This is an optimization exercise on Yosys and OpenROAD, whose aim is small area, a short achievable clock period and few clock cycles per item, not a production implementation.
In this exercise RTL edits were held to simulation tests only and were not proved equivalent to the original.
Not every run is shown, and edits may drop behaviour that the tests do not exercise.

## flow/design.v

```verilog
module Mul (input clk,
            input reset,
            input signed [10:0] A,
            input signed [10:0] B,
            output signed [20:0] out);
    assign out = A * B;
endmodule
module CrossProduct (input clk,
                     input reset,
                     input start_flg,
                     input signed [10:0] Ax,
                     input signed [10:0] Bx,
                     input signed [10:0] Ay,
                     input signed [10:0] By,
                     output cmp_flg,
                     output reg A_bigger_B_flg);
    reg signed [10:0] Mul_A;
    reg signed [10:0] Mul_B;
    reg signed [20:0] tmp;
    wire signed [20:0] Mul_O;
    reg [1:0]timer;
    assign cmp_flg = (timer == 2'd3);
    Mul M0(
    .clk(clk),
    .reset(reset),
    .A(Mul_A),
    .B(Mul_B),
    .out(Mul_O));
    always @(posedge clk or posedge reset) begin
        if (reset) begin
            timer <= 2'd0;
        end
        else if(!start_flg) begin
            timer <= 2'd0;
        end
        else if (start_flg) begin
            timer <= timer + 2'd1;
        end
        else begin
            timer <= 2'd0;
        end
    end
    always @(posedge clk or posedge reset) begin
        if (reset) begin
            Mul_A <= 11'b0;
            Mul_B <= 11'b0;
        end
        else if(!start_flg) begin
            Mul_A <= 11'b0;
            Mul_B <= 11'b0;
        end
        else if (start_flg) begin
            case(timer)
                2'd0: begin
                    Mul_A <= Bx;
                    Mul_B <= Ay;
                end
                2'd1: begin
                    Mul_A <= Ax;
                    Mul_B <= By;
                end
                2'd2: begin
                    Mul_A <= 11'd0;
                    Mul_B <= 11'd0;
                end
                default: begin
                    Mul_A <= 11'd0;
                    Mul_B <= 11'd0;
                end
            endcase
        end
        else begin
            Mul_A <= 11'd0;
            Mul_B <= 11'd0;
        end
    end
    always @(posedge clk or posedge reset) begin
        if (reset) begin
            tmp <= 21'd0;
        end
        else if(!start_flg) begin
            tmp <= 21'd0;
        end
        else if (start_flg) begin
            case(timer)
                2'd0: begin
                    tmp <= 21'd0;
                end
                2'd1: begin
                    tmp <= Mul_O;
                end
                2'd2: begin
                    tmp <= tmp;
                end
                default: begin
                    tmp <= 21'd0;
                end
            endcase
        end
        else begin
            tmp <= 21'd0;
        end
    end
    wire [20:0] div = $signed(tmp) - $signed(Mul_O);
    wire cmp = !div[20];
    always @(posedge clk or posedge reset) begin
        if (reset) begin
            A_bigger_B_flg <= 1'd0;
        end
        else if(!start_flg) begin
            A_bigger_B_flg <= 1'd0;
        end
        else if (start_flg) begin
            if (timer == 2'd2) begin
                A_bigger_B_flg <= cmp;
            end
            else begin
                A_bigger_B_flg <= A_bigger_B_flg;
            end
        end
        else begin
            A_bigger_B_flg <= A_bigger_B_flg;
        end
    end
endmodule
module geofence (clk,
                 reset,
                 X,
                 Y,
                 valid,
                 is_inside);
    input clk;
    input reset;
    input [9:0] X;
    input [9:0] Y;
    output valid;
    output is_inside;
    localparam FALSE = 1'd0;
    localparam TRUE  = !FALSE;
    localparam STORE_NODE      = 3'd0;
    localparam STORE_FENCE     = 3'd1;
    localparam CACULATE_VECTOR = 3'd2;
    localparam FENCE_BUILD     = 3'd3;
    localparam ORDER_CHANGE    = 3'd4;
    localparam CACULATE_NODE   = 3'd5;
    localparam DETECT_NODE     = 3'd6;
    localparam CACULATE_OVER   = 3'd7;
    reg [2:0] cur_state, next_state;
    reg [2:0] node_ptr, node_ptr2;
    reg signed [10:0] cmp_node_x, cmp_node_y;
    reg signed [10:0] fence_node_x [5:0];
    reg signed [10:0] fence_node_y [5:0];
    reg p_n_flg, cross_start_flg;
    wire cross_cmp_flg, A_bigger_B_flg;
    reg signed [10:0] Ax, Bx, Ay, By;
    reg is_inside_tmp;
    integer i;
    assign is_inside = is_inside_tmp;
    assign valid = (cur_state == CACULATE_OVER) ? TRUE : FALSE;
    CrossProduct C0(
    .clk(clk),
    .reset(reset),
    .start_flg(cross_start_flg),
    .Ax(Ax),
    .Bx(Bx),
    .Ay(Ay),
    .By(By),
    .cmp_flg(cross_cmp_flg),
    .A_bigger_B_flg(A_bigger_B_flg));
    wire STORE_FENCE_flg     = (node_ptr == 3'd5) ? TRUE : FALSE;
    wire CACULATE_VECTOR_flg = (node_ptr == 3'd0) ? TRUE : FALSE;
    wire FENCE_BUILD_flg     = (cross_cmp_flg) ? TRUE : FALSE;
    wire ORDER_CHANGE_flg    = (node_ptr == 3'd4 && node_ptr2 == 3'd5) ? TRUE : FALSE;
    wire CACULATE_NODE_flg   = (cross_cmp_flg) ? TRUE : FALSE;
    wire DETECT_NODE_flg     = ((node_ptr != 0 && A_bigger_B_flg != p_n_flg) || (node_ptr == 3'd5)) ? TRUE : FALSE;
    always @(posedge clk or posedge reset) begin
        if (reset) begin
            cur_state <= STORE_NODE;
        end
        else begin
            cur_state <= next_state;
        end
    end
    always @(*) begin
        case(cur_state)
            STORE_NODE : begin
                next_state = STORE_FENCE;
            end
            STORE_FENCE : begin
                next_state = (STORE_FENCE_flg) ? CACULATE_VECTOR : STORE_FENCE;
            end
            CACULATE_VECTOR : begin
                next_state = (CACULATE_VECTOR_flg) ? FENCE_BUILD : CACULATE_VECTOR;
            end
            FENCE_BUILD : begin
                next_state = (FENCE_BUILD_flg) ? ORDER_CHANGE : FENCE_BUILD;
            end
            ORDER_CHANGE : begin
                next_state = (ORDER_CHANGE_flg) ? CACULATE_NODE : FENCE_BUILD;
            end
            CACULATE_NODE : begin
                next_state = (CACULATE_NODE_flg) ? DETECT_NODE : CACULATE_NODE;
            end
            DETECT_NODE : begin
                next_state = (DETECT_NODE_flg) ? CACULATE_OVER : CACULATE_NODE;
            end
            CACULATE_OVER : begin
                next_state = STORE_NODE;
            end
        endcase
    end
    always @(posedge clk or posedge reset) begin
        if (reset) begin
            cmp_node_x <= 11'd0;
            cmp_node_y <= 11'd0;
        end
        else begin
            case(cur_state)
                STORE_NODE : begin
                    cmp_node_x <= $signed({1'b0, X});
                    cmp_node_y <= $signed({1'b0, Y});
                end
                CACULATE_VECTOR : begin
                    if (node_ptr == 3'd5) begin
                        cmp_node_x <= cmp_node_x - $signed({1'b0, fence_node_x[0]});
                        cmp_node_y <= cmp_node_y - $signed({1'b0, fence_node_y[0]});
                    end
                end
                default: begin
                    cmp_node_x <= cmp_node_x;
                    cmp_node_y <= cmp_node_y;
                end
            endcase
        end
    end
    always @(posedge clk or posedge reset) begin
        if (reset) begin
            for(i = 0; i<6; i = i+1) begin
                fence_node_x[i] <= 11'd0;
                fence_node_y[i] <= 11'd0;
            end
        end
        else begin
            case(cur_state)
                STORE_FENCE : begin
                    fence_node_x[node_ptr] <= $signed({1'b0, X});
                    fence_node_y[node_ptr] <= $signed({1'b0, Y});
                end
                CACULATE_VECTOR : begin
                    fence_node_x[node_ptr] <= fence_node_x[node_ptr] - $signed({1'b0, fence_node_x[0]});
                    fence_node_y[node_ptr] <= fence_node_y[node_ptr] - $signed({1'b0, fence_node_y[0]});
                end
                ORDER_CHANGE : begin
                    if (!A_bigger_B_flg) begin  
                        fence_node_x[node_ptr]  <= fence_node_x[node_ptr2];
                        fence_node_x[node_ptr2] <= fence_node_x[node_ptr];
                        fence_node_y[node_ptr]  <= fence_node_y[node_ptr2];
                        fence_node_y[node_ptr2] <= fence_node_y[node_ptr];
                    end
                end
                default: begin
                    for(i = 0; i<6; i = i+1) begin
                        fence_node_x[i] <= fence_node_x[i] ;
                        fence_node_y[i] <= fence_node_y[i] ;
                    end
                end
            endcase
        end
    end
    always @(posedge clk or posedge reset) begin
        if (reset) begin
            node_ptr <= 3'd0;
        end
        else begin
            case(cur_state)
                STORE_NODE : begin
                    node_ptr <= 3'd0;
                end
                STORE_FENCE : begin
                    if (node_ptr == 3'd5) begin
                        node_ptr <= 3'd5;
                    end
                    else begin
                        node_ptr <= node_ptr + 3'd1;
                    end
                end
                CACULATE_VECTOR : begin
                    if (node_ptr == 3'd0) begin
                        node_ptr <= 3'd1;
                    end
                    else begin
                        node_ptr <= node_ptr - 3'd1;
                    end
                end
                ORDER_CHANGE : begin
                    if (node_ptr == 3'd4 && node_ptr2 == 3'd5) begin
                        node_ptr <= 3'd0;
                    end
                    else if (node_ptr2 == 3'd5) begin
                        node_ptr <= node_ptr + 3'd1;
                    end
                    else begin
                        node_ptr <= node_ptr;
                    end
                end
                DETECT_NODE : begin
                    if (node_ptr == 3'd5) begin
                        node_ptr <= 3'd0;
                    end
                    else begin
                        node_ptr <= node_ptr + 3'd1;
                    end
                end
                default: begin
                    node_ptr <= node_ptr;
                end
            endcase
        end
    end
    always @(posedge clk or posedge reset) begin
        if (reset) begin
            node_ptr2 <= 3'd1;
        end
        else begin
            case(cur_state)
                STORE_NODE : begin
                    node_ptr2 <= 3'd1;
                end
                CACULATE_VECTOR : begin
                    node_ptr2 <= 3'd2;
                end
                ORDER_CHANGE : begin
                    if (node_ptr2 == 3'd5 && node_ptr == 3'd4) begin
                        node_ptr2 <= 3'd1;
                    end
                    else if (node_ptr2 == 3'd5) begin
                        node_ptr2 <= node_ptr + 3'd2;
                    end
                    else begin
                        node_ptr2 <= node_ptr2 + 3'd1;
                    end
                end
                DETECT_NODE : begin
                    if (node_ptr2 == 3'd5) begin
                        node_ptr2 <= 3'd0;
                    end
                    else begin
                        node_ptr2 <= node_ptr2 + 3'd1;
                    end
                end
                default: begin
                    node_ptr2 <= node_ptr2;
                end
            endcase
        end
    end
    always @(*) begin
        case(cur_state)
            FENCE_BUILD : begin
                Ax              = fence_node_x[node_ptr];
                Bx              = fence_node_x[node_ptr2];
                Ay              = fence_node_y[node_ptr];
                By              = fence_node_y[node_ptr2];
                cross_start_flg = 1'b1;
            end
            CACULATE_NODE : begin
                Ax              = cmp_node_x - fence_node_x[node_ptr];
                Bx              = fence_node_x[node_ptr] - fence_node_x[node_ptr2];
                Ay              = cmp_node_y - fence_node_y[node_ptr];
                By              = fence_node_y[node_ptr] - fence_node_y[node_ptr2];
                cross_start_flg = 1'b1;
            end
            default: begin
                Ax              = 11'd0;
                Bx              = 11'd0;
                Ay              = 11'd0;
                By              = 11'd0;
                cross_start_flg = 1'd0;
            end
        endcase
    end
    always @(posedge clk or posedge reset) begin
        if (reset) begin
            p_n_flg <= FALSE;
        end
        else begin
            case(cur_state)
                STORE_NODE : begin
                    p_n_flg <= FALSE;
                end
                CACULATE_NODE : begin
                    p_n_flg <= p_n_flg;
                end
                DETECT_NODE : begin
                    if (node_ptr == 3'd0) begin
                        p_n_flg <= A_bigger_B_flg;
                    end
                    else begin
                        p_n_flg <= p_n_flg;
                    end
                end
                default: begin
                    p_n_flg <= FALSE;
                end
            endcase
        end
    end
    always @(posedge clk or posedge reset) begin
        if (reset) begin
            is_inside_tmp <= FALSE;
        end
        else begin
            case(cur_state)
                STORE_NODE : begin
                    is_inside_tmp <= FALSE;
                end
                DETECT_NODE : begin
                    if(node_ptr == 3'd5 && A_bigger_B_flg == p_n_flg) begin
                        is_inside_tmp <= TRUE;
                    end
                    else begin
                        is_inside_tmp <= FALSE;
                    end
                end
                CACULATE_OVER : begin
                    is_inside_tmp <= is_inside_tmp;
                end
                default: begin
                    is_inside_tmp <= FALSE;
                end
            endcase
        end
    end
endmodule
```

## flow/run.sh

```bash
#!/bin/bash
# synth_recipe.tcl (not shown) runs the flow's synth.tcl, then flattens the netlist and writes it again
# the make line also repeats each setting of config.mk as NAME=value (left out here)
make -C /OpenROAD-flow-scripts/flow DESIGN_CONFIG=/design/flow/config.mk WORK_HOME=/design/flow/orfs CLKGATE_MAP_FILE= SYNTH_SCRIPT=/design/flow/synth_recipe.tcl finish
```

## flow/config.mk

```make
export PLATFORM = sky130hd
export DESIGN_NAME = geofence
export DESIGN_NICKNAME = geofence
export VERILOG_FILES = /design/flow/design.v
export SDC_FILE = /design/flow/constraint.sdc
export NUM_CORES = 4
export LEC_CHECK = 0
export CAP_MARGIN = 20
export CORE_MARGIN = 2
export CORE_UTILIZATION = 40
export SLEW_MARGIN = 20
```

## flow/constraint.sdc

```tcl
create_clock -name core_clock -period 7.5 [get_ports {clk}]
set_input_delay 1.5000 -clock core_clock [delete_from_list [all_inputs] [get_ports {clk}]]
set_output_delay 1.5000 -clock core_clock [all_outputs]
set_load 0.01 [all_outputs]
```

==> summary.txt, run 1 <==
Total wire length: 76200 um
Met1 GRT Util: 37.5%
Worst hold slack: 0.480 ns
Met2 Track Usage GR: 44.2%
R2R setup slack: 0.91 ns
Main combinational cell family by area after synthesis: compound AO/OA/AOI/OAI gates
Crit-path leading delay family: adder cells
Sequential fraction of total cell area: 22.9%
Hpwl dp: 51300 um
Max layer used: met4
First-pass DRT Iterations: 6
Share of Yosys cell area claimed by the top area cell type: 24.7%
Top FF cell, synth: dfrtp_1
TAP cells: 688
Reg2Reg Depth: 26
Root Driver: clkbuf_16
Fmax: 152 MHz
CP peak stage delay: 0.60 ns
Layout cells sized above 1: 7.14%
Gr busiest metal: met2
Slew Limit Fails: 0
Post-synthesis compound-gate area fraction: 25.8%
Row count: 84
Crit-path max FO: 11
Initial antenna violation count: 2
Yosys warnings: 4
Vias: 19.8k
Clk latency of the worst-skew pair: 0.61 ns
GR Layer Usage met3: 4.35%
TritonCTS Buffers: 27
Clock network area share: 3.96%
Worst R2R Start: C0.Mul_A[4]$_DFF_PP0_
Multi-In Gates: 1994
Clk sinks: 211
Crit path launch type: flop
Top-count cell post-synth: nor2_1
Footprint of the multi-input gates: 14500 um^2
Buf/Inv on CP: 3
DRT met1 WL: 31900 um
Setup TNS: 0 ns
Nets: 2844
Distinct cells, synth: 77
Multi-input combinational area share: 62.8%
Mapped Cells: 2600
Xor-xnor portion of the synthesized cell area: 3.17%
Hold WC Path Type: flop to flop
Post-synthesis simple-gate area fraction: 16.1%
Vias in the first global route: 19.5k
Post-CTS setup buffer count: 0
Antenna Nets Post-Route: 0
Sequential share of the synthesized area: 24.8%
NonClk Buf Share: 2.89%
Antenna fix cells: 0
Die area: 55000 um^2
Synth top cells by count: nor2_1, nand2_1, inv_1
Tcrit/Tclk final: 87.8%
CP Data Arrival Time: 7.12 ns
Multiplexer area fraction after synthesis: 1.91%
P&R area growth vs syn: 8.68%
Status: finished clean
Largest net degree at the start of global routing: 174
Placed Area: 22200 um^2
CTS Hold Bufs: 0
Clock Skews: 0.0222 ns
CTS tree: yes
Testbench counts for the RTL of run 1, summed over its fixed seeds: cycles 269,580, tests 3,200.
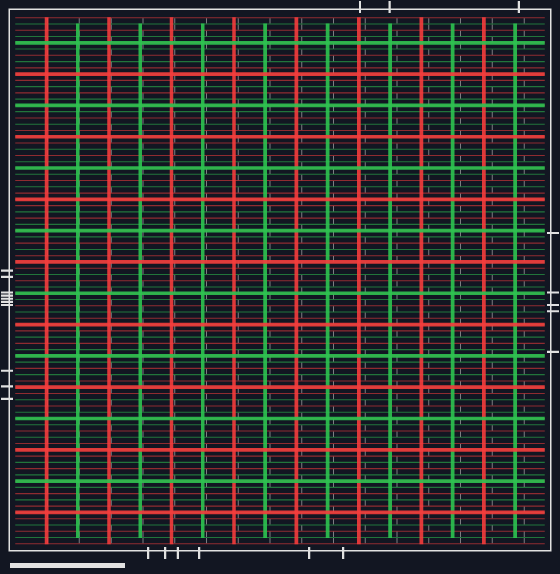
*Power grid, run 1*
Scale bar: 50 um. Pins as bars on the die edge. Tap cells in grey.
colour	net
red	VSS
green	VDD
met4 straps	16
met5 straps	16
rows	84
tap cells	688

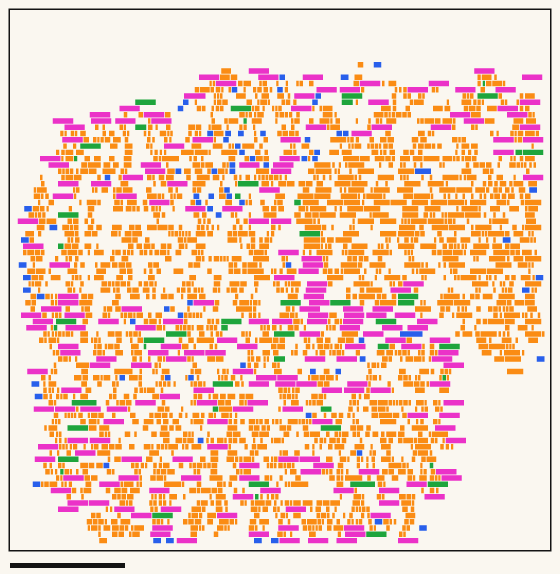
*Cell classes on the final placement, run 1*
Scale bar: 50 um.
colour	class	cells	share of their area
blue	other buffers and delay cells	77	3.0%
magenta	flops	211	24%
green	clock drivers and dummy loads	50	4.1%
orange	combinational and other logic	2225	69%
design area: 23100 um^2
Final Util: 44.0%
total core area: 52600 um^2

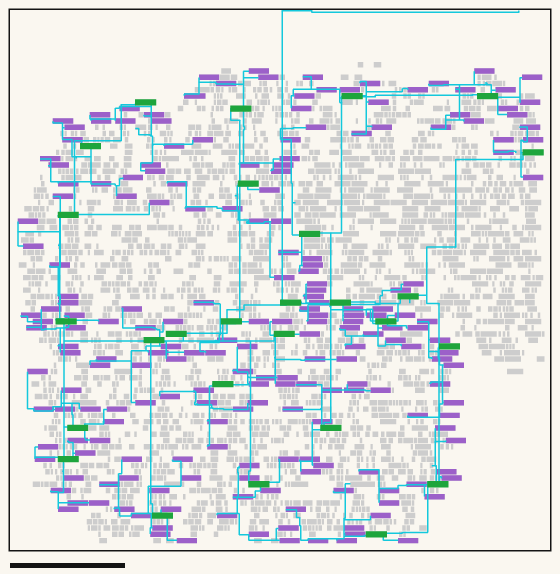
*Routed clock nets over the placement, run 1*
Scale bar: 50 um.
[purple] flip-flops | count: 211
[cyan] clock wires | length: 3810 um
[green] clock drivers | count: 27
routed clock nets	28
flops lie	spread over the die

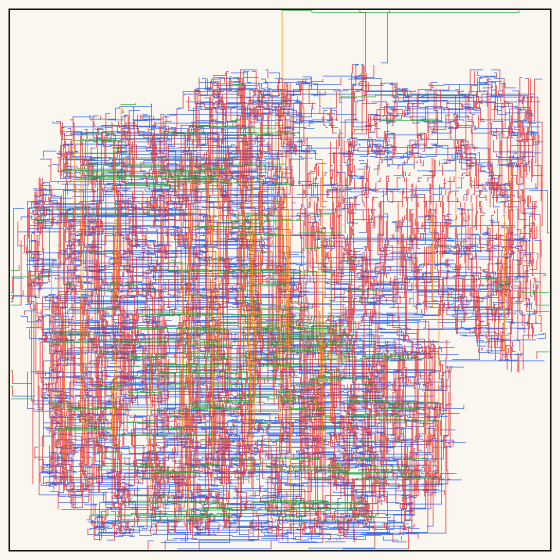
*Signal wires by layer, run 1*
colour	layer	wire length
orange	metal 4	4110 um
red	metal 2	33.7 mm
green	metal 3	6380 um
blue	metal 1	31.9 mm

==> run 2, diff against run 1 <==
==> flow/design.v (replaced) <==
module Mul (input signed [10:0] A,
            input signed [10:0] B,
            output signed [20:0] out);
    assign out = A * B;
endmodule
module CrossProduct (input signed [10:0] ax,
                     input signed [10:0] ay,
                     input signed [10:0] bx,
                     input signed [10:0] by,
                     output pos);
    wire signed [21:0] d = Mul(ay, bx) - Mul(ax, by);
    assign pos = d[21];
    function signed [21:0] Mul(input signed [10:0] a, input signed [10:0] b);
        Mul = a * b;
    endfunction
endmodule
module geofence (clk,
                 reset,
                 X,
                 Y,
                 valid,
                 is_inside);
    input clk;
    input reset;
    input [9:0] X;
    input [9:0] Y;
    output valid;
    output is_inside;
    reg [3:0] cnt;
    reg [9:0] px, py;
    reg signed [10:0] ux, uy, sx, sy, ex, ey;
    reg ins;
    wire cs, ce;
    CrossProduct C0 (.ax(sx), .ay(sy), .bx(ux), .by(uy), .pos(cs));
    CrossProduct C1 (.ax(ex), .ay(ey), .bx(ux), .by(uy), .pos(ce));
    assign valid = (cnt == 4'd8);
    assign is_inside = ins;
    always @(posedge clk or posedge reset) begin
        if (reset)
            cnt <= 4'd0;
        else if (cnt == 4'd8)
            cnt <= 4'd0;
        else
            cnt <= cnt + 4'd1;
    end
    always @(posedge clk) begin
        if (cnt == 4'd0) begin
            px <= X;
            py <= Y;
        end
        ux <= $signed({1'b0, X}) - $signed({1'b0, px});
        uy <= $signed({1'b0, Y}) - $signed({1'b0, py});
        if (cnt == 4'd2 || (cnt >= 4'd3 && cnt <= 4'd7 && !cs && !ce)) begin
            sx <= ux;
            sy <= uy;
        end
        if (cnt == 4'd2 || (cnt >= 4'd3 && cnt <= 4'd7 && cs && ce)) begin
            ex <= ux;
            ey <= uy;
        end
        if (cnt == 4'd2)
            ins <= 1'b0;
        else if (cnt >= 4'd3 && cnt <= 4'd7 && !cs && ce)
            ins <= 1'b1;
    end
endmodule
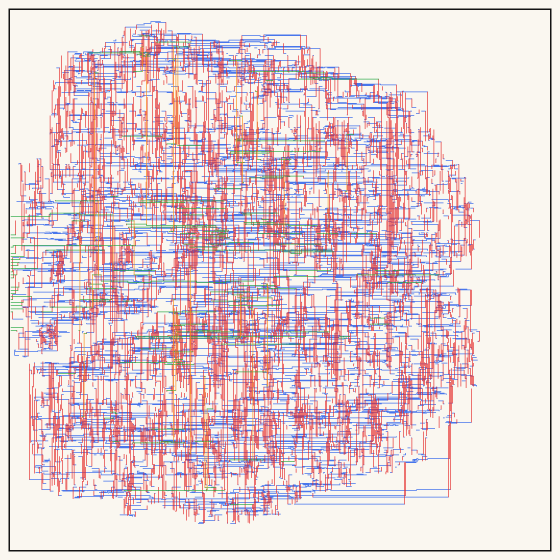
*Signal wires by layer, run 2*
colour	layer	wire length
red	metal 2	24.1 mm
green	metal 3	1970 um
orange	metal 4	1120 um
blue	metal 1	21.4 mm
WL per Instance: 16.8 um
Vias: 13.7k

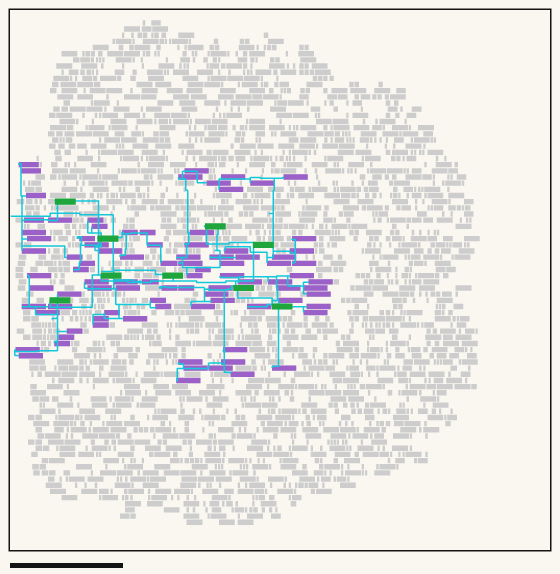
*Routed clock nets over the placement, run 2*
Scale bar: 50 um.
[green] clock drivers | count: 9
[purple] flip-flops | count: 91
[cyan] clock wires | length: 1280 um
routed clock nets	10
clk latency of the worst-skew pair: 0.35 ns

==> run 2 against run 1 <==
  * Still clean on timing, DRC and antenna
  * Flip-flop and latch count down 120
  * Cell area rose by 0.96%
  * First-iteration DRC count shrank 71%
  * Final cell count is 11% lower
  * Sequential share of layout area fell by 12 points
  * Critical path type unchanged
==> summary.txt, run 2 <==
Largest net degree at the start of global routing: 27 (-84%)
Met2 Wirelength: 24100 um
Syn nets: 2933
Multi-input combinational area share: 71.8% (+9.1 points)
Layout cells sized above 1: 2.64% (-4.5 points)
Top-count cell post-synth: inv_1
Sequential fraction of total cell area: 10.6% (-12 points)
Most common cell after layout, fill and taps aside: inv_1
FFs w/ async S/R, synth: 4.40%
Crit-path max FO: 22 (+11)
WP depth: 22
Post-synth EDFFs: 64
Crit-path leading delay family: adder cells
Slew Limit Fails: 0 (unchanged)
Design area: 23300 um^2 (+0.96%)
Footprint of the multi-input gates: 16800 um^2 (+16%)
Fillers: 5269
Total wire length: 48600 um (-36%)
Worst R2R Start: uy[2]$_DFF_P_
Gr busiest metal: met2
Met1 GRT Util: 25.7% (-12 points)
Quantity of gates resized following cts: 0
Initial antenna violation count: 1 (-1)
Dpl cells: 2872
Worst slew pin tran: 0.911 ns
Antenna fix cells: 0 (unchanged)
Yosys warnings: 2 (-2)
First-pass DRT Iterations: 5 (-1)
CTS tree: yes
Multiplexer area fraction after synthesis: 0.0456% (-1.9 points)
Clock network area share: 1.20% (-2.8 points)
Xor-xnor portion of the synthesized cell area: 2.27% (-0.90 points)
CTS Hold Bufs: 0 (unchanged)
Hold WC Path Type: flop to flop
CP Data Arrival Time: 7.22 ns (+0.10 ns)
Crit path launch type: flop
Antenna Nets Post-Route: 0 (unchanged)
Nets: 2919 (+2.6%)
Sequential share of the synthesized area: 11.3% (-14 points)
Initial core utilization: 40.6%
CP cell instances: buf_4, and2_1, fa_1, fa_1, fa_1, inv_1, fa_1, fa_1, fa_1, inv_1, fa_1, inv_1, ha_1, a21o_1, a21oi_1, o211ai_1, a221oi_1, o31ai_1, xnor2_1, nand3b_1, nand2_1, buf_12
Clock Skews: 0.00759 ns (-0.0146 ns)
Area share of fa/ha/maj cells after synthesis: 58.5%
NonClk Buf Share: 2.35% (-0.54 points)
Synth Register Bits: 91
Synth top cells by count: inv_1, fa_1, and2_1
Total core area: 54000 um^2 (+2.8%)
GR Layer Usage met3: 1.70% (-2.6 points)
Non-clock buffers: 62
Setup TNS: 0 ns (unchanged)
Root Driver: clkbuf_16
Distinct cells, synth: 43 (-44%)
Max layer used: met4
Status: finished clean
DRT met1 WL: 21400 um (-33%)
TAP cells: 696 (+1.2%)
Tcrit/Tclk final: 95.5% (+7.6 points)
Hpwl dp: 40700 um (-21%)
R2R setup slack: 0.34 ns (-0.57 ns)
Hold-critical path depth: 1
Final Hold Vio Count: 0
Fmax: 140 MHz (-8.0%)
Clk sinks: 91 (-57%)
Multi-In Gates: 1388 (-30%)
Final Util: 43.2% (-0.79 points)
Met2 Track Usage GR: 32.0% (-12 points)
Post-synthesis compound-gate area fraction: 2.11% (-24 points)
Reg2Reg Depth: 22 (-15%)
Die area: 56800 um^2 (+3.2%)
TritonCTS Buffers: 9 (-67%)
Post-CTS setup buffer count: 0 (unchanged)
P&R area growth vs syn: 6.31%
CP peak stage delay: 0.75 ns (+0.15 ns)
Top FF cell, synth: edfxtp_1
Post-synthesis simple-gate area fraction: 13.3% (-2.8 points)
Critical Path Sink Type: flop
Vias in the first global route: 16.0k (-18%)
Placed Area: 23000 um^2 (+3.9%)
Buf/Inv on CP: 5 (+2)
Commonest non-fill, non-tap cells in the layout: inv_1, fa_1, and2_1
Hold path endpoint: ins$_SDFFE_PP0P_
Share of Yosys cell area claimed by the top area cell type: 48.3% (+24 points)
Row count: 85 (+1.2%)
Worst hold slack: 0.470 ns (-0.0105 ns)
Main combinational cell family by area after synthesis: adder cells
Die width: 238 um
Mapped Cells: 2202 (-15%)
Testbench counts for the RTL of run 2, summed over its fixed seeds: cycles 28,800, tests 3,200.
==> run 3: a larger rewrite; changed files in full <==
==> flow/design.v <==
module FA (input a, input b, input c, output s, output co);
    assign s = a ^ b ^ c;
    assign co = (a & b) | (c & (a ^ b));
endmodule
module HA (input a, input b, output s, output co);
    assign s = a ^ b;
    assign co = a & b;
endmodule
module CrossProduct (input [10:0] ax,
                     input [10:0] ay,
                     input [10:0] bx,
                     input [10:0] by,
                     output pos);
    wire [9:0] ma = ax[9:0], mb = by[9:0], mc = ay[9:0], md = bx[9:0];
    wire n1 = ax[10] ^ by[10];    
    wire n2 = ay[10] ^ bx[10];    
    wire gt;
    assign pos = n1 ? (n2 & ~gt) : (n2 | gt);
    wire p1, q2, p3, q4, p5, q6, p7, q8, p9, q10, p11, q12, p13, q14, p15, q16;
    wire p17, q18, p19, q20, p21, q22, p23, q24, p25, q26, p27, q28, p29, q30, p31, q32;
    wire p33, q34, p35, q36, p37, q38, p39, q40, p41, q42, p43, q44, p45, q46, p47, q48;
    wire p49, q50, p51, q52, p53, q54, p55, q56, p57, q58, p59, q60, p61, q62, p63, q64;
    wire p65, q66, p67, q68, p69, q70, p71, q72, p73, q74, p75, q76, p77, q78, p79, q80;
    wire p81, q82, p83, q84, p85, q86, p87, q88, p89, q90, p91, q92, p93, q94, p95, q96;
    wire p97, q98, p99, q100, p101, q102, p103, q104, p105, q106, p107, q108, p109, q110, p111, q112;
    wire p113, q114, p115, q116, p117, q118, p119, q120, p121, q122, p123, q124, p125, q126, p127, q128;
    wire p129, q130, p131, q132, p133, q134, p135, q136, p137, q138, p139, q140, p141, q142, p143, q144;
    wire p145, q146, p147, q148, p149, q150, p151, q152, p153, q154, p155, q156, p157, q158, p159, q160;
    wire p161, q162, p163, q164, p165, q166, p167, q168, p169, q170, p171, q172, p173, q174, p175, q176;
    wire p177, q178, p179, q180, p181, q182, p183, q184, p185, q186, p187, q188, p189, q190, p191, q192;
    wire p193, q194, p195, q196, p197, q198, p199, q200, s201, c202, s203, c204, s205, c206, s207, c208;
    wire s209, c210, s211, c212, s213, c214, s215, c216, s217, c218, s219, c220, s221, c222, s223, c224;
    wire s225, c226, s227, c228, s229, c230, s231, c232, s233, c234, s235, c236, s237, c238, s239, c240;
    wire s241, c242, s243, c244, s245, c246, s247, c248, s249, c250, s251, c252, s253, c254, s255, c256;
    wire s257, c258, s259, c260, s261, c262, s263, c264, s265, c266, s267, c268, s269, c270, s271, c272;
    wire s273, c274, s275, c276, s277, c278, s279, c280, s281, c282, s283, c284, s285, c286, s287, c288;
    wire s289, c290, s291, c292, s293, c294, s295, c296, s297, c298, s299, c300, s301, c302, s303, c304;
    wire s305, c306, s307, c308, s309, c310, s311, c312, s313, c314, s315, c316, s317, c318, s319, c320;
    wire s321, c322, s323, c324, s325, c326, s327, c328, s329, c330, s331, c332, s333, c334, s335, c336;
    wire s337, c338, s339, c340, s341, c342, s343, c344, s345, c346, s347, c348, s349, c350, s351, c352;
    wire s353, c354, s355, c356, s357, c358, s359, c360, s361, c362, s363, c364, s365, c366, s367, c368;
    wire s369, c370, s371, c372, s373, c374, s375, c376, s377, c378, s379, c380, s381, c382, s383, c384;
    wire s385, c386, s387, c388, s389, c390, s391, c392, s393, c394, s395, c396, s397, c398, s399, c400;
    wire s401, c402, s403, c404, s405, c406, s407, c408, s409, c410, s411, c412, s413, c414, s415, c416;
    wire s417, c418, s419, c420, s421, c422, s423, c424, s425, c426, s427, c428, s429, c430, s431, c432;
    wire s433, c434, s435, c436, s437, c438, s439, c440, s441, c442, s443, c444, s445, c446, s447, c448;
    wire s449, c450, s451, c452, s453, c454, s455, c456, s457, c458, s459, c460, s461, c462, s463, c464;
    wire s465, c466, s467, c468, s469, c470, s471, c472, s473, c474, s475, c476, s477, c478, s479, c480;
    wire s481, c482, s483, c484, s485, c486, s487, c488, s489, c490, s491, c492, s493, c494, s495, c496;
    wire s497, c498, s499, c500, s501, c502, s503, c504, s505, c506, s507, c508, s509, c510, s511, c512;
    wire s513, c514, s515, c516, s517, c518, s519, c520, s521, c522, s523, c524, s525, c526, s527, c528;
    wire s529, c530, s531, c532, s533, c534, s535, c536, s537, c538, s539, c540, s541, c542, s543, c544;
    wire s545, c546, s547, c548, s549, c550, s551, c552, s553, c554, s555, c556, s557, c558, s559, c560;
    wire s561, c562, s563, c564, g565, t566, g567, t568, g569, t570, g571, t572, g573, t574, g575, t576;
    wire g577, t578, g579, t580, g581, t582, g583, t584, g585, t586, g587, t588, g589, t590, g591, t592;
    wire g593, t594, g595, t596, g597, t598, g599, t600, g601, t602, g603, t604, g605, t606, G607, P608;
    wire G609, P610, G611, P612, G613, P614, G615, P616, G617, P618, G619, P620, G621, P622, G623, P624;
    wire G625, P626, G627, P628, G629, P630, G631, P632, G633, P634, G635, P636, G637, P638, G639, P640;
    wire G641, P642, G643, P644, G645, P646;
    assign p1 = ma[0] & mb[0];
    assign q2 = ~(mc[0] & md[0]);
    assign p3 = ma[0] & mb[1];
    assign q4 = ~(mc[0] & md[1]);
    assign p5 = ma[0] & mb[2];
    assign q6 = ~(mc[0] & md[2]);
    assign p7 = ma[0] & mb[3];
    assign q8 = ~(mc[0] & md[3]);
    assign p9 = ma[0] & mb[4];
    assign q10 = ~(mc[0] & md[4]);
    assign p11 = ma[0] & mb[5];
    assign q12 = ~(mc[0] & md[5]);
    assign p13 = ma[0] & mb[6];
    assign q14 = ~(mc[0] & md[6]);
    assign p15 = ma[0] & mb[7];
    assign q16 = ~(mc[0] & md[7]);
    assign p17 = ma[0] & mb[8];
    assign q18 = ~(mc[0] & md[8]);
    assign p19 = ma[0] & mb[9];
    assign q20 = ~(mc[0] & md[9]);
    assign p21 = ma[1] & mb[0];
    assign q22 = ~(mc[1] & md[0]);
    assign p23 = ma[1] & mb[1];
    assign q24 = ~(mc[1] & md[1]);
    assign p25 = ma[1] & mb[2];
    assign q26 = ~(mc[1] & md[2]);
    assign p27 = ma[1] & mb[3];
    assign q28 = ~(mc[1] & md[3]);
    assign p29 = ma[1] & mb[4];
    assign q30 = ~(mc[1] & md[4]);
    assign p31 = ma[1] & mb[5];
    assign q32 = ~(mc[1] & md[5]);
    assign p33 = ma[1] & mb[6];
    assign q34 = ~(mc[1] & md[6]);
    assign p35 = ma[1] & mb[7];
    assign q36 = ~(mc[1] & md[7]);
    assign p37 = ma[1] & mb[8];
    assign q38 = ~(mc[1] & md[8]);
    assign p39 = ma[1] & mb[9];
    assign q40 = ~(mc[1] & md[9]);
    assign p41 = ma[2] & mb[0];
    assign q42 = ~(mc[2] & md[0]);
    assign p43 = ma[2] & mb[1];
    assign q44 = ~(mc[2] & md[1]);
    assign p45 = ma[2] & mb[2];
    assign q46 = ~(mc[2] & md[2]);
    assign p47 = ma[2] & mb[3];
    assign q48 = ~(mc[2] & md[3]);
    assign p49 = ma[2] & mb[4];
    assign q50 = ~(mc[2] & md[4]);
    assign p51 = ma[2] & mb[5];
    assign q52 = ~(mc[2] & md[5]);
    assign p53 = ma[2] & mb[6];
    assign q54 = ~(mc[2] & md[6]);
    assign p55 = ma[2] & mb[7];
    assign q56 = ~(mc[2] & md[7]);
    assign p57 = ma[2] & mb[8];
    assign q58 = ~(mc[2] & md[8]);
    assign p59 = ma[2] & mb[9];
    assign q60 = ~(mc[2] & md[9]);
    assign p61 = ma[3] & mb[0];
    assign q62 = ~(mc[3] & md[0]);
    assign p63 = ma[3] & mb[1];
    assign q64 = ~(mc[3] & md[1]);
    assign p65 = ma[3] & mb[2];
    assign q66 = ~(mc[3] & md[2]);
    assign p67 = ma[3] & mb[3];
    assign q68 = ~(mc[3] & md[3]);
    assign p69 = ma[3] & mb[4];
    assign q70 = ~(mc[3] & md[4]);
    assign p71 = ma[3] & mb[5];
    assign q72 = ~(mc[3] & md[5]);
    assign p73 = ma[3] & mb[6];
    assign q74 = ~(mc[3] & md[6]);
    assign p75 = ma[3] & mb[7];
    assign q76 = ~(mc[3] & md[7]);
    assign p77 = ma[3] & mb[8];
    assign q78 = ~(mc[3] & md[8]);
    assign p79 = ma[3] & mb[9];
    assign q80 = ~(mc[3] & md[9]);
    assign p81 = ma[4] & mb[0];
    assign q82 = ~(mc[4] & md[0]);
    assign p83 = ma[4] & mb[1];
    assign q84 = ~(mc[4] & md[1]);
    assign p85 = ma[4] & mb[2];
    assign q86 = ~(mc[4] & md[2]);
    assign p87 = ma[4] & mb[3];
    assign q88 = ~(mc[4] & md[3]);
    assign p89 = ma[4] & mb[4];
    assign q90 = ~(mc[4] & md[4]);
    assign p91 = ma[4] & mb[5];
    assign q92 = ~(mc[4] & md[5]);
    assign p93 = ma[4] & mb[6];
    assign q94 = ~(mc[4] & md[6]);
    assign p95 = ma[4] & mb[7];
    assign q96 = ~(mc[4] & md[7]);
    assign p97 = ma[4] & mb[8];
    assign q98 = ~(mc[4] & md[8]);
    assign p99 = ma[4] & mb[9];
    assign q100 = ~(mc[4] & md[9]);
    assign p101 = ma[5] & mb[0];
    assign q102 = ~(mc[5] & md[0]);
    assign p103 = ma[5] & mb[1];
    assign q104 = ~(mc[5] & md[1]);
    assign p105 = ma[5] & mb[2];
    assign q106 = ~(mc[5] & md[2]);
    assign p107 = ma[5] & mb[3];
    assign q108 = ~(mc[5] & md[3]);
    assign p109 = ma[5] & mb[4];
    assign q110 = ~(mc[5] & md[4]);
    assign p111 = ma[5] & mb[5];
    assign q112 = ~(mc[5] & md[5]);
    assign p113 = ma[5] & mb[6];
    assign q114 = ~(mc[5] & md[6]);
    assign p115 = ma[5] & mb[7];
    assign q116 = ~(mc[5] & md[7]);
    assign p117 = ma[5] & mb[8];
    assign q118 = ~(mc[5] & md[8]);
    assign p119 = ma[5] & mb[9];
    assign q120 = ~(mc[5] & md[9]);
    assign p121 = ma[6] & mb[0];
    assign q122 = ~(mc[6] & md[0]);
    assign p123 = ma[6] & mb[1];
    assign q124 = ~(mc[6] & md[1]);
    assign p125 = ma[6] & mb[2];
    assign q126 = ~(mc[6] & md[2]);
    assign p127 = ma[6] & mb[3];
    assign q128 = ~(mc[6] & md[3]);
    assign p129 = ma[6] & mb[4];
    assign q130 = ~(mc[6] & md[4]);
    assign p131 = ma[6] & mb[5];
    assign q132 = ~(mc[6] & md[5]);
    assign p133 = ma[6] & mb[6];
    assign q134 = ~(mc[6] & md[6]);
    assign p135 = ma[6] & mb[7];
    assign q136 = ~(mc[6] & md[7]);
    assign p137 = ma[6] & mb[8];
    assign q138 = ~(mc[6] & md[8]);
    assign p139 = ma[6] & mb[9];
    assign q140 = ~(mc[6] & md[9]);
    assign p141 = ma[7] & mb[0];
    assign q142 = ~(mc[7] & md[0]);
    assign p143 = ma[7] & mb[1];
    assign q144 = ~(mc[7] & md[1]);
    assign p145 = ma[7] & mb[2];
    assign q146 = ~(mc[7] & md[2]);
    assign p147 = ma[7] & mb[3];
    assign q148 = ~(mc[7] & md[3]);
    assign p149 = ma[7] & mb[4];
    assign q150 = ~(mc[7] & md[4]);
    assign p151 = ma[7] & mb[5];
    assign q152 = ~(mc[7] & md[5]);
    assign p153 = ma[7] & mb[6];
    assign q154 = ~(mc[7] & md[6]);
    assign p155 = ma[7] & mb[7];
    assign q156 = ~(mc[7] & md[7]);
    assign p157 = ma[7] & mb[8];
    assign q158 = ~(mc[7] & md[8]);
    assign p159 = ma[7] & mb[9];
    assign q160 = ~(mc[7] & md[9]);
    assign p161 = ma[8] & mb[0];
    assign q162 = ~(mc[8] & md[0]);
    assign p163 = ma[8] & mb[1];
    assign q164 = ~(mc[8] & md[1]);
    assign p165 = ma[8] & mb[2];
    assign q166 = ~(mc[8] & md[2]);
    assign p167 = ma[8] & mb[3];
    assign q168 = ~(mc[8] & md[3]);
    assign p169 = ma[8] & mb[4];
    assign q170 = ~(mc[8] & md[4]);
    assign p171 = ma[8] & mb[5];
    assign q172 = ~(mc[8] & md[5]);
    assign p173 = ma[8] & mb[6];
    assign q174 = ~(mc[8] & md[6]);
    assign p175 = ma[8] & mb[7];
    assign q176 = ~(mc[8] & md[7]);
    assign p177 = ma[8] & mb[8];
    assign q178 = ~(mc[8] & md[8]);
    assign p179 = ma[8] & mb[9];
    assign q180 = ~(mc[8] & md[9]);
    assign p181 = ma[9] & mb[0];
    assign q182 = ~(mc[9] & md[0]);
    assign p183 = ma[9] & mb[1];
    assign q184 = ~(mc[9] & md[1]);
    assign p185 = ma[9] & mb[2];
    assign q186 = ~(mc[9] & md[2]);
    assign p187 = ma[9] & mb[3];
    assign q188 = ~(mc[9] & md[3]);
    assign p189 = ma[9] & mb[4];
    assign q190 = ~(mc[9] & md[4]);
    assign p191 = ma[9] & mb[5];
    assign q192 = ~(mc[9] & md[5]);
    assign p193 = ma[9] & mb[6];
    assign q194 = ~(mc[9] & md[6]);
    assign p195 = ma[9] & mb[7];
    assign q196 = ~(mc[9] & md[7]);
    assign p197 = ma[9] & mb[8];
    assign q198 = ~(mc[9] & md[8]);
    assign p199 = ma[9] & mb[9];
    assign q200 = ~(mc[9] & md[9]);
    FA fs201 (.a(p19), .b(q20), .c(p37), .s(s201), .co(c202));
    HA hs203 (.a(p39), .b(q40), .s(s203), .co(c204));
    FA fs205 (.a(p13), .b(q14), .c(p31), .s(s205), .co(c206));
    FA fs207 (.a(p15), .b(q16), .c(p33), .s(s207), .co(c208));
    FA fs209 (.a(q34), .b(p51), .c(q52), .s(s209), .co(c210));
    HA hs211 (.a(p69), .b(q70), .s(s211), .co(c212));
    FA fs213 (.a(p17), .b(q18), .c(p35), .s(s213), .co(c214));
    FA fs215 (.a(q36), .b(p53), .c(q54), .s(s215), .co(c216));
    FA fs217 (.a(p71), .b(q72), .c(p89), .s(s217), .co(c218));
    FA fs219 (.a(q90), .b(p107), .c(q108), .s(s219), .co(c220));
    HA hs221 (.a(p125), .b(q126), .s(s221), .co(c222));
    FA fs223 (.a(s201), .b(q38), .c(p55), .s(s223), .co(c224));
    FA fs225 (.a(q56), .b(p73), .c(q74), .s(s225), .co(c226));
    FA fs227 (.a(p91), .b(q92), .c(p109), .s(s227), .co(c228));
    FA fs229 (.a(q110), .b(p127), .c(q128), .s(s229), .co(c230));
    FA fs231 (.a(p145), .b(q146), .c(p163), .s(s231), .co(c232));
    HA hs233 (.a(q164), .b(p181), .s(s233), .co(c234));
    FA fs235 (.a(s203), .b(p57), .c(q58), .s(s235), .co(c236));
    FA fs237 (.a(p75), .b(q76), .c(p93), .s(s237), .co(c238));
    FA fs239 (.a(q94), .b(p111), .c(q112), .s(s239), .co(c240));
    FA fs241 (.a(p129), .b(q130), .c(p147), .s(s241), .co(c242));
    FA fs243 (.a(q148), .b(p165), .c(q166), .s(s243), .co(c244));
    FA fs245 (.a(p183), .b(q184), .c(c202), .s(s245), .co(c246));
    FA fs247 (.a(p59), .b(q60), .c(p77), .s(s247), .co(c248));
    FA fs249 (.a(q78), .b(p95), .c(q96), .s(s249), .co(c250));
    FA fs251 (.a(p113), .b(q114), .c(p131), .s(s251), .co(c252));
    FA fs253 (.a(q132), .b(p149), .c(q150), .s(s253), .co(c254));
    FA fs255 (.a(p167), .b(q168), .c(p185), .s(s255), .co(c256));
    FA fs257 (.a(p79), .b(q80), .c(p97), .s(s257), .co(c258));
    FA fs259 (.a(q98), .b(p115), .c(q116), .s(s259), .co(c260));
    FA fs261 (.a(p133), .b(q134), .c(p151), .s(s261), .co(c262));
    FA fs263 (.a(p99), .b(q100), .c(p117), .s(s263), .co(c264));
    FA fs265 (.a(p9), .b(q10), .c(p27), .s(s265), .co(c266));
    FA fs267 (.a(p11), .b(q12), .c(p29), .s(s267), .co(c268));
    FA fs269 (.a(q30), .b(p47), .c(q48), .s(s269), .co(c270));
    HA hs271 (.a(p65), .b(q66), .s(s271), .co(c272));
    FA fs273 (.a(s205), .b(q32), .c(p49), .s(s273), .co(c274));
    FA fs275 (.a(q50), .b(p67), .c(q68), .s(s275), .co(c276));
    FA fs277 (.a(p85), .b(q86), .c(p103), .s(s277), .co(c278));
    HA hs279 (.a(q104), .b(p121), .s(s279), .co(c280));
    FA fs281 (.a(s207), .b(s209), .c(s211), .s(s281), .co(c282));
    FA fs283 (.a(p87), .b(q88), .c(p105), .s(s283), .co(c284));
    FA fs285 (.a(q106), .b(p123), .c(q124), .s(s285), .co(c286));
    FA fs287 (.a(p141), .b(q142), .c(c206), .s(s287), .co(c288));
    FA fs289 (.a(s213), .b(s215), .c(s217), .s(s289), .co(c290));
    FA fs291 (.a(s219), .b(s221), .c(p143), .s(s291), .co(c292));
    FA fs293 (.a(q144), .b(p161), .c(q162), .s(s293), .co(c294));
    FA fs295 (.a(c208), .b(c210), .c(c212), .s(s295), .co(c296));
    FA fs297 (.a(s223), .b(s225), .c(s227), .s(s297), .co(c298));
    FA fs299 (.a(s229), .b(s231), .c(s233), .s(s299), .co(c300));
    FA fs301 (.a(q182), .b(c214), .c(c216), .s(s301), .co(c302));
    FA fs303 (.a(c218), .b(c220), .c(c222), .s(s303), .co(c304));
    FA fs305 (.a(s235), .b(s237), .c(s239), .s(s305), .co(c306));
    FA fs307 (.a(s241), .b(s243), .c(s245), .s(s307), .co(c308));
    FA fs309 (.a(c224), .b(c226), .c(c228), .s(s309), .co(c310));
    FA fs311 (.a(c230), .b(c232), .c(c234), .s(s311), .co(c312));
    FA fs313 (.a(s247), .b(s249), .c(s251), .s(s313), .co(c314));
    FA fs315 (.a(s253), .b(s255), .c(q186), .s(s315), .co(c316));
    FA fs317 (.a(c204), .b(c236), .c(c238), .s(s317), .co(c318));
    FA fs319 (.a(c240), .b(c242), .c(c244), .s(s319), .co(c320));
    FA fs321 (.a(s257), .b(s259), .c(s261), .s(s321), .co(c322));
    FA fs323 (.a(q152), .b(p169), .c(q170), .s(s323), .co(c324));
    FA fs325 (.a(p187), .b(q188), .c(c248), .s(s325), .co(c326));
    FA fs327 (.a(c250), .b(c252), .c(c254), .s(s327), .co(c328));
    FA fs329 (.a(s263), .b(q118), .c(p135), .s(s329), .co(c330));
    FA fs331 (.a(q136), .b(p153), .c(q154), .s(s331), .co(c332));
    FA fs333 (.a(p171), .b(q172), .c(p189), .s(s333), .co(c334));
    FA fs335 (.a(q190), .b(c258), .c(c260), .s(s335), .co(c336));
    FA fs337 (.a(p119), .b(q120), .c(p137), .s(s337), .co(c338));
    FA fs339 (.a(q138), .b(p155), .c(q156), .s(s339), .co(c340));
    FA fs341 (.a(p173), .b(q174), .c(p191), .s(s341), .co(c342));
    FA fs343 (.a(p139), .b(q140), .c(p157), .s(s343), .co(c344));
    HA hs345 (.a(p5), .b(q6), .s(s345), .co(c346));
    FA fs347 (.a(p7), .b(q8), .c(p25), .s(s347), .co(c348));
    FA fs349 (.a(q26), .b(p43), .c(q44), .s(s349), .co(c350));
    FA fs351 (.a(s265), .b(q28), .c(p45), .s(s351), .co(c352));
    FA fs353 (.a(q46), .b(p63), .c(q64), .s(s353), .co(c354));
    HA hs355 (.a(p81), .b(q82), .s(s355), .co(c356));
    FA fs357 (.a(s267), .b(s269), .c(s271), .s(s357), .co(c358));
    FA fs359 (.a(p83), .b(q84), .c(p101), .s(s359), .co(c360));
    assign s361 = ~(q102 ^ c266);
    assign c362 = q102 | c266;
    FA fs363 (.a(s273), .b(s275), .c(s277), .s(s363), .co(c364));
    FA fs365 (.a(s279), .b(q122), .c(c268), .s(s365), .co(c366));
    assign s367 = ~(c270 ^ c272);
    assign c368 = c270 | c272;
    FA fs369 (.a(s281), .b(s283), .c(s285), .s(s369), .co(c370));
    FA fs371 (.a(s287), .b(c274), .c(c276), .s(s371), .co(c372));
    assign s373 = ~(c278 ^ c280);
    assign c374 = c278 | c280;
    FA fs375 (.a(s289), .b(s291), .c(s293), .s(s375), .co(c376));
    FA fs377 (.a(s295), .b(c282), .c(c284), .s(s377), .co(c378));
    assign s379 = ~(c286 ^ c288);
    assign c380 = c286 | c288;
    FA fs381 (.a(s297), .b(s299), .c(s301), .s(s381), .co(c382));
    FA fs383 (.a(s303), .b(c290), .c(c292), .s(s383), .co(c384));
    assign s385 = ~(c294 ^ c296);
    assign c386 = c294 | c296;
    FA fs387 (.a(s305), .b(s307), .c(s309), .s(s387), .co(c388));
    FA fs389 (.a(s311), .b(c298), .c(c300), .s(s389), .co(c390));
    assign s391 = ~(c302 ^ c304);
    assign c392 = c302 | c304;
    FA fs393 (.a(s313), .b(s315), .c(s317), .s(s393), .co(c394));
    FA fs395 (.a(s319), .b(c246), .c(c306), .s(s395), .co(c396));
    FA fs397 (.a(c308), .b(c310), .c(c312), .s(s397), .co(c398));
    FA fs399 (.a(s321), .b(s323), .c(s325), .s(s399), .co(c400));
    FA fs401 (.a(s327), .b(c256), .c(c314), .s(s401), .co(c402));
    FA fs403 (.a(c316), .b(c318), .c(c320), .s(s403), .co(c404));
    FA fs405 (.a(s329), .b(s331), .c(s333), .s(s405), .co(c406));
    FA fs407 (.a(s335), .b(c262), .c(c322), .s(s407), .co(c408));
    FA fs409 (.a(c324), .b(c326), .c(c328), .s(s409), .co(c410));
    FA fs411 (.a(s337), .b(s339), .c(s341), .s(s411), .co(c412));
    FA fs413 (.a(q192), .b(c264), .c(c330), .s(s413), .co(c414));
    FA fs415 (.a(c332), .b(c334), .c(c336), .s(s415), .co(c416));
    FA fs417 (.a(s343), .b(q158), .c(p175), .s(s417), .co(c418));
    FA fs419 (.a(q176), .b(p193), .c(q194), .s(s419), .co(c420));
    FA fs421 (.a(c338), .b(c340), .c(c342), .s(s421), .co(c422));
    FA fs423 (.a(p159), .b(q160), .c(p177), .s(s423), .co(c424));
    FA fs425 (.a(q178), .b(p195), .c(q196), .s(s425), .co(c426));
    HA hs427 (.a(p3), .b(q4), .s(s427), .co(c428));
    FA fs429 (.a(s345), .b(p23), .c(q24), .s(s429), .co(c430));
    HA hs431 (.a(p41), .b(q42), .s(s431), .co(c432));
    FA fs433 (.a(s347), .b(s349), .c(p61), .s(s433), .co(c434));
    assign s435 = ~(q62 ^ c346);
    assign c436 = q62 | c346;
    FA fs437 (.a(s351), .b(s353), .c(s355), .s(s437), .co(c438));
    assign s439 = ~(c348 ^ c350);
    assign c440 = c348 | c350;
    FA fs441 (.a(s357), .b(s359), .c(s361), .s(s441), .co(c442));
    FA fs443 (.a(c352), .b(c354), .c(c356), .s(s443), .co(c444));
    FA fs445 (.a(s363), .b(s365), .c(s367), .s(s445), .co(c446));
    FA fs447 (.a(c358), .b(c360), .c(c362), .s(s447), .co(c448));
    FA fs449 (.a(s369), .b(s371), .c(s373), .s(s449), .co(c450));
    FA fs451 (.a(c364), .b(c366), .c(c368), .s(s451), .co(c452));
    FA fs453 (.a(s375), .b(s377), .c(s379), .s(s453), .co(c454));
    FA fs455 (.a(c370), .b(c372), .c(c374), .s(s455), .co(c456));
    FA fs457 (.a(s381), .b(s383), .c(s385), .s(s457), .co(c458));
    FA fs459 (.a(c376), .b(c378), .c(c380), .s(s459), .co(c460));
    FA fs461 (.a(s387), .b(s389), .c(s391), .s(s461), .co(c462));
    FA fs463 (.a(c382), .b(c384), .c(c386), .s(s463), .co(c464));
    FA fs465 (.a(s393), .b(s395), .c(s397), .s(s465), .co(c466));
    FA fs467 (.a(c388), .b(c390), .c(c392), .s(s467), .co(c468));
    FA fs469 (.a(s399), .b(s401), .c(s403), .s(s469), .co(c470));
    FA fs471 (.a(c394), .b(c396), .c(c398), .s(s471), .co(c472));
    FA fs473 (.a(s405), .b(s407), .c(s409), .s(s473), .co(c474));
    FA fs475 (.a(c400), .b(c402), .c(c404), .s(s475), .co(c476));
    FA fs477 (.a(s411), .b(s413), .c(s415), .s(s477), .co(c478));
    FA fs479 (.a(c406), .b(c408), .c(c410), .s(s479), .co(c480));
    FA fs481 (.a(s417), .b(s419), .c(s421), .s(s481), .co(c482));
    FA fs483 (.a(c412), .b(c414), .c(c416), .s(s483), .co(c484));
    FA fs485 (.a(s423), .b(s425), .c(c344), .s(s485), .co(c486));
    FA fs487 (.a(c418), .b(c420), .c(c422), .s(s487), .co(c488));
    FA fs489 (.a(p179), .b(q180), .c(p197), .s(s489), .co(c490));
    FA fs491 (.a(q198), .b(c424), .c(c426), .s(s491), .co(c492));
    HA hs493 (.a(s427), .b(p21), .s(s493), .co(c494));
    FA fs495 (.a(s429), .b(s431), .c(c428), .s(s495), .co(c496));
    FA fs497 (.a(s433), .b(s435), .c(c430), .s(s497), .co(c498));
    FA fs499 (.a(s437), .b(s439), .c(c434), .s(s499), .co(c500));
    FA fs501 (.a(s441), .b(s443), .c(c438), .s(s501), .co(c502));
    FA fs503 (.a(s445), .b(s447), .c(c442), .s(s503), .co(c504));
    FA fs505 (.a(s449), .b(s451), .c(c446), .s(s505), .co(c506));
    FA fs507 (.a(s453), .b(s455), .c(c450), .s(s507), .co(c508));
    FA fs509 (.a(s457), .b(s459), .c(c454), .s(s509), .co(c510));
    FA fs511 (.a(s461), .b(s463), .c(c458), .s(s511), .co(c512));
    FA fs513 (.a(s465), .b(s467), .c(c462), .s(s513), .co(c514));
    FA fs515 (.a(s469), .b(s471), .c(c466), .s(s515), .co(c516));
    FA fs517 (.a(s473), .b(s475), .c(c470), .s(s517), .co(c518));
    FA fs519 (.a(s477), .b(s479), .c(c474), .s(s519), .co(c520));
    FA fs521 (.a(s481), .b(s483), .c(c478), .s(s521), .co(c522));
    FA fs523 (.a(s485), .b(s487), .c(c482), .s(s523), .co(c524));
    FA fs525 (.a(s489), .b(s491), .c(c486), .s(s525), .co(c526));
    FA fs527 (.a(p199), .b(q200), .c(c490), .s(s527), .co(c528));
    HA hs529 (.a(s493), .b(q22), .s(s529), .co(c530));
    assign s531 = ~(s495 ^ c494);
    assign c532 = s495 | c494;
    FA fs533 (.a(s497), .b(c432), .c(c496), .s(s533), .co(c534));
    FA fs535 (.a(s499), .b(c436), .c(c498), .s(s535), .co(c536));
    FA fs537 (.a(s501), .b(c440), .c(c500), .s(s537), .co(c538));
    FA fs539 (.a(s503), .b(c444), .c(c502), .s(s539), .co(c540));
    FA fs541 (.a(s505), .b(c448), .c(c504), .s(s541), .co(c542));
    FA fs543 (.a(s507), .b(c452), .c(c506), .s(s543), .co(c544));
    FA fs545 (.a(s509), .b(c456), .c(c508), .s(s545), .co(c546));
    FA fs547 (.a(s511), .b(c460), .c(c510), .s(s547), .co(c548));
    FA fs549 (.a(s513), .b(c464), .c(c512), .s(s549), .co(c550));
    FA fs551 (.a(s515), .b(c468), .c(c514), .s(s551), .co(c552));
    FA fs553 (.a(s517), .b(c472), .c(c516), .s(s553), .co(c554));
    FA fs555 (.a(s519), .b(c476), .c(c518), .s(s555), .co(c556));
    FA fs557 (.a(s521), .b(c480), .c(c520), .s(s557), .co(c558));
    FA fs559 (.a(s523), .b(c484), .c(c522), .s(s559), .co(c560));
    FA fs561 (.a(s525), .b(c488), .c(c524), .s(s561), .co(c562));
    FA fs563 (.a(s527), .b(c492), .c(c526), .s(s563), .co(c564));
    assign g565 = p1 & q2;
    assign t566 = p1 | q2;
    assign g567 = s529 & 1'b1;
    assign t568 = s529 | 1'b1;
    assign g569 = s531 & c530;
    assign t570 = s531 | c530;
    assign g571 = s533 & c532;
    assign t572 = s533 | c532;
    assign g573 = s535 & c534;
    assign t574 = s535 | c534;
    assign g575 = s537 & c536;
    assign t576 = s537 | c536;
    assign g577 = s539 & c538;
    assign t578 = s539 | c538;
    assign g579 = s541 & c540;
    assign t580 = s541 | c540;
    assign g581 = s543 & c542;
    assign t582 = s543 | c542;
    assign g583 = s545 & c544;
    assign t584 = s545 | c544;
    assign g585 = s547 & c546;
    assign t586 = s547 | c546;
    assign g587 = s549 & c548;
    assign t588 = s549 | c548;
    assign g589 = s551 & c550;
    assign t590 = s551 | c550;
    assign g591 = s553 & c552;
    assign t592 = s553 | c552;
    assign g593 = s555 & c554;
    assign t594 = s555 | c554;
    assign g595 = s557 & c556;
    assign t596 = s557 | c556;
    assign g597 = s559 & c558;
    assign t598 = s559 | c558;
    assign g599 = s561 & c560;
    assign t600 = s561 | c560;
    assign g601 = s563 & c562;
    assign t602 = s563 | c562;
    assign g603 = c528 & c564;
    assign t604 = c528 | c564;
    assign g605 = 1'b1 & 1'b0;
    assign t606 = 1'b1 | 1'b0;
    assign G607 = g567 | (t568 & g565);
    assign P608 = t568 & t566;
    assign G609 = g569 | (t570 & G607);
    assign P610 = t570 & P608;
    assign G611 = g573 | (t574 & g571);
    assign P612 = t574 & t572;
    assign G613 = g575 | (t576 & G611);
    assign P614 = t576 & P612;
    assign G615 = G613 | (P614 & G609);
    assign P616 = P614 & P610;
    assign G617 = g579 | (t580 & g577);
    assign P618 = t580 & t578;
    assign G619 = g581 | (t582 & G617);
    assign P620 = t582 & P618;
    assign G621 = g585 | (t586 & g583);
    assign P622 = t586 & t584;
    assign G623 = G621 | (P622 & G619);
    assign P624 = P622 & P620;
    assign G625 = G623 | (P624 & G615);
    assign P626 = P624 & P616;
    assign G627 = g589 | (t590 & g587);
    assign P628 = t590 & t588;
    assign G629 = g591 | (t592 & G627);
    assign P630 = t592 & P628;
    assign G631 = g595 | (t596 & g593);
    assign P632 = t596 & t594;
    assign G633 = G631 | (P632 & G629);
    assign P634 = P632 & P630;
    assign G635 = g599 | (t600 & g597);
    assign P636 = t600 & t598;
    assign G637 = g601 | (t602 & G635);
    assign P638 = t602 & P636;
    assign G639 = g605 | (t606 & g603);
    assign P640 = t606 & t604;
    assign G641 = G639 | (P640 & G637);
    assign P642 = P640 & P638;
    assign G643 = G641 | (P642 & G633);
    assign P644 = P642 & P634;
    assign G645 = G643 | (P644 & G625);
    assign P646 = P644 & P626;
    assign gt = G645;
endmodule
module geofence (clk,
                 reset,
                 X,
                 Y,
                 valid,
                 is_inside);
    input clk;
    input reset;
    input [9:0] X;
    input [9:0] Y;
    output valid;
    output is_inside;
    reg [3:0] cnt;
    reg [9:0] px, py;
    reg [10:0] ux, uy, sx, sy, ex, ey;    
    reg ins, vld;
    wire cs, ce;
    CrossProduct C0 (.ax(sx), .ay(sy), .bx(ux), .by(uy), .pos(cs));
    CrossProduct C1 (.ax(ex), .ay(ey), .bx(ux), .by(uy), .pos(ce));
    assign valid = vld;
    assign is_inside = ins;
    always @(posedge clk or posedge reset) begin
        if (reset) begin
            cnt <= 4'd0;
            vld <= 1'b0;
        end else begin
            cnt <= (cnt == 4'd8) ? 4'd0 : cnt + 4'd1;
            vld <= (cnt == 4'd7);
        end
    end
    wire [10:0] dx = {1'b0, X} - {1'b0, px};
    wire [10:0] dy = {1'b0, Y} - {1'b0, py};
    wire [9:0] nx = px - X;
    wire [9:0] ny = py - Y;
    wire place = cnt >= 4'd3 && cnt <= 4'd7;
    always @(posedge clk) begin
        if (cnt == 4'd0) begin
            px <= X;
            py <= Y;
        end
        ux <= {dx[10], dx[10] ? nx : dx[9:0]};
        uy <= {dy[10], dy[10] ? ny : dy[9:0]};
        if (cnt == 4'd2 || (place && !cs && !ce)) begin
            sx <= ux;
            sy <= uy;
        end
        if (cnt == 4'd2 || (place && cs && ce)) begin
            ex <= ux;
            ey <= uy;
        end
        if (cnt == 4'd2)
            ins <= 1'b0;
        else if (place && !cs && ce)
            ins <= 1'b1;
    end
endmodule
==> flow/config.mk <==
export PLATFORM = sky130hd
export DESIGN_NAME = geofence
export DESIGN_NICKNAME = geofence
export VERILOG_FILES = /design/flow/design.v
export SDC_FILE = /design/flow/constraint.sdc
export NUM_CORES = 4
export LEC_CHECK = 0
export CAP_MARGIN = 20
export CORE_MARGIN = 2
export CORE_UTILIZATION = 40
export SETUP_SLACK_MARGIN = 3.0
export SLEW_MARGIN = 20
export SYNTH_HIERARCHICAL = 1
export SYNTH_MINIMUM_KEEP_SIZE = 0
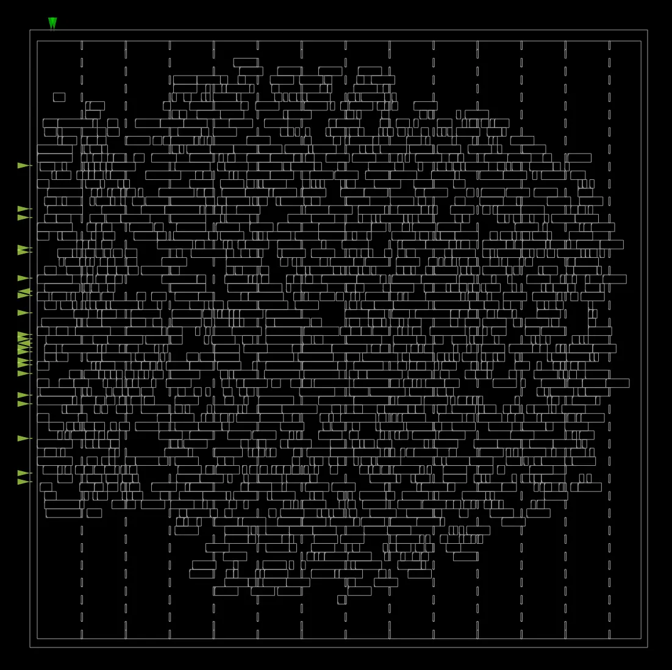
*Placed standard cells, run 3*
Seq cells: 92
Fillers: 3398

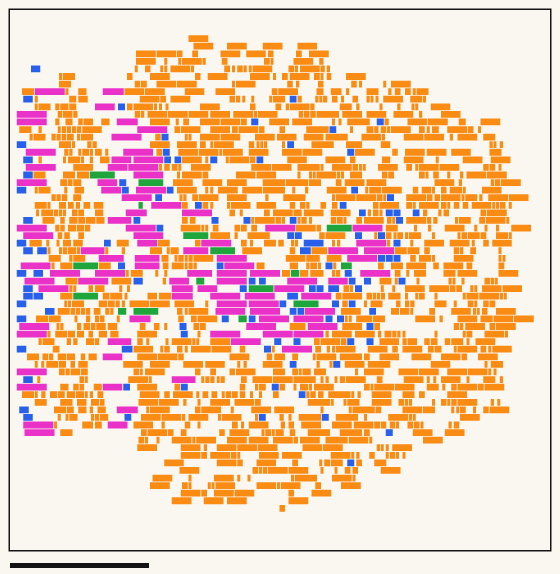
*Cell classes on the final placement, run 3*
Scale bar: 50 um.
colour	class	cells	share of their area
magenta	flops	92	16%
orange	combinational and other logic	1191	76%
green	clock drivers and dummy loads	16	1.9%
blue	other buffers and delay cells	110	5.9%

==> run 3 against run 2 <==
  * First-iteration DRC count shrank 9.5%
  * Still clean
  * Highest routed layer unchanged
  * Largest cell class unchanged
  * Via count down 27%
  * Global-route usage increased by 2.9 points
  * Critical path type unchanged
  * Critical path depth is 4 lower
  * Synthesized cell count decreased by 39%
  * Critical endpoint is now ex[3]$_DFFE_PP_
==> summary.txt, run 3 <==
Status: finished clean
Die width: 194 um (-19%)
Clk latency of the worst-skew pair: 0.35 ns (about the same)
Area share of fa/ha/maj cells after synthesis: 52.9% (-5.7 points)
Post-synth EDFFs: 64 (unchanged)
Tcrit/Tclk final: 82.2% (-13 points)
Min-delay src: cnt[0]$_DFF_PP0_
Antenna fix cells: 0 (unchanged)
Max-cap violations: 0
Worst endpoint required time: 7.57 ns
NonClk Buf Share: 5.65% (+3.3 points)
Crit Reg-Reg Endpoint: ex[3]$_DFFE_PP_
GR Overflow Total: 0
WP depth: 18 (-18%)
CTS Hold Bufs: 0 (unchanged)
Initial core utilization: 40.5% (-0.078 points)
Main combinational cell family by area after synthesis: adder cells
Row count: 69 (-19%)
Hold path endpoint: cnt[0]$_DFF_PP0_
Non-clk invs: 119
Met3 wire len: 2250 um
Worst slew pin tran: 0.735 ns (-0.176 ns)
First-pass DRT Iterations: 5 (unchanged)
Buf/Inv on CP: 1 (-4)
RSZ-0062 raised after global routing: true
Clock transition at the registers of the reported paths: 0.07 ns
Crit-path leading delay family: adder cells
Total core area: 35600 um^2 (-34%)
Drt via density: 5.39
Design area: 16100 um^2 (-31%)
Nets: 1835 (-37%)
Final Util: 45.3% (+2.1 points)
Top post-synthesis cells by area: fa_1, edfxtp_1, and2_1, ha_1, nand2_1
Crit Path Class: flop to flop
DRT iter0 DRCs: 571
IO buf count: 23
Xor-xnor portion of the synthesized cell area: 1.28% (-1.0 points)
CP Data Arrival Time: 6.23 ns (-0.99 ns)
Post-synthesis compound-gate area fraction: 6.44% (+4.3 points)
Reg2Reg Depth: 18 (-18%)
Post-layout worst setup margin: 1.34 ns
Clock Skews: 0.00744 ns (-0.000155 ns)
Hpwl dp: 28300 um (-30%)
Final setup vio count: 0
Synth Register Bits: 92 (+1.1%)
Top FF cell, synth: edfxtp_1
Root Driver: clkbuf_16
Crit path top cell by count: fa_2
CP cell instances: and2_4, fa_2, fa_1, fa_2, fa_2, fa_2, fa_2, fa_2, a31oi_1, o21ai_1, a21oi_2, o31ai_1, maj3_2, a21oi_4, mux2i_2, o211ai_1, a21oi_4, buf_6
Multiplexer area fraction after synthesis: 1.18% (+1.1 points)
Vias in the first global route: 11.2k (-30%)
Crit path launch: ex[1]$_DFFE_PP_
Top-count cell post-synth: fa_1
Sequential share of the synthesized area: 17.4% (+6.1 points)
TritonCTS Buffers: 9 (unchanged)
Final Non-Filler Cells: 1870
Fmax: 162 MHz (+16%)
Most common cell after layout, fill and taps aside: fa_1
Placed Area: 15300 um^2 (-34%)
Mapped Cells: 1337 (-39%)
Quantity of gates resized following cts: 20 (+20)
H-tree depth: 3
Post-CTS setup buffer count: 47 (+47)
Syn nets: 1768 (-40%)
Post-synthesis simple-gate area fraction: 16.0% (+2.7 points)
Largest cell class: multi-input combinational cells
Max layer used: met4
Met1 GRT Util: 30.6% (+4.9 points)
Layout cells sized above 1: 11.1% (+8.5 points)
Crit-path max FO: 6 (-73%)
Clock buffer count: 10
Worst R2R Start: ex[1]$_DFFE_PP_
CTS Buffer Depth: 2
Crit path launch type: flop
Biggest area consumer among synthesized cells: fa_1
Commonest non-fill, non-tap cells in the layout: fa_1, nand2_1, and2_1
Gr busiest metal: met2
FFs w/ async S/R, synth: 5.43% (+1.0 points)
Multi-input combinational area share: 70.4% (-1.4 points)
Antenna Nets Post-Route: 0 (unchanged)
CP peak stage delay: 0.57 ns (-0.18 ns)
DRT met1 WL: 17000 um (-20%)
Met2 Track Usage GR: 35.0% (+2.9 points)
WL per Instance: 20.6 um (+23%)
Sequential fraction of total cell area: 15.7% (+5.0 points)
Synth top cells by count: fa_1, nand2_1, and2_1
Slew Limit Fails: 0 (unchanged)
R2R setup slack: 1.34 ns (+1.00 ns)
Initial antenna violation count: 0 (-1)
Critical Path Sink Type: flop
Place WS: 0.744 ns
Yosys warnings: 7 (+5)
Distinct cells, synth: 50 (+16%)
Share of Yosys cell area claimed by the top area cell type: 45.3% (-3.1 points)
Worst path slowest cell: fa_2
Boundary Pins: 24
Total GRT Usage: 21.5%
Worst hold slack: 0.502 ns (+0.0326 ns)
Gpl congestion: 0.818
Fin crit period: 6.16 ns
Setup TNS: 0 ns (unchanged)
Synthesized area: 14400 um^2
GR Layer Usage met3: 2.99% (+1.3 points)
Hold-critical path depth: 1 (unchanged)
Drt drc: 0
Vias: 10.1k (-27%)
TAP cells: 461 (-34%)
Total wire length: 38600 um (-20%)
Clk sinks: 92 (+1.1%)
Dpl cells: 1796 (-37%)
Final Hold Vio Count: 0 (unchanged)
Multi-In Gates: 1072 (-23%)
Hold WC Path Type: flop to flop
Clock network area share: 1.87% (+0.67 points)
Die area: 37600 um^2 (-34%)
P&R area growth vs syn: 11.8%
Chip height: 194 um
First-pass GRT wire length: 62400 um
Crit path to: ex[3]$_DFFE_PP_
CTS tree: yes
Slew headroom: 50.8%
Non-clock buffers: 110 (+77%)
Met2 Wirelength: 18400 um (-24%)
Syn avg cell area: 10.8 um^2
Footprint of the multi-input gates: 11400 um^2 (-32%)
Largest net degree at the start of global routing: 23 (-15%)
Storage cell area: 2530 um^2
Testbench counts for the RTL of run 3, summed over its fixed seeds: cycles 28,800, tests 3,200.
==> run 4, diff against run 3 <==
--- a/flow/config.mk
+++ b/flow/config.mk
@@ -8,7 +8,6 @@
 export CAP_MARGIN = 20
 export CORE_MARGIN = 2
 export CORE_UTILIZATION = 40
-export SETUP_SLACK_MARGIN = 3.0
 export SLEW_MARGIN = 20
 export SYNTH_HIERARCHICAL = 1
 export SYNTH_MINIMUM_KEEP_SIZE = 0
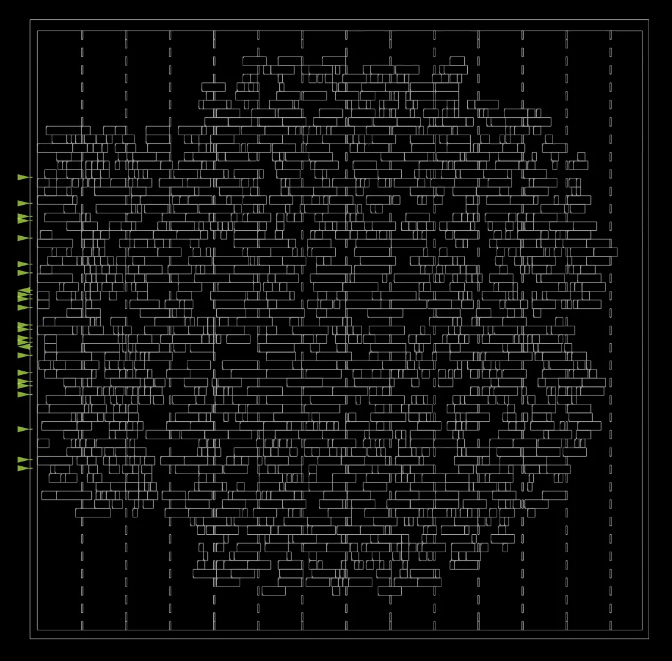
*Placed standard cells, run 4*
sequential fraction of total cell area: 16.2%
Final Non-Filler Cells: 1815

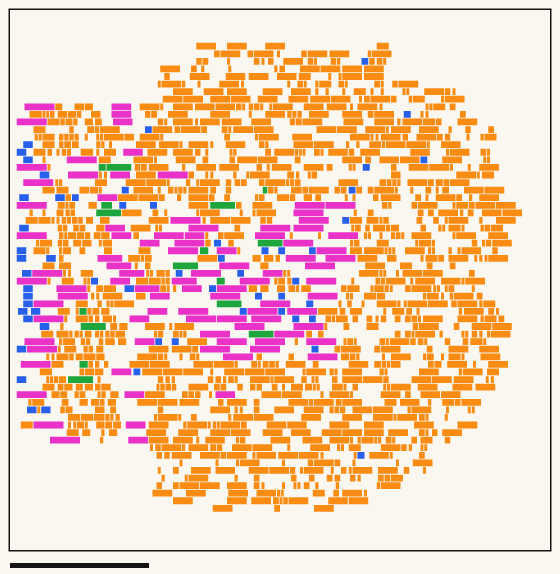
*Cell classes on the final placement, run 4*
Scale bar: 50 um.
colour	class	cells	share of their area
blue	other buffers and delay cells	56	3.2%
green	clock drivers and dummy loads	16	1.9%
orange	combinational and other logic	1190	78%
magenta	flops	92	17%
design area: 15500 um^2
Final Util: 43.6%
row count: 69
total core area: 35600 um^2

==> run 4 against run 3 <==
  * Still clean on timing, DRC and antenna
  * Cell area down 3.7%
  * Maximum frequency down 6.6%
  * Setup slack worse by 0.43 ns
  * Non-clock buffer count down 54
  * Register-to-register slack worse by 0.43 ns
  * Clock skew about the same
  * Hold slack worse by 0.0084 ns
  * Global-route usage down 0.37 points
  * First-iteration DRC count up 18%
  * Largest cell class unchanged
==> summary.txt, run 4 <==
Max-cap violations: 0 (unchanged)
Yosys warnings: 7 (unchanged)
Crit-path leading delay family: adder cells
Initial antenna violation count: 1 (+1)
Seq cells: 92 (unchanged)
Post-synthesis compound-gate area fraction: 6.44% (unchanged)
Root Driver: clkbuf_16
P&R area growth vs syn: 7.61%
CTS Hold Bufs: 0 (unchanged)
RSZ-0062 raised after global routing: false
Synth Register Bits: 92 (unchanged)
Met2 Track Usage GR: 33.6% (-1.4 points)
Fillers: 3345 (-1.6%)
Xor-xnor portion of the synthesized cell area: 1.28% (unchanged)
Biggest area consumer among synthesized cells: fa_1
Most common cell after layout, fill and taps aside: fa_1
Gpl congestion: 0.833 (+1.9%)
Storage cell area: 2510 um^2 (-0.94%)
Vias in the first global route: 10.7k (-4.1%)
Largest net degree at the start of global routing: 23 (unchanged)
Footprint of the multi-input gates: 11200 um^2 (-1.1%)
NonClk Buf Share: 3.08% (-2.6 points)
Crit path to: ex[10]$_DFFE_PP_
Crit Reg-Reg Endpoint: ex[10]$_DFFE_PP_
Clock network area share: 1.82% (-0.048 points)
Worst slew pin tran: 0.866 ns (+0.131 ns)
Crit-path max FO: 22 (+16)
TritonCTS Buffers: 9 (unchanged)
Gr busiest metal: met2
Clk latency of the worst-skew pair: 0.35 ns (about the same)
Slew Limit Fails: 0 (unchanged)
Die area: 37600 um^2 (unchanged)
WP depth: 17 (-1)
Final Hold Vio Count: 0 (unchanged)
Min-delay src: cnt[0]$_DFF_PP0_
Setup TNS: 0 ns (unchanged)
Non-clk invs: 119 (unchanged)
Worst endpoint required time: 7.53 ns (-0.04 ns)
Multi-In Gates: 1071 (-0.093%)
Top FF cell, synth: edfxtp_1
Main combinational cell family by area after synthesis: adder cells
Clock buffer count: 9 (-1)
DRT met1 WL: 16200 um (-5.0%)
H-tree depth: 3 (unchanged)
Commonest non-fill, non-tap cells in the layout: fa_1, nand2_1, and2_1
GR Overflow Total: 0 (unchanged)
DRT iter0 DRCs: 676 (+18%)
Max layer used: met4
CTS tree: yes
Top-count cell post-synth: fa_1
Clock Skews: 0.00751 ns (+0.0000699 ns)
Non-clock buffers: 56 (-49%)
Post-synthesis simple-gate area fraction: 16.0% (unchanged)
Vias: 9666 (-4.1%)
Hold-critical path depth: 1 (unchanged)
Drt drc: 0 (unchanged)
Worst R2R Start: ux[9]$_DFF_P_
Critical Path Sink Type: flop
GR Layer Usage met3: 3.90% (+0.90 points)
Crit path launch type: flop
Final setup vio count: 0 (unchanged)
Worst hold slack: 0.494 ns (-0.00843 ns)
Status: finished clean
Post-synth EDFFs: 64 (unchanged)
Hpwl dp: 29000 um (+2.4%)
Distinct cells, synth: 50 (unchanged)
==> run 5, diff against run 4 <==
--- a/flow/config.mk
+++ b/flow/config.mk
@@ -8,6 +8,7 @@
 export CAP_MARGIN = 20
 export CORE_MARGIN = 2
 export CORE_UTILIZATION = 40
+export SETUP_SLACK_MARGIN = 2.0
 export SLEW_MARGIN = 20
 export SYNTH_HIERARCHICAL = 1
 export SYNTH_MINIMUM_KEEP_SIZE = 0
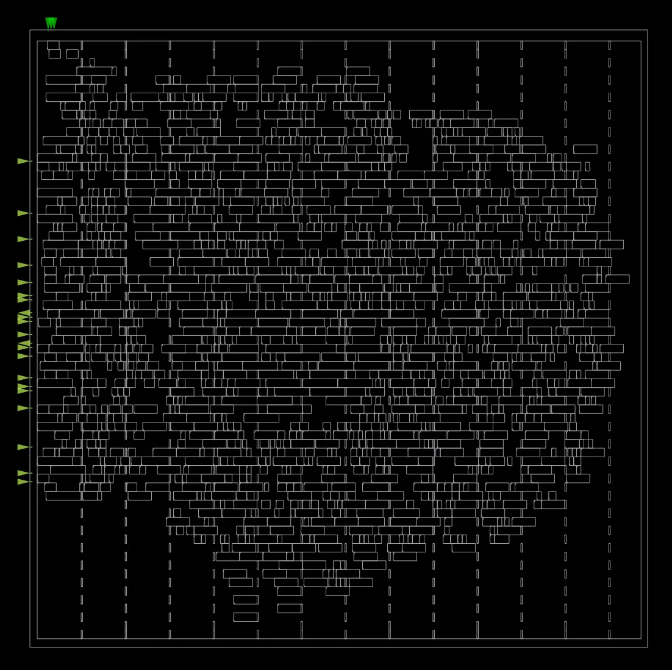
*Placed standard cells, run 5*
Final Util: 46.3%
Fillers: 3317

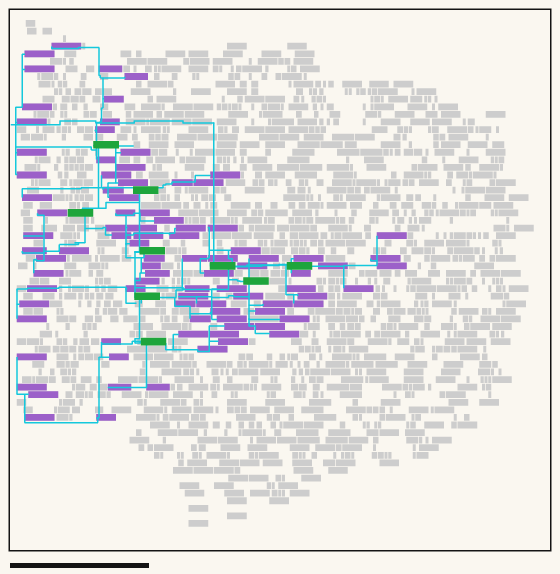
*Routed clock nets over the placement, run 5*
Scale bar: 50 um.
[purple] flip-flops | count: 92
[cyan] clock wires | length: 1290 um
[green] clock drivers | count: 9
routed clock nets	10
Clock Skews: 0.0128 ns

==> run 5 against run 4 <==
  * Synthesized area did not move
  * Final cell count increased by 5.0%
  * Cell area increased by 6.2%
  * Utilization rose by 2.7 points
  * Critical endpoint is now ex[8]$_DFFE_PP_
  * First-iteration DRC count is 2.2% lower
==> summary.txt, run 5 <==
Status: finished clean
Met2 Track Usage GR: 35.6% (+2.0 points)
WP depth: 18 (+1)
First-pass GRT wire length: 62700 um
Hold WC Path Type: flop to flop
Nets: 1871
Antenna fix cells: 0
Top-count cell post-synth: fa_1
Clock transition at the registers of the reported paths: 0.07 ns
Final Hold Vio Count: 0 (unchanged)
Crit path launch: ex[0]$_DFFE_PP_
Final Non-Filler Cells: 1906 (+5.0%)
Gpl congestion: 0.843 (+1.1%)
Synth Register Bits: 92 (unchanged)
Top FF cell, synth: edfxtp_1
RSZ-0062 raised after global routing: true
Hpwl dp: 28100 um (-3.1%)
TAP cells: 461
Max-cap violations: 0 (unchanged)
Total core area: 35600 um^2 (unchanged)
Total wire length: 39400 um
Root Driver: clkbuf_16
Fin crit period: 6.16 ns
Footprint of the multi-input gates: 11400 um^2 (+1.3%)
Crit path launch type: flop
Largest cell class: multi-input combinational cells
R2R setup slack: 1.34 ns
Design area: 16500 um^2 (+6.2%)
Chip height: 194 um
First-pass DRT Iterations: 6
Setup TNS: 0 ns (unchanged)
Gr busiest metal: met2
WL per Instance: 20.7 um
NonClk Buf Share: 7.65% (+4.6 points)
Crit-path max FO: 11 (-50%)
Final setup vio count: 0 (unchanged)
Clock network area share: 1.78% (-0.046 points)
Worst path slowest cell: fa_2
Met1 GRT Util: 29.5%
DRT iter0 DRCs: 661 (-2.2%)
Fmax: 162 MHz
Synthesized area: 14400 um^2
TritonCTS Buffers: 9 (unchanged)
CTS Buffer Depth: 2
Initial antenna violation count: 0 (-1)
Hold-critical path depth: 1 (unchanged)
CTS Hold Bufs: 0 (unchanged)
Main combinational cell family by area after synthesis: adder cells
P&R area growth vs syn: 14.3%
Crit path top cell by count: fa_2
Storage cell area: 2530 um^2 (+0.90%)
Largest net degree at the start of global routing: 23 (unchanged)
Worst R2R Start: ex[0]$_DFFE_PP_
CTS tree: yes
Top post-synthesis cells by area: fa_1, edfxtp_1, and2_1, ha_1, nand2_1
Syn nets: 1768
Xor-xnor portion of the synthesized cell area: 1.28% (unchanged)
Drt drc: 0 (unchanged)
Min-delay src: cnt[0]$_DFF_PP0_
Place WS: 0.794 ns
Post-synthesis simple-gate area fraction: 16.0% (unchanged)
Vias in the first global route: 11.2k (+5.1%)
Placed Area: 15300 um^2
Drt via density: 5.34
DRT met1 WL: 16800 um (+3.5%)
Tcrit/Tclk final: 82.1%
Multi-input combinational area share: 69.0%
Crit-path leading delay family: adder cells
Worst hold slack: 0.511 ns (+0.0174 ns)
Syn avg cell area: 10.8 um^2
Layout cells sized above 1: 13.6%
Reg2Reg Depth: 18
Sequential fraction of total cell area: 15.4% (-0.81 points)
Met3 wire len: 2930 um
Most common cell after layout, fill and taps aside: fa_1
Worst slew pin tran: 0.599 ns (-0.267 ns)
Met2 Wirelength: 18900 um
Crit Reg-Reg Endpoint: ex[8]$_DFFE_PP_
Sequential share of the synthesized area: 17.4%
Quantity of gates resized following cts: 24
Die width: 194 um
Distinct cells, synth: 50 (unchanged)
Hold path endpoint: cnt[0]$_DFF_PP0_
Clk latency of the worst-skew pair: 0.35 ns (about the same)
Max layer used: met4
Share of Yosys cell area claimed by the top area cell type: 45.3%
Slew headroom: 59.8%
Critical Path Sink Type: flop
Slew Limit Fails: 0 (unchanged)
IO buf count: 23
H-tree depth: 3 (unchanged)
Die area: 37600 um^2 (unchanged)
Dpl cells: 1790
Post-synth EDFFs: 64 (unchanged)
Crit path to: ex[8]$_DFFE_PP_
Crit Path Class: flop to flop
CP cell instances: and2_4, fa_2, fa_2, fa_2, fa_2, fa_2, fa_2, fa_1, a31oi_1, nor2_1, nor2_1, o221ai_1, a21oi_2, mux2i_1, o211ai_1, buf_4, a21oi_4, buf_12
Row count: 69 (unchanged)
Vias: 10.2k (+5.3%)
CP Data Arrival Time: 6.22 ns
Multi-In Gates: 1073 (+0.19%)
Commonest non-fill, non-tap cells in the layout: fa_1, nand2_1, and2_1
Non-clock buffers: 145 (+160%)
Buf/Inv on CP: 2
Clock buffer count: 10 (+1)
Post-layout worst setup margin: 1.34 ns
Initial core utilization: 40.5%
Non-clk invs: 119 (unchanged)
Post-synthesis compound-gate area fraction: 6.44% (unchanged)
Synth top cells by count: fa_1, nand2_1, and2_1
Multiplexer area fraction after synthesis: 1.18%
Biggest area consumer among synthesized cells: fa_1
GR Overflow Total: 0 (unchanged)
Boundary Pins: 24
Yosys warnings: 7 (unchanged)
GR Layer Usage met3: 4.33% (+0.43 points)
CP peak stage delay: 0.54 ns
Antenna Nets Post-Route: 0
Clk sinks: 92
Seq cells: 92 (unchanged)
Worst endpoint required time: 7.56 ns (+0.03 ns)
==> run 6, diff against run 5 <==
--- a/flow/design.v
+++ b/flow/design.v
@@ -6,6 +6,25 @@
     assign s = a ^ b;
     assign co = a & b;
 endmodule
+module GPI (input a, input b, output ng, output np);
+    assign ng = ~(a & b);
+    assign np = ~(a | b);
+endmodule
+module MGI (input gh, input ph, input gl, input pl, output g, output p);
+    assign g = ~(gh & (ph | gl));
+    assign p = ~(ph | pl);
+endmodule
+module MGP (input gh, input ph, input gl, input pl, output g, output p);
+    assign g = ~(gh | (ph & gl));
+    assign p = ~(ph & pl);
+endmodule
+module INV2 (input g, input p, output gn, output pn);
+    assign gn = ~g;
+    assign pn = ~p;
+endmodule
+module CSEL (input s, input a, input b, output y);
+    assign y = s ? a : b;
+endmodule
 module CrossProduct (input [10:0] ax,
                      input [10:0] ay,
                      input [10:0] bx,
@@ -14,8 +33,9 @@
     wire [9:0] ma = ax[9:0], mb = by[9:0], mc = ay[9:0], md = bx[9:0];
     wire n1 = ax[10] ^ by[10];    
     wire n2 = ay[10] ^ bx[10];    
-    wire gt;
-    assign pos = n1 ? (n2 & ~gt) : (n2 | gt);
+    wire x, pa, pb;
+    assign pa = n1 ? (n2 & ~x) : (n2 | x);
+    assign pb = n1 ? (n2 & x) : (n2 | ~x);
     wire p1, q2, p3, q4, p5, q6, p7, q8, p9, q10, p11, q12, p13, q14, p15, q16;
     wire p17, q18, p19, q20, p21, q22, p23, q24, p25, q26, p27, q28, p29, q30, p31, q32;
     wire p33, q34, p35, q36, p37, q38, p39, q40, p41, q42, p43, q44, p45, q46, p47, q48;
@@ -53,7 +73,7 @@
     wire s545, c546, s547, c548, s549, c550, s551, c552, s553, c554, s555, c556, s557, c558, s559, c560;
     wire s561, c562, s563, c564, g565, t566, g567, t568, g569, t570, g571, t572, g573, t574, g575, t576;
     wire g577, t578, g579, t580, g581, t582, g583, t584, g585, t586, g587, t588, g589, t590, g591, t592;
-    wire g593, t594, g595, t596, g597, t598, g599, t600, g601, t602, g603, t604, g605, t606, G607, P608;
+    wire g593, t594, g595, t596, g597, t598, g599, t600, g601, t602, g603, t604, G605, P606, G607, P608;
     wire G609, P610, G611, P612, G613, P614, G615, P616, G617, P618, G619, P620, G621, P622, G623, P624;
     wire G625, P626, G627, P628, G629, P630, G631, P632, G633, P634, G635, P636, G637, P638, G639, P640;
     wire G641, P642, G643, P644, G645, P646;
@@ -448,89 +468,50 @@
     FA fs559 (.a(s523), .b(c484), .c(c522), .s(s559), .co(c560));
     FA fs561 (.a(s525), .b(c488), .c(c524), .s(s561), .co(c562));
     FA fs563 (.a(s527), .b(c492), .c(c526), .s(s563), .co(c564));
-    assign g565 = p1 & q2;
-    assign t566 = p1 | q2;
-    assign g567 = s529 & 1'b1;
-    assign t568 = s529 | 1'b1;
-    assign g569 = s531 & c530;
-    assign t570 = s531 | c530;
-    assign g571 = s533 & c532;
-    assign t572 = s533 | c532;
-    assign g573 = s535 & c534;
-    assign t574 = s535 | c534;
-    assign g575 = s537 & c536;
-    assign t576 = s537 | c536;
-    assign g577 = s539 & c538;
-    assign t578 = s539 | c538;
-    assign g579 = s541 & c540;
-    assign t580 = s541 | c540;
-    assign g581 = s543 & c542;
-    assign t582 = s543 | c542;
-    assign g583 = s545 & c544;
-    assign t584 = s545 | c544;
-    assign g585 = s547 & c546;
-    assign t586 = s547 | c546;
-    assign g587 = s549 & c548;
-    assign t588 = s549 | c548;
-    assign g589 = s551 & c550;
-    assign t590 = s551 | c550;
-    assign g591 = s553 & c552;
-    assign t592 = s553 | c552;
-    assign g593 = s555 & c554;
-    assign t594 = s555 | c554;
-    assign g595 = s557 & c556;
-    assign t596 = s557 | c556;
-    assign g597 = s559 & c558;
-    assign t598 = s559 | c558;
-    assign g599 = s561 & c560;
-    assign t600 = s561 | c560;
-    assign g601 = s563 & c562;
-    assign t602 = s563 | c562;
-    assign g603 = c528 & c564;
-    assign t604 = c528 | c564;
-    assign g605 = 1'b1 & 1'b0;
-    assign t606 = 1'b1 | 1'b0;
-    assign G607 = g567 | (t568 & g565);
-    assign P608 = t568 & t566;
-    assign G609 = g569 | (t570 & G607);
-    assign P610 = t570 & P608;
-    assign G611 = g573 | (t574 & g571);
-    assign P612 = t574 & t572;
-    assign G613 = g575 | (t576 & G611);
-    assign P614 = t576 & P612;
-    assign G615 = G613 | (P614 & G609);
-    assign P616 = P614 & P610;
-    assign G617 = g579 | (t580 & g577);
-    assign P618 = t580 & t578;
-    assign G619 = g581 | (t582 & G617);
-    assign P620 = t582 & P618;
-    assign G621 = g585 | (t586 & g583);
-    assign P622 = t586 & t584;
-    assign G623 = G621 | (P622 & G619);
-    assign P624 = P622 & P620;
-    assign G625 = G623 | (P624 & G615);
-    assign P626 = P624 & P616;
-    assign G627 = g589 | (t590 & g587);
-    assign P628 = t590 & t588;
-    assign G629 = g591 | (t592 & G627);
-    assign P630 = t592 & P628;
-    assign G631 = g595 | (t596 & g593);
-    assign P632 = t596 & t594;
-    assign G633 = G631 | (P632 & G629);
-    assign P634 = P632 & P630;
-    assign G635 = g599 | (t600 & g597);
-    assign P636 = t600 & t598;
-    assign G637 = g601 | (t602 & G635);
-    assign P638 = t602 & P636;
-    assign G639 = g605 | (t606 & g603);
-    assign P640 = t606 & t604;
-    assign G641 = G639 | (P640 & G637);
-    assign P642 = P640 & P638;
-    assign G643 = G641 | (P642 & G633);
-    assign P644 = P642 & P634;
-    assign G645 = G643 | (P644 & G625);
-    assign P646 = P644 & P626;
-    assign gt = G645;
+    GPI ug565 (.a(p1), .b(q2), .ng(g565), .np(t566));
+    assign g567 = ~s529;
+    assign t568 = 1'b0;
+    GPI ug569 (.a(s531), .b(c530), .ng(g569), .np(t570));
+    GPI ug571 (.a(s533), .b(c532), .ng(g571), .np(t572));
+    GPI ug573 (.a(s535), .b(c534), .ng(g573), .np(t574));
+    GPI ug575 (.a(s537), .b(c536), .ng(g575), .np(t576));
+    GPI ug577 (.a(s539), .b(c538), .ng(g577), .np(t578));
+    GPI ug579 (.a(s541), .b(c540), .ng(g579), .np(t580));
+    GPI ug581 (.a(s543), .b(c542), .ng(g581), .np(t582));
+    GPI ug583 (.a(s545), .b(c544), .ng(g583), .np(t584));
+    GPI ug585 (.a(s547), .b(c546), .ng(g585), .np(t586));
+    GPI ug587 (.a(s549), .b(c548), .ng(g587), .np(t588));
+    GPI ug589 (.a(s551), .b(c550), .ng(g589), .np(t590));
+    GPI ug591 (.a(s553), .b(c552), .ng(g591), .np(t592));
+    GPI ug593 (.a(s555), .b(c554), .ng(g593), .np(t594));
+    GPI ug595 (.a(s557), .b(c556), .ng(g595), .np(t596));
+    GPI ug597 (.a(s559), .b(c558), .ng(g597), .np(t598));
+    GPI ug599 (.a(s561), .b(c560), .ng(g599), .np(t600));
+    GPI ug601 (.a(s563), .b(c562), .ng(g601), .np(t602));
+    GPI ug603 (.a(c528), .b(c564), .ng(g603), .np(t604));
+    MGI mG605 (.gh(g603), .ph(t604), .gl(g601), .pl(t602), .g(G605), .p(P606));
+    MGI mG607 (.gh(g599), .ph(t600), .gl(g597), .pl(t598), .g(G607), .p(P608));
+    MGI mG609 (.gh(g595), .ph(t596), .gl(g593), .pl(t594), .g(G609), .p(P610));
+    MGI mG611 (.gh(g591), .ph(t592), .gl(g589), .pl(t590), .g(G611), .p(P612));
+    MGI mG613 (.gh(g587), .ph(t588), .gl(g585), .pl(t586), .g(G613), .p(P614));
+    MGI mG615 (.gh(g583), .ph(t584), .gl(g581), .pl(t582), .g(G615), .p(P616));
+    MGI mG617 (.gh(g579), .ph(t580), .gl(g577), .pl(t578), .g(G617), .p(P618));
+    MGI mG619 (.gh(g575), .ph(t576), .gl(g573), .pl(t574), .g(G619), .p(P620));
+    MGI mG621 (.gh(g571), .ph(t572), .gl(g569), .pl(t570), .g(G621), .p(P622));
+    MGI mG623 (.gh(g567), .ph(t568), .gl(g565), .pl(t566), .g(G623), .p(P624));
+    MGP mG625 (.gh(G605), .ph(P606), .gl(G607), .pl(P608), .g(G625), .p(P626));
+    MGP mG627 (.gh(G609), .ph(P610), .gl(G611), .pl(P612), .g(G627), .p(P628));
+    MGP mG629 (.gh(G613), .ph(P614), .gl(G615), .pl(P616), .g(G629), .p(P630));
+    MGP mG631 (.gh(G617), .ph(P618), .gl(G619), .pl(P620), .g(G631), .p(P632));
+    MGP mG633 (.gh(G621), .ph(P622), .gl(G623), .pl(P624), .g(G633), .p(P634));
+    MGI mG635 (.gh(G625), .ph(P626), .gl(G627), .pl(P628), .g(G635), .p(P636));
+    MGI mG637 (.gh(G629), .ph(P630), .gl(G631), .pl(P632), .g(G637), .p(P638));
+    INV2 iG639 (.g(G633), .p(P634), .gn(G639), .pn(P640));
+    MGP mG641 (.gh(G635), .ph(P636), .gl(G637), .pl(P638), .g(G641), .p(P642));
+    INV2 iG643 (.g(G639), .p(P640), .gn(G643), .pn(P644));
+    MGI mG645 (.gh(G641), .ph(P642), .gl(G643), .pl(P644), .g(G645), .p(P646));
+    assign x = 1'b1;
+    CSEL usel (.s(G645), .a(pa), .b(pb), .y(pos));
 endmodule
 module geofence (clk,
                  reset,
@@ -564,16 +545,26 @@
     end
     wire [10:0] dx = {1'b0, X} - {1'b0, px};
     wire [10:0] dy = {1'b0, Y} - {1'b0, py};
-    wire [9:0] nx = px - X;
-    wire [9:0] ny = py - Y;
+    wire [9:0] lx, ly;    
+    assign lx[0] = 1'b0;
+    assign ly[0] = 1'b0;
+    genvar j;
+    generate
+        for (j = 1; j < 10; j = j + 1) begin : neg
+            assign lx[j] = lx[j-1] | dx[j-1];
+            assign ly[j] = ly[j-1] | dy[j-1];
+        end
+    endgenerate
+    wire [9:0] mx = dx[9:0] ^ ({10{dx[10]}} & lx);
+    wire [9:0] my = dy[9:0] ^ ({10{dy[10]}} & ly);
     wire place = cnt >= 4'd3 && cnt <= 4'd7;
     always @(posedge clk) begin
         if (cnt == 4'd0) begin
             px <= X;
             py <= Y;
         end
-        ux <= {dx[10], dx[10] ? nx : dx[9:0]};
-        uy <= {dy[10], dy[10] ? ny : dy[9:0]};
+        ux <= {dx[10], mx};
+        uy <= {dy[10], my};
         if (cnt == 4'd2 || (place && !cs && !ce)) begin
             sx <= ux;
             sy <= uy;
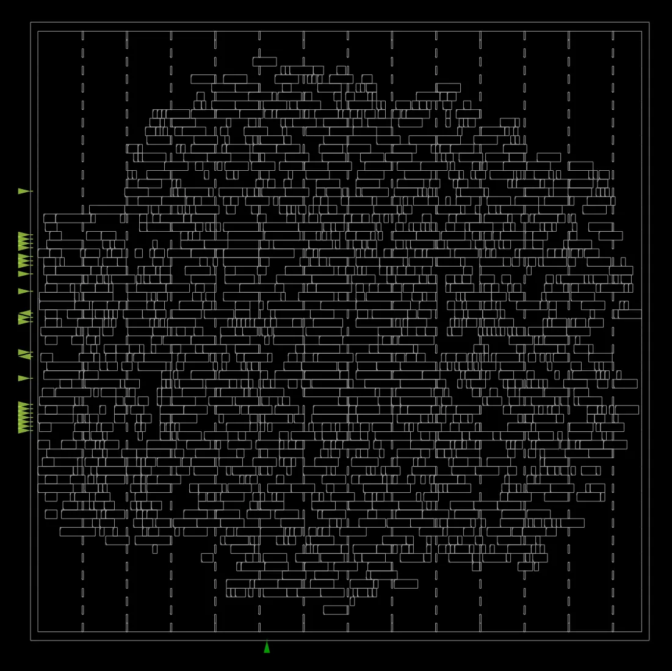
*Placed standard cells, run 6*
Final Util: 45.5%
Fillers: 3293

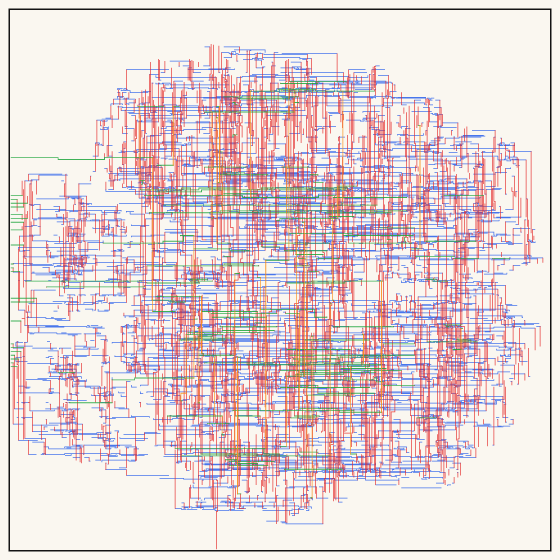
*Signal wires by layer, run 6*
colour	layer	wire length
green	metal 3	2550 um
orange	metal 4	1280 um
blue	metal 1	15400 um
red	metal 2	17400 um
WL per Instance: 19.5 um
Vias: 9658
total wire length: 36600 um
Total GRT Usage: 20.9%

==> run 6 against run 5 <==
  * Still clean
  * First-iteration DRC count fell by 15%
  * Synthesized area is 0.66% lower
  * Setup slack improved by 0.28 ns
  * Maximum frequency is 4.8% higher
  * Clock-buffer cell count fell by 1
  * Critical path depth increased by 1
  * Routed wire length shrank 7.1%
  * Highest routed layer unchanged
==> summary.txt, run 6 <==
Status: finished clean
Storage cell area: 2530 um^2 (about the same)
Nets: 1828 (-2.3%)
Antenna fix cells: 0 (unchanged)
Buf/Inv on CP: 2 (unchanged)
Layout cells sized above 1: 16.3% (+2.7 points)
Crit-path leading delay family: adder cells
Root Driver: clkbuf_16
TAP cells: 461 (unchanged)
Met1 GRT Util: 28.5% (-1.1 points)
Reg2Reg Depth: 19 (+1)
CTS tree: yes
Max layer used: met4
Multi-input combinational area share: 70.5% (+1.4 points)
Met2 Wirelength: 17400 um (-7.7%)
Gpl congestion: 0.795 (-5.7%)
Sequential fraction of total cell area: 15.7% (+0.37 points)
IO buf count: 23 (unchanged)
Clk latency of the worst-skew pair: 0.35 ns (about the same)
Final setup vio count: 0 (unchanged)
Initial core utilization: 40.5% (-0.071 points)
Worst R2R Start: ex[1]$_DFFE_PP_
CTS Hold Bufs: 0 (unchanged)
Fin crit period: 5.88 ns (-0.284 ns)
CP cell instances: and2_4, fa_2, fa_2, fa_2, fa_2, fa_2, fa_1, fa_1, nor2_2, o21ai_2, a21oi_2, o21ai_2, a21oi_2, o21ai_2, mux2_4, o211ai_1, buf_4, a21oi_4, buf_4
Hold-critical path depth: 1 (unchanged)
Syn avg cell area: 10.8 um^2 (about the same)
Yosys warnings: 7 (unchanged)
CTS Buffer Depth: 2 (unchanged)
Worst path slowest cell: fa_2
Design area: 16100 um^2 (-2.3%)
CP peak stage delay: 0.56 ns (+0.02 ns)
Clock network area share: 1.76% (-0.013 points)
Hold path endpoint: cnt[0]$_DFF_PP0_
Initial antenna violation count: 0 (unchanged)
Largest net degree at the start of global routing: 23 (unchanged)
Drt via density: 5.13 (-3.9%)
Synthesized area: 14300 um^2 (-0.66%)
R2R setup slack: 1.62 ns (+0.28 ns)
Antenna Nets Post-Route: 0 (unchanged)
Tcrit/Tclk final: 78.3% (-3.8 points)
Max-cap violations: 0 (unchanged)
Slew headroom: 38.2% (-22 points)
Crit Reg-Reg Endpoint: ey[1]$_DFFE_PP_
TritonCTS Buffers: 9 (unchanged)
Gr busiest metal: met2
Fmax: 170 MHz (+4.8%)
DRT iter0 DRCs: 559 (-15%)
Clock Skews: 0.00945 ns (-0.00338 ns)
RSZ-0062 raised after global routing: true
Setup TNS: 0 ns (unchanged)
Placed Area: 15100 um^2 (-0.79%)
CP Data Arrival Time: 5.95 ns (-0.27 ns)
Met3 wire len: 2550 um (-13%)
Die area: 37300 um^2 (-0.64%)
Crit path launch type: flop
Worst endpoint required time: 7.57 ns (about the same)
Worst hold slack: 0.499 ns (-0.0124 ns)
DRT met1 WL: 15400 um (-8.2%)
GR Overflow Total: 0 (unchanged)
Total core area: 35400 um^2 (-0.49%)
Multi-In Gates: 1090 (+1.6%)
Crit path top cell by count: fa_2
Seq cells: 92 (unchanged)
First-pass DRT Iterations: 4 (-2)
Drt drc: 0 (unchanged)
Hpwl dp: 27000 um (-3.7%)
Dpl cells: 1795 (+0.28%)
Row count: 69 (unchanged)
Final Hold Vio Count: 0 (unchanged)
Non-clk invs: 109 (-8.4%)
Vias in the first global route: 10.9k (-2.7%)
Post-layout worst setup margin: 1.62 ns (+0.284 ns)
Chip height: 193 um (-0.32%)
Place WS: 1.01 ns (+0.212 ns)
Min-delay src: cnt[0]$_DFF_PP0_
Worst slew pin tran: 0.925 ns (+0.326 ns)
Clk sinks: 92 (unchanged)
GR Layer Usage met3: 2.98% (-1.4 points)
Clock transition at the registers of the reported paths: 0.07 ns (about the same)
Die width: 193 um (-0.32%)
Testbench counts for the RTL of run 6, summed over its fixed seeds: cycles 28,800, tests 3,200.
==> run 7, diff against run 6 <==
--- a/flow/config.mk
+++ b/flow/config.mk
@@ -8,6 +8,7 @@
 export CAP_MARGIN = 20
 export CORE_MARGIN = 2
 export CORE_UTILIZATION = 40
+export CTS_BUF_LIST = sky130_fd_sc_hd__clkbuf_4 sky130_fd_sc_hd__clkbuf_8
 export SETUP_SLACK_MARGIN = 2.0
 export SLEW_MARGIN = 20
 export SYNTH_HIERARCHICAL = 1
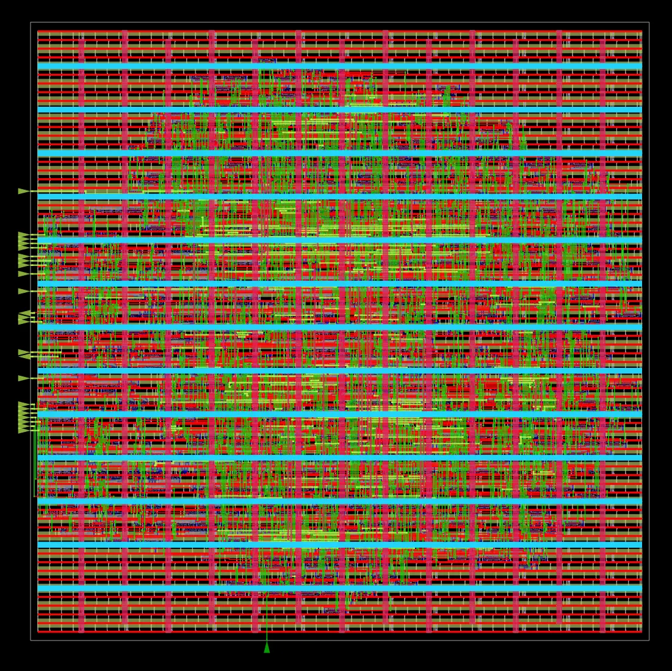
*Full-chip view from the flow's report step, run 7*
die width: 193 um
Boundary Pins: 24
Final Util: 45.3%
die area: 37300 um^2
design area: 16000 um^2

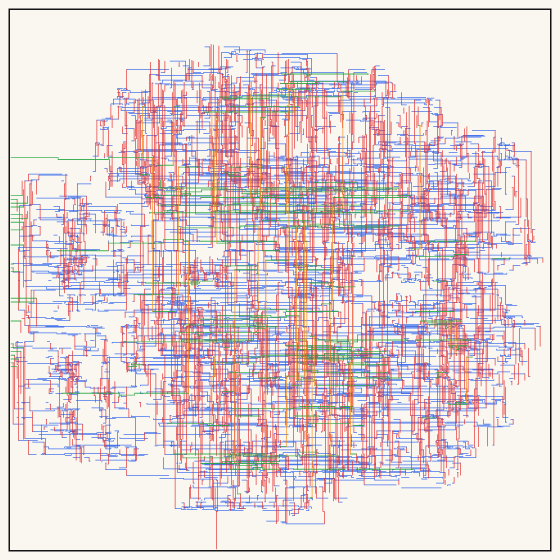
*Signal wires by layer, run 7*
colour	layer	wire length
red	metal 2	17400 um
orange	metal 4	1340 um
green	metal 3	2510 um
blue	metal 1	15500 um
total wire length: 36700 um
WL per Instance: 19.5 um
Total GRT Usage: 20.9%
Vias: 9741

==> run 7 against run 6 <==
  * Routed wire length increased by 0.31%
  * Register-to-register slack about the same
  * Flip-flop and latch count is the same
  * Utilization down 0.18 points
  * Setup slack got worse by 0.0060 ns
==> summary.txt, run 7 <==
Status: finished clean
Non-clk invs: 109 (unchanged)
Dpl cells: 1795 (unchanged)
Largest net degree at the start of global routing: 23 (unchanged)
Clock buffer count: 9
Gpl congestion: 0.795 (unchanged)
Vias in the first global route: 11.0k (+0.27%)
Crit-path max FO: 5
First-pass GRT wire length: 60100 um
Worst endpoint required time: 7.62 ns (+0.05 ns)
CP Data Arrival Time: 6.00 ns (+0.05 ns)
Crit-path leading delay family: adder cells
Layout cells sized above 1: 16.5% (+0.18 points)
Antenna Nets Post-Route: 0 (unchanged)
WP depth: 19
Fmax: 170 MHz (-0.10%)
Row count: 69 (unchanged)
Initial core utilization: 40.5% (unchanged)
Synthesized area: 14300 um^2 (unchanged)
CTS Hold Bufs: 0 (unchanged)
CTS Buffer Depth: 2 (unchanged)
Nets: 1831 (+0.16%)
Clk latency of the worst-skew pair: 0.39 ns (+0.04 ns)
CTS tree: yes
Min-delay src: cnt[0]$_DFF_PP0_
Met1 GRT Util: 28.3% (-0.12 points)
Met3 wire len: 2510 um (-1.7%)
Multi-In Gates: 1090 (unchanged)
Seq cells: 92 (unchanged)
Quantity of gates resized following cts: 32
TritonCTS Buffers: 9 (unchanged)
Final Non-Filler Cells: 1886
Crit path top cell by count: fa_2
Crit Path Class: flop to flop
Clock network area share: 1.14% (-0.62 points)
GR Layer Usage met3: 3.21% (+0.23 points)
Antenna fix cells: 0 (unchanged)
Syn avg cell area: 10.8 um^2 (unchanged)
Hold path endpoint: cnt[0]$_DFF_PP0_
NonClk Buf Share: 6.15%
Clock transition at the registers of the reported paths: 0.10 ns (+0.03 ns)
Largest cell class: multi-input combinational cells
RSZ-0062 raised after global routing: true
Hpwl dp: 27000 um (unchanged)
DRT met1 WL: 15500 um (+0.82%)
Multi-input combinational area share: 70.8% (+0.32 points)
Worst hold slack: 0.506 ns (+0.00763 ns)
Place WS: 1.01 ns (unchanged)
GR Overflow Total: 0 (unchanged)
Reg2Reg Depth: 19 (unchanged)
Most common cell after layout, fill and taps aside: fa_1
Root Driver: clkbuf_8
DRT iter0 DRCs: 496 (-11%)
Non-clock buffers: 118
Crit Reg-Reg Endpoint: ey[1]$_DFFE_PP_
Footprint of the multi-input gates: 11400 um^2
Crit path launch type: flop
Post-CTS setup buffer count: 67
Fin crit period: 5.88 ns (+0.00597 ns)
CP cell instances: and2_4, fa_2, fa_2, fa_2, fa_2, fa_2, fa_1, fa_1, nor2_2, o21ai_2, a21oi_2, o21ai_2, a21oi_2, o21ai_2, mux2_4, o211ai_1, buf_4, a21oi_4, buf_6
P&R area growth vs syn: 11.9%
Slew Limit Fails: 0
Worst path slowest cell: fa_2
Drt via density: 5.16 (+0.70%)
Final setup vio count: 0 (unchanged)
IO buf count: 23 (unchanged)
Met2 Track Usage GR: 34.3%
Clock Skews: 0.0131 ns (+0.00366 ns)
Hold WC Path Type: flop to flop
Slew headroom: 36.6% (-1.7 points)
Storage cell area: 2530 um^2 (unchanged)
Critical Path Sink Type: flop
Placed Area: 15100 um^2 (unchanged)
Buf/Inv on CP: 2 (unchanged)
Commonest non-fill, non-tap cells in the layout: fa_1, nand2_1, and2_1
Post-layout worst setup margin: 1.62 ns (-0.00597 ns)
Clk sinks: 92 (unchanged)
Worst slew pin tran: 0.950 ns (+0.0252 ns)
Yosys warnings: 7 (unchanged)
Worst R2R Start: ex[1]$_DFFE_PP_
Drt drc: 0 (unchanged)
R2R setup slack: 1.62 ns (about the same)
Max layer used: met4
CP peak stage delay: 0.56 ns (about the same)
Total core area: 35400 um^2 (unchanged)
Crit path launch: ex[1]$_DFFE_PP_
Mapped Cells: 1328
Hold-critical path depth: 1 (unchanged)
Crit path to: ey[1]$_DFFE_PP_
Fillers: 3302 (+0.27%)
Setup TNS: 0 ns (unchanged)
Syn nets: 1739
Tcrit/Tclk final: 78.4% (+0.080 points)
Met2 Wirelength: 17400 um (-0.16%)
Final Hold Vio Count: 0 (unchanged)
Initial antenna violation count: 0 (unchanged)
Gr busiest metal: met2
H-tree depth: 3
Sequential fraction of total cell area: 15.8% (+0.064 points)
TAP cells: 461 (unchanged)
Max-cap violations: 0 (unchanged)
First-pass DRT Iterations: 5 (+1)
==> run 8, diff against run 7 <==
--- a/flow/config.mk
+++ b/flow/config.mk
@@ -13,3 +13,4 @@
 export SLEW_MARGIN = 20
 export SYNTH_HIERARCHICAL = 1
 export SYNTH_MINIMUM_KEEP_SIZE = 0
+export TNS_END_PERCENT = 10
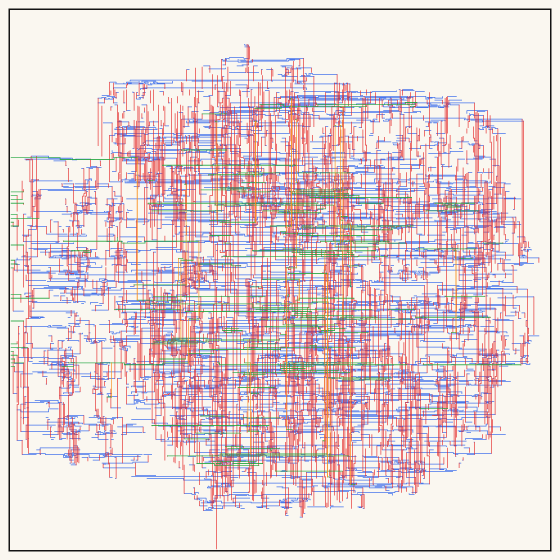
*Signal wires by layer, run 8*
colour	layer	wire length
blue	metal 1	15600 um
green	metal 3	2570 um
red	metal 2	17900 um
orange	metal 4	913 um

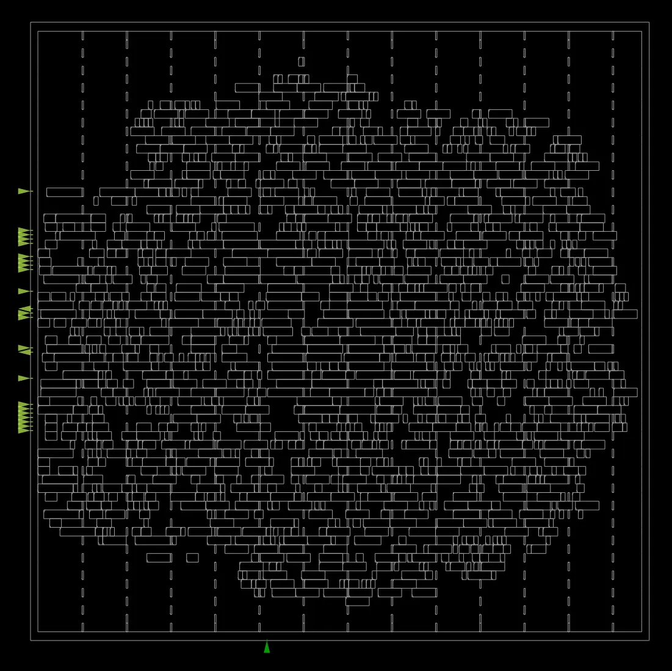
*Placed standard cells, run 8*
total core area: 35400 um^2
sequential fraction of total cell area: 15.8%
TAP cells: 461
Final Non-Filler Cells: 1883

==> run 8 against run 7 <==
  * Critical path type unchanged
  * Hold slack better by 0.0062 ns
  * Critical path depth is 1 lower
  * First-iteration DRC count increased by 14%
  * Setup slack got worse by 0.018 ns
  * Via count is 0.92% lower
  * Largest cell class unchanged
  * Critical endpoint is now sy[5]$_DFFE_PP_
  * Die area stayed put
==> summary.txt, run 8 <==
Crit path top cell by count: fa_1
Die width: 193 um (unchanged)
Drt drc: 0 (unchanged)
RSZ-0062 raised after global routing: true
Setup TNS: 0 ns (unchanged)
GR Overflow Total: 0 (unchanged)
P&R area growth vs syn: 11.6%
Largest cell class: multi-input combinational cells
CTS Buffer Depth: 2 (unchanged)
Max layer used: met4
H-tree depth: 3 (unchanged)
Hold path endpoint: cnt[0]$_DFF_PP0_
Hpwl dp: 26800 um (-0.86%)
Commonest non-fill, non-tap cells in the layout: fa_1, nand2_1, and2_1
Most common cell after layout, fill and taps aside: fa_1
DRT iter0 DRCs: 566 (+14%)
CTS Hold Bufs: 0 (unchanged)
First-pass GRT wire length: 60200 um (+0.15%)
CTS tree: yes
NonClk Buf Share: 5.84% (-0.31 points)
IO buf count: 23 (unchanged)
Clk latency of the worst-skew pair: 0.39 ns (about the same)
R2R setup slack: 1.60 ns (-0.02 ns)
Storage cell area: 2530 um^2 (about the same)
Multi-In Gates: 1090 (unchanged)
Post-CTS setup buffer count: 64 (-4.5%)
Crit-path max FO: 6 (+1)
Nets: 1828 (-0.16%)
Syn nets: 1739 (unchanged)
Dpl cells: 1791 (-0.22%)
Die area: 37300 um^2 (unchanged)
Root Driver: clkbuf_8
Met2 Wirelength: 17900 um (+3.2%)
Crit Path Class: flop to flop
Total wire length: 37100 um (+0.85%)
Syn avg cell area: 10.8 um^2 (unchanged)
Clk sinks: 92 (unchanged)
CP Data Arrival Time: 6.01 ns (about the same)
WP depth: 18 (-1)
Worst hold slack: 0.512 ns (+0.00617 ns)
Min-delay src: cnt[0]$_DFF_PP0_
Worst R2R Start: sx[1]$_DFFE_PP_
Gpl congestion: 0.806 (+1.5%)
Multi-input combinational area share: 70.8% (about the same)
Row count: 69 (unchanged)
Clock buffer count: 9 (unchanged)
Status: finished clean
Largest net degree at the start of global routing: 23 (unchanged)
Antenna fix cells: 0 (unchanged)
Non-clock buffers: 115 (-2.5%)
DRT met1 WL: 15600 um (+0.81%)
First-pass DRT Iterations: 5 (unchanged)
Total GRT Usage: 21.0% (+0.11 points)
Design area: 16000 um^2 (-0.30%)
Place WS: 1.05 ns (+0.0435 ns)
Critical Path Sink Type: flop
Layout cells sized above 1: 15.8% (-0.74 points)
Vias in the first global route: 10.9k (-0.78%)
CP cell instances: and2_4, fa_1, fa_2, fa_1, fa_2, fa_2, fa_1, fa_1, nor2_2, nor2_1, nand2_1, nor2_1, nand2_1, o21ai_2, mux2_4, nor3_4, buf_4, a21o_4
Worst path slowest cell: fa_1
Quantity of gates resized following cts: 24 (-25%)
Final Util: 45.2% (-0.13 points)
Seq cells: 92 (unchanged)
Hold WC Path Type: flop to flop
Slew headroom: 43.2% (+6.6 points)
Fillers: 3307 (+0.15%)
Crit-path leading delay family: adder cells
Crit path launch: sx[1]$_DFFE_PP_
Tcrit/Tclk final: 78.7% (+0.24 points)
Hold-critical path depth: 1 (unchanged)
Vias: 9651 (-0.92%)
Clock Skews: 0.0182 ns (+0.00509 ns)
Clock transition at the registers of the reported paths: 0.11 ns (about the same)
Reg2Reg Depth: 18 (-1)
Initial core utilization: 40.5% (unchanged)
==> run 9, diff against run 8 <==
--- a/flow/config.mk
+++ b/flow/config.mk
@@ -9,8 +9,7 @@
 export CORE_MARGIN = 2
 export CORE_UTILIZATION = 40
 export CTS_BUF_LIST = sky130_fd_sc_hd__clkbuf_4 sky130_fd_sc_hd__clkbuf_8
-export SETUP_SLACK_MARGIN = 2.0
+export SETUP_SLACK_MARGIN = 3.0
 export SLEW_MARGIN = 20
 export SYNTH_HIERARCHICAL = 1
 export SYNTH_MINIMUM_KEEP_SIZE = 0
-export TNS_END_PERCENT = 10
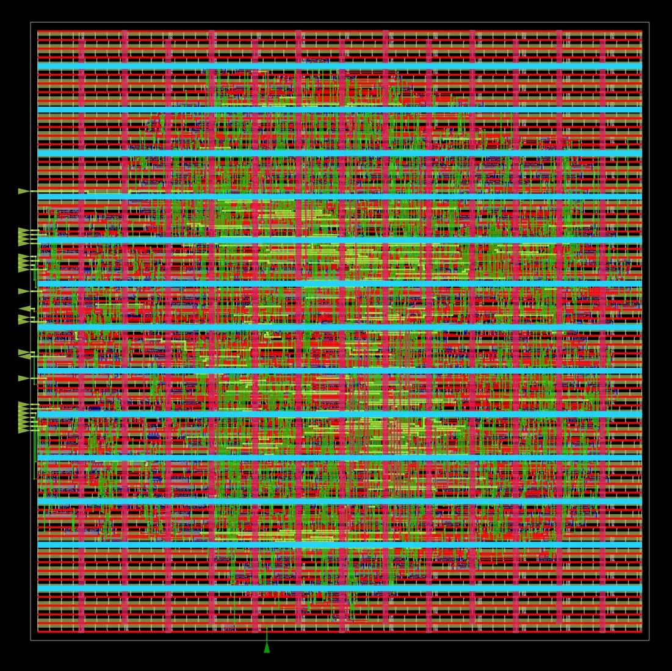
*Full-chip view from the flow's report step, run 9*
total wire length: 36800 um
design area: 16100 um^2
Final Non-Filler Cells: 1890
Final Util: 45.4%
chip height: 193 um

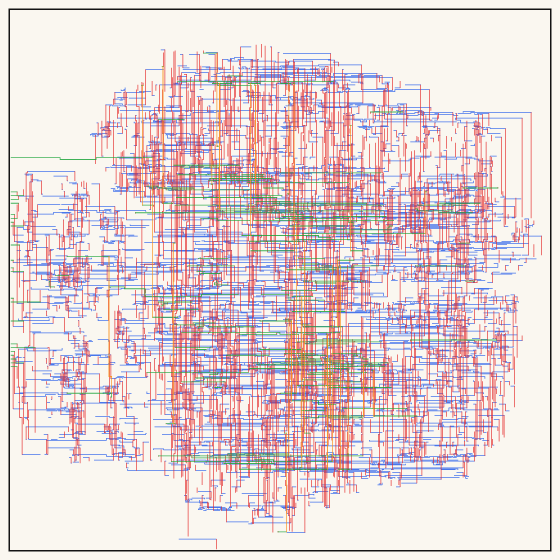
*Signal wires by layer, run 9*
colour	layer	wire length
green	metal 3	2500 um
blue	metal 1	15400 um
red	metal 2	17700 um
orange	metal 4	1230 um
WL per Instance: 19.5 um
Vias: 9708
Total GRT Usage: 21.0%

==> run 9 against run 8 <==
  * Non-clock buffer count rose by 7
  * Global-route usage up 0.068 points
  * First-iteration DRC count is 8.3% higher
  * Routed wire length down 0.70%
  * Hold slack got worse by 0.0096 ns
  * Clock skew is essentially flat
  * Via count rose by 0.59%
  * Sequential share of layout area decreased by 0.054 points
  * Maximum frequency about the same
  * Critical endpoint is now ey[1]$_DFFE_PP_
==> summary.txt, run 9 <==
Post-CTS setup buffer count: 70 (+9.4%)
NonClk Buf Share: 6.41% (+0.57 points)
CP Data Arrival Time: 6.06 ns (+0.05 ns)
Total core area: 35400 um^2 (unchanged)
Drt via density: 5.14
Met2 Track Usage GR: 35.1%
Gpl congestion: 0.802 (-0.55%)
Clk latency of the worst-skew pair: 0.39 ns (about the same)
Max-cap violations: 0
Fmax: 170 MHz
Fin crit period: 5.90 ns
Crit path to: ey[1]$_DFFE_PP_
Max layer used: met4
Clock Skews: 0.0178 ns (-0.000423 ns)
Initial antenna violation count: 0
GR Overflow Total: 0 (unchanged)
Crit Reg-Reg Endpoint: ey[1]$_DFFE_PP_
Root Driver: clkbuf_8
CP cell instances: and2_4, fa_2, fa_2, fa_2, fa_2, fa_2, fa_1, fa_1, nor2_2, nor2_1, nand2_1, nor2_1, nand2_1, o21ai_2, mux2_4, o211ai_1, buf_4, a21oi_4, buf_12
Clock network area share: 1.18%
Vias in the first global route: 11.0k (+1.4%)
Buf/Inv on CP: 2
GR Layer Usage met3: 3.56%
CP peak stage delay: 0.57 ns
Hold WC Path Type: flop to flop
Placed Area: 15100 um^2
Layout cells sized above 1: 16.4% (+0.62 points)
Crit path top cell by count: fa_2
Place WS: 1.12 ns (+0.0655 ns)
Gr busiest metal: met2
TritonCTS Buffers: 9
Final setup vio count: 0
Crit Path Class: flop to flop
Non-clk invs: 109
Commonest non-fill, non-tap cells in the layout: fa_1, nand2_1, and2_1
Syn avg cell area: 10.8 um^2 (unchanged)
Syn nets: 1739 (unchanged)
Slew headroom: 39.0% (-4.2 points)
RSZ-0062 raised after global routing: true
First-pass GRT wire length: 60400 um (+0.37%)
Non-clock buffers: 122 (+6.1%)
Die area: 37300 um^2 (unchanged)
Storage cell area: 2540 um^2 (+0.20%)
Worst hold slack: 0.503 ns (-0.00957 ns)
H-tree depth: 3 (unchanged)
Largest net degree at the start of global routing: 23 (unchanged)
Row count: 69 (unchanged)
Dpl cells: 1793 (+0.11%)
Antenna fix cells: 0 (unchanged)
Final Hold Vio Count: 0
Yosys warnings: 7
Fillers: 3342 (+1.1%)
Worst slew pin tran: 0.914 ns
Clk sinks: 92 (unchanged)
Post-layout worst setup margin: 1.60 ns
Crit-path leading delay family: adder cells
Mapped Cells: 1328
Min-delay src: ux[9]$_DFF_P_
Multi-In Gates: 1090 (unchanged)
Crit path launch type: flop
Hold-critical path depth: 0 (-1)
Slew Limit Fails: 0
CTS Hold Bufs: 0 (unchanged)
Clock buffer count: 9 (unchanged)
Crit-path max FO: 11 (+5)
IO buf count: 23 (unchanged)
Largest cell class: multi-input combinational cells
Footprint of the multi-input gates: 11300 um^2
First-pass DRT Iterations: 5 (unchanged)
Reg2Reg Depth: 19 (+1)
Crit path launch: ex[1]$_DFFE_PP_
Hold path endpoint: ex[9]$_DFFE_PP_
Nets: 1835 (+0.38%)
Met1 GRT Util: 27.9%
Antenna Nets Post-Route: 0
Met3 wire len: 2500 um
TAP cells: 461 (unchanged)
Boundary Pins: 24
Initial core utilization: 40.5% (unchanged)
P&R area growth vs syn: 12.2%
R2R setup slack: 1.60 ns (about the same)
Status: finished clean
Drt drc: 0 (unchanged)
Worst endpoint required time: 7.67 ns
Worst R2R Start: ex[1]$_DFFE_PP_
Met2 Wirelength: 17700 um (-1.5%)
Synthesized area: 14300 um^2
Hpwl dp: 27200 um (+1.5%)
DRT met1 WL: 15400 um (-1.5%)
Worst path slowest cell: fa_2
CTS Buffer Depth: 2 (unchanged)
Tcrit/Tclk final: 78.6% (about the same)
DRT iter0 DRCs: 613 (+8.3%)
Sequential fraction of total cell area: 15.8% (-0.054 points)
Multi-input combinational area share: 70.5% (-0.33 points)
Quantity of gates resized following cts: 31 (+29%)
Setup TNS: 0 ns (unchanged)
Most common cell after layout, fill and taps aside: fa_1
Die width: 193 um (unchanged)
WP depth: 19 (+1)
Clock transition at the registers of the reported paths: 0.11 ns (about the same)
Seq cells: 92 (unchanged)
CTS tree: yes
Critical Path Sink Type: flop

==> gallery <==
Power grid.
Scale bar: 50 um. Pins as bars on the die edge. Tap cells in grey.
shot_01.png
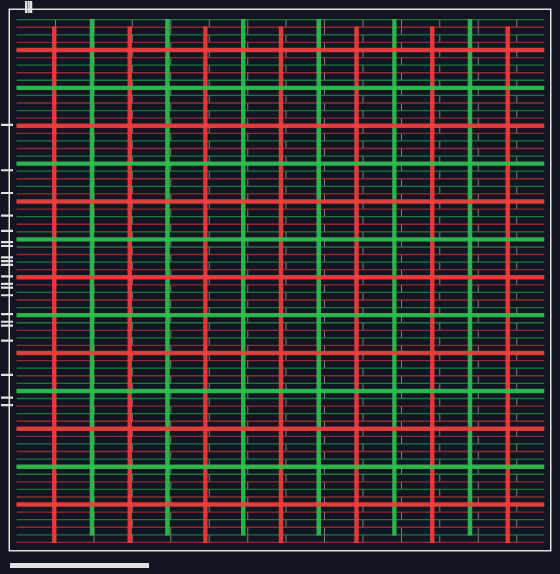
shot_02.png
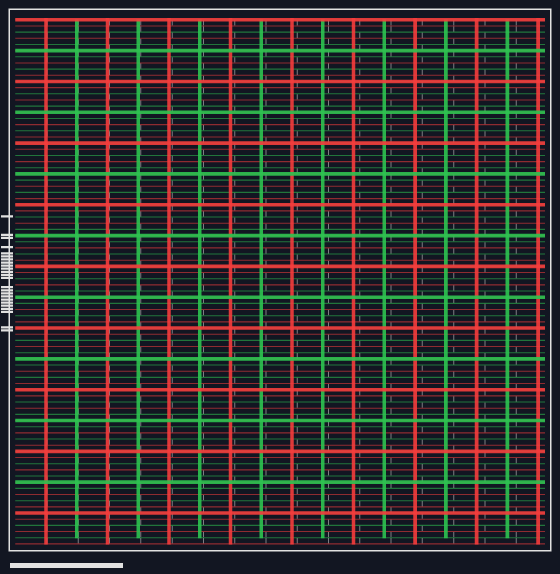
shot_01.png is run 5.
shot_02.png is run 2.
- largest die: shot_02.png

what the ideal ports hide:
In the flow no input, the clock included, has a driving cell. The finished layouts below were timed again as built, in two steps. Step 1, drivers: a clkbuf_16 drives clk and a buf_2 each remaining input, both assumed. Step 2 moves the port delays by t, midway between the first and last clock arrival at a register: inputs arrive t later, outputs are due t later. That takes back most of the time a late clock gives input paths. Three values: no drivers, after step 1, after step 2; two values: the first two.
run | t, ns | setup WS [ns] | hold WS [ns] | worst setup path after step 2 | pins driven straight from the clock port
run 1 | 0.651 | 0.912 / 0.912 / 0.912 | 0.480 / 0.480 / 0.480 | register to register | 1
run 2 | 0.383 | 0.338 / 0.338 / 0.338 | 0.470 / 0.470 / 0.470 | register to register | 1
run 3 | 0.386 | 1.339 / 1.339 / 1.339 | 0.502 / 0.502 / 0.502 | register to register | 1
run 4 | 0.389 | 0.904 / 0.904 / 0.904 | 0.494 / 0.494 / 0.494 | register to register | 1
run 5 | 0.390 | 1.340 / 1.340 / 1.340 | 0.511 / 0.511 / 0.511 | register to register | 1
run 6 | 0.390 | 1.624 / 1.624 / 1.624 | 0.499 / 0.499 / 0.499 | register to register | 1
run 7 | 0.420 | 1.618 / 1.618 / 1.618 | 0.506 / 0.506 / 0.506 | register to register | 1
run 8 | 0.420 | 1.601 / 1.601 / 1.601 | 0.512 / 0.512 / 0.512 | register to register | 1
run 9 | 0.415 | 1.601 / 1.601 / 1.601 | 0.503 / 0.503 / 0.503 | register to register | 1
After both steps setup and hold are still met in every run listed.
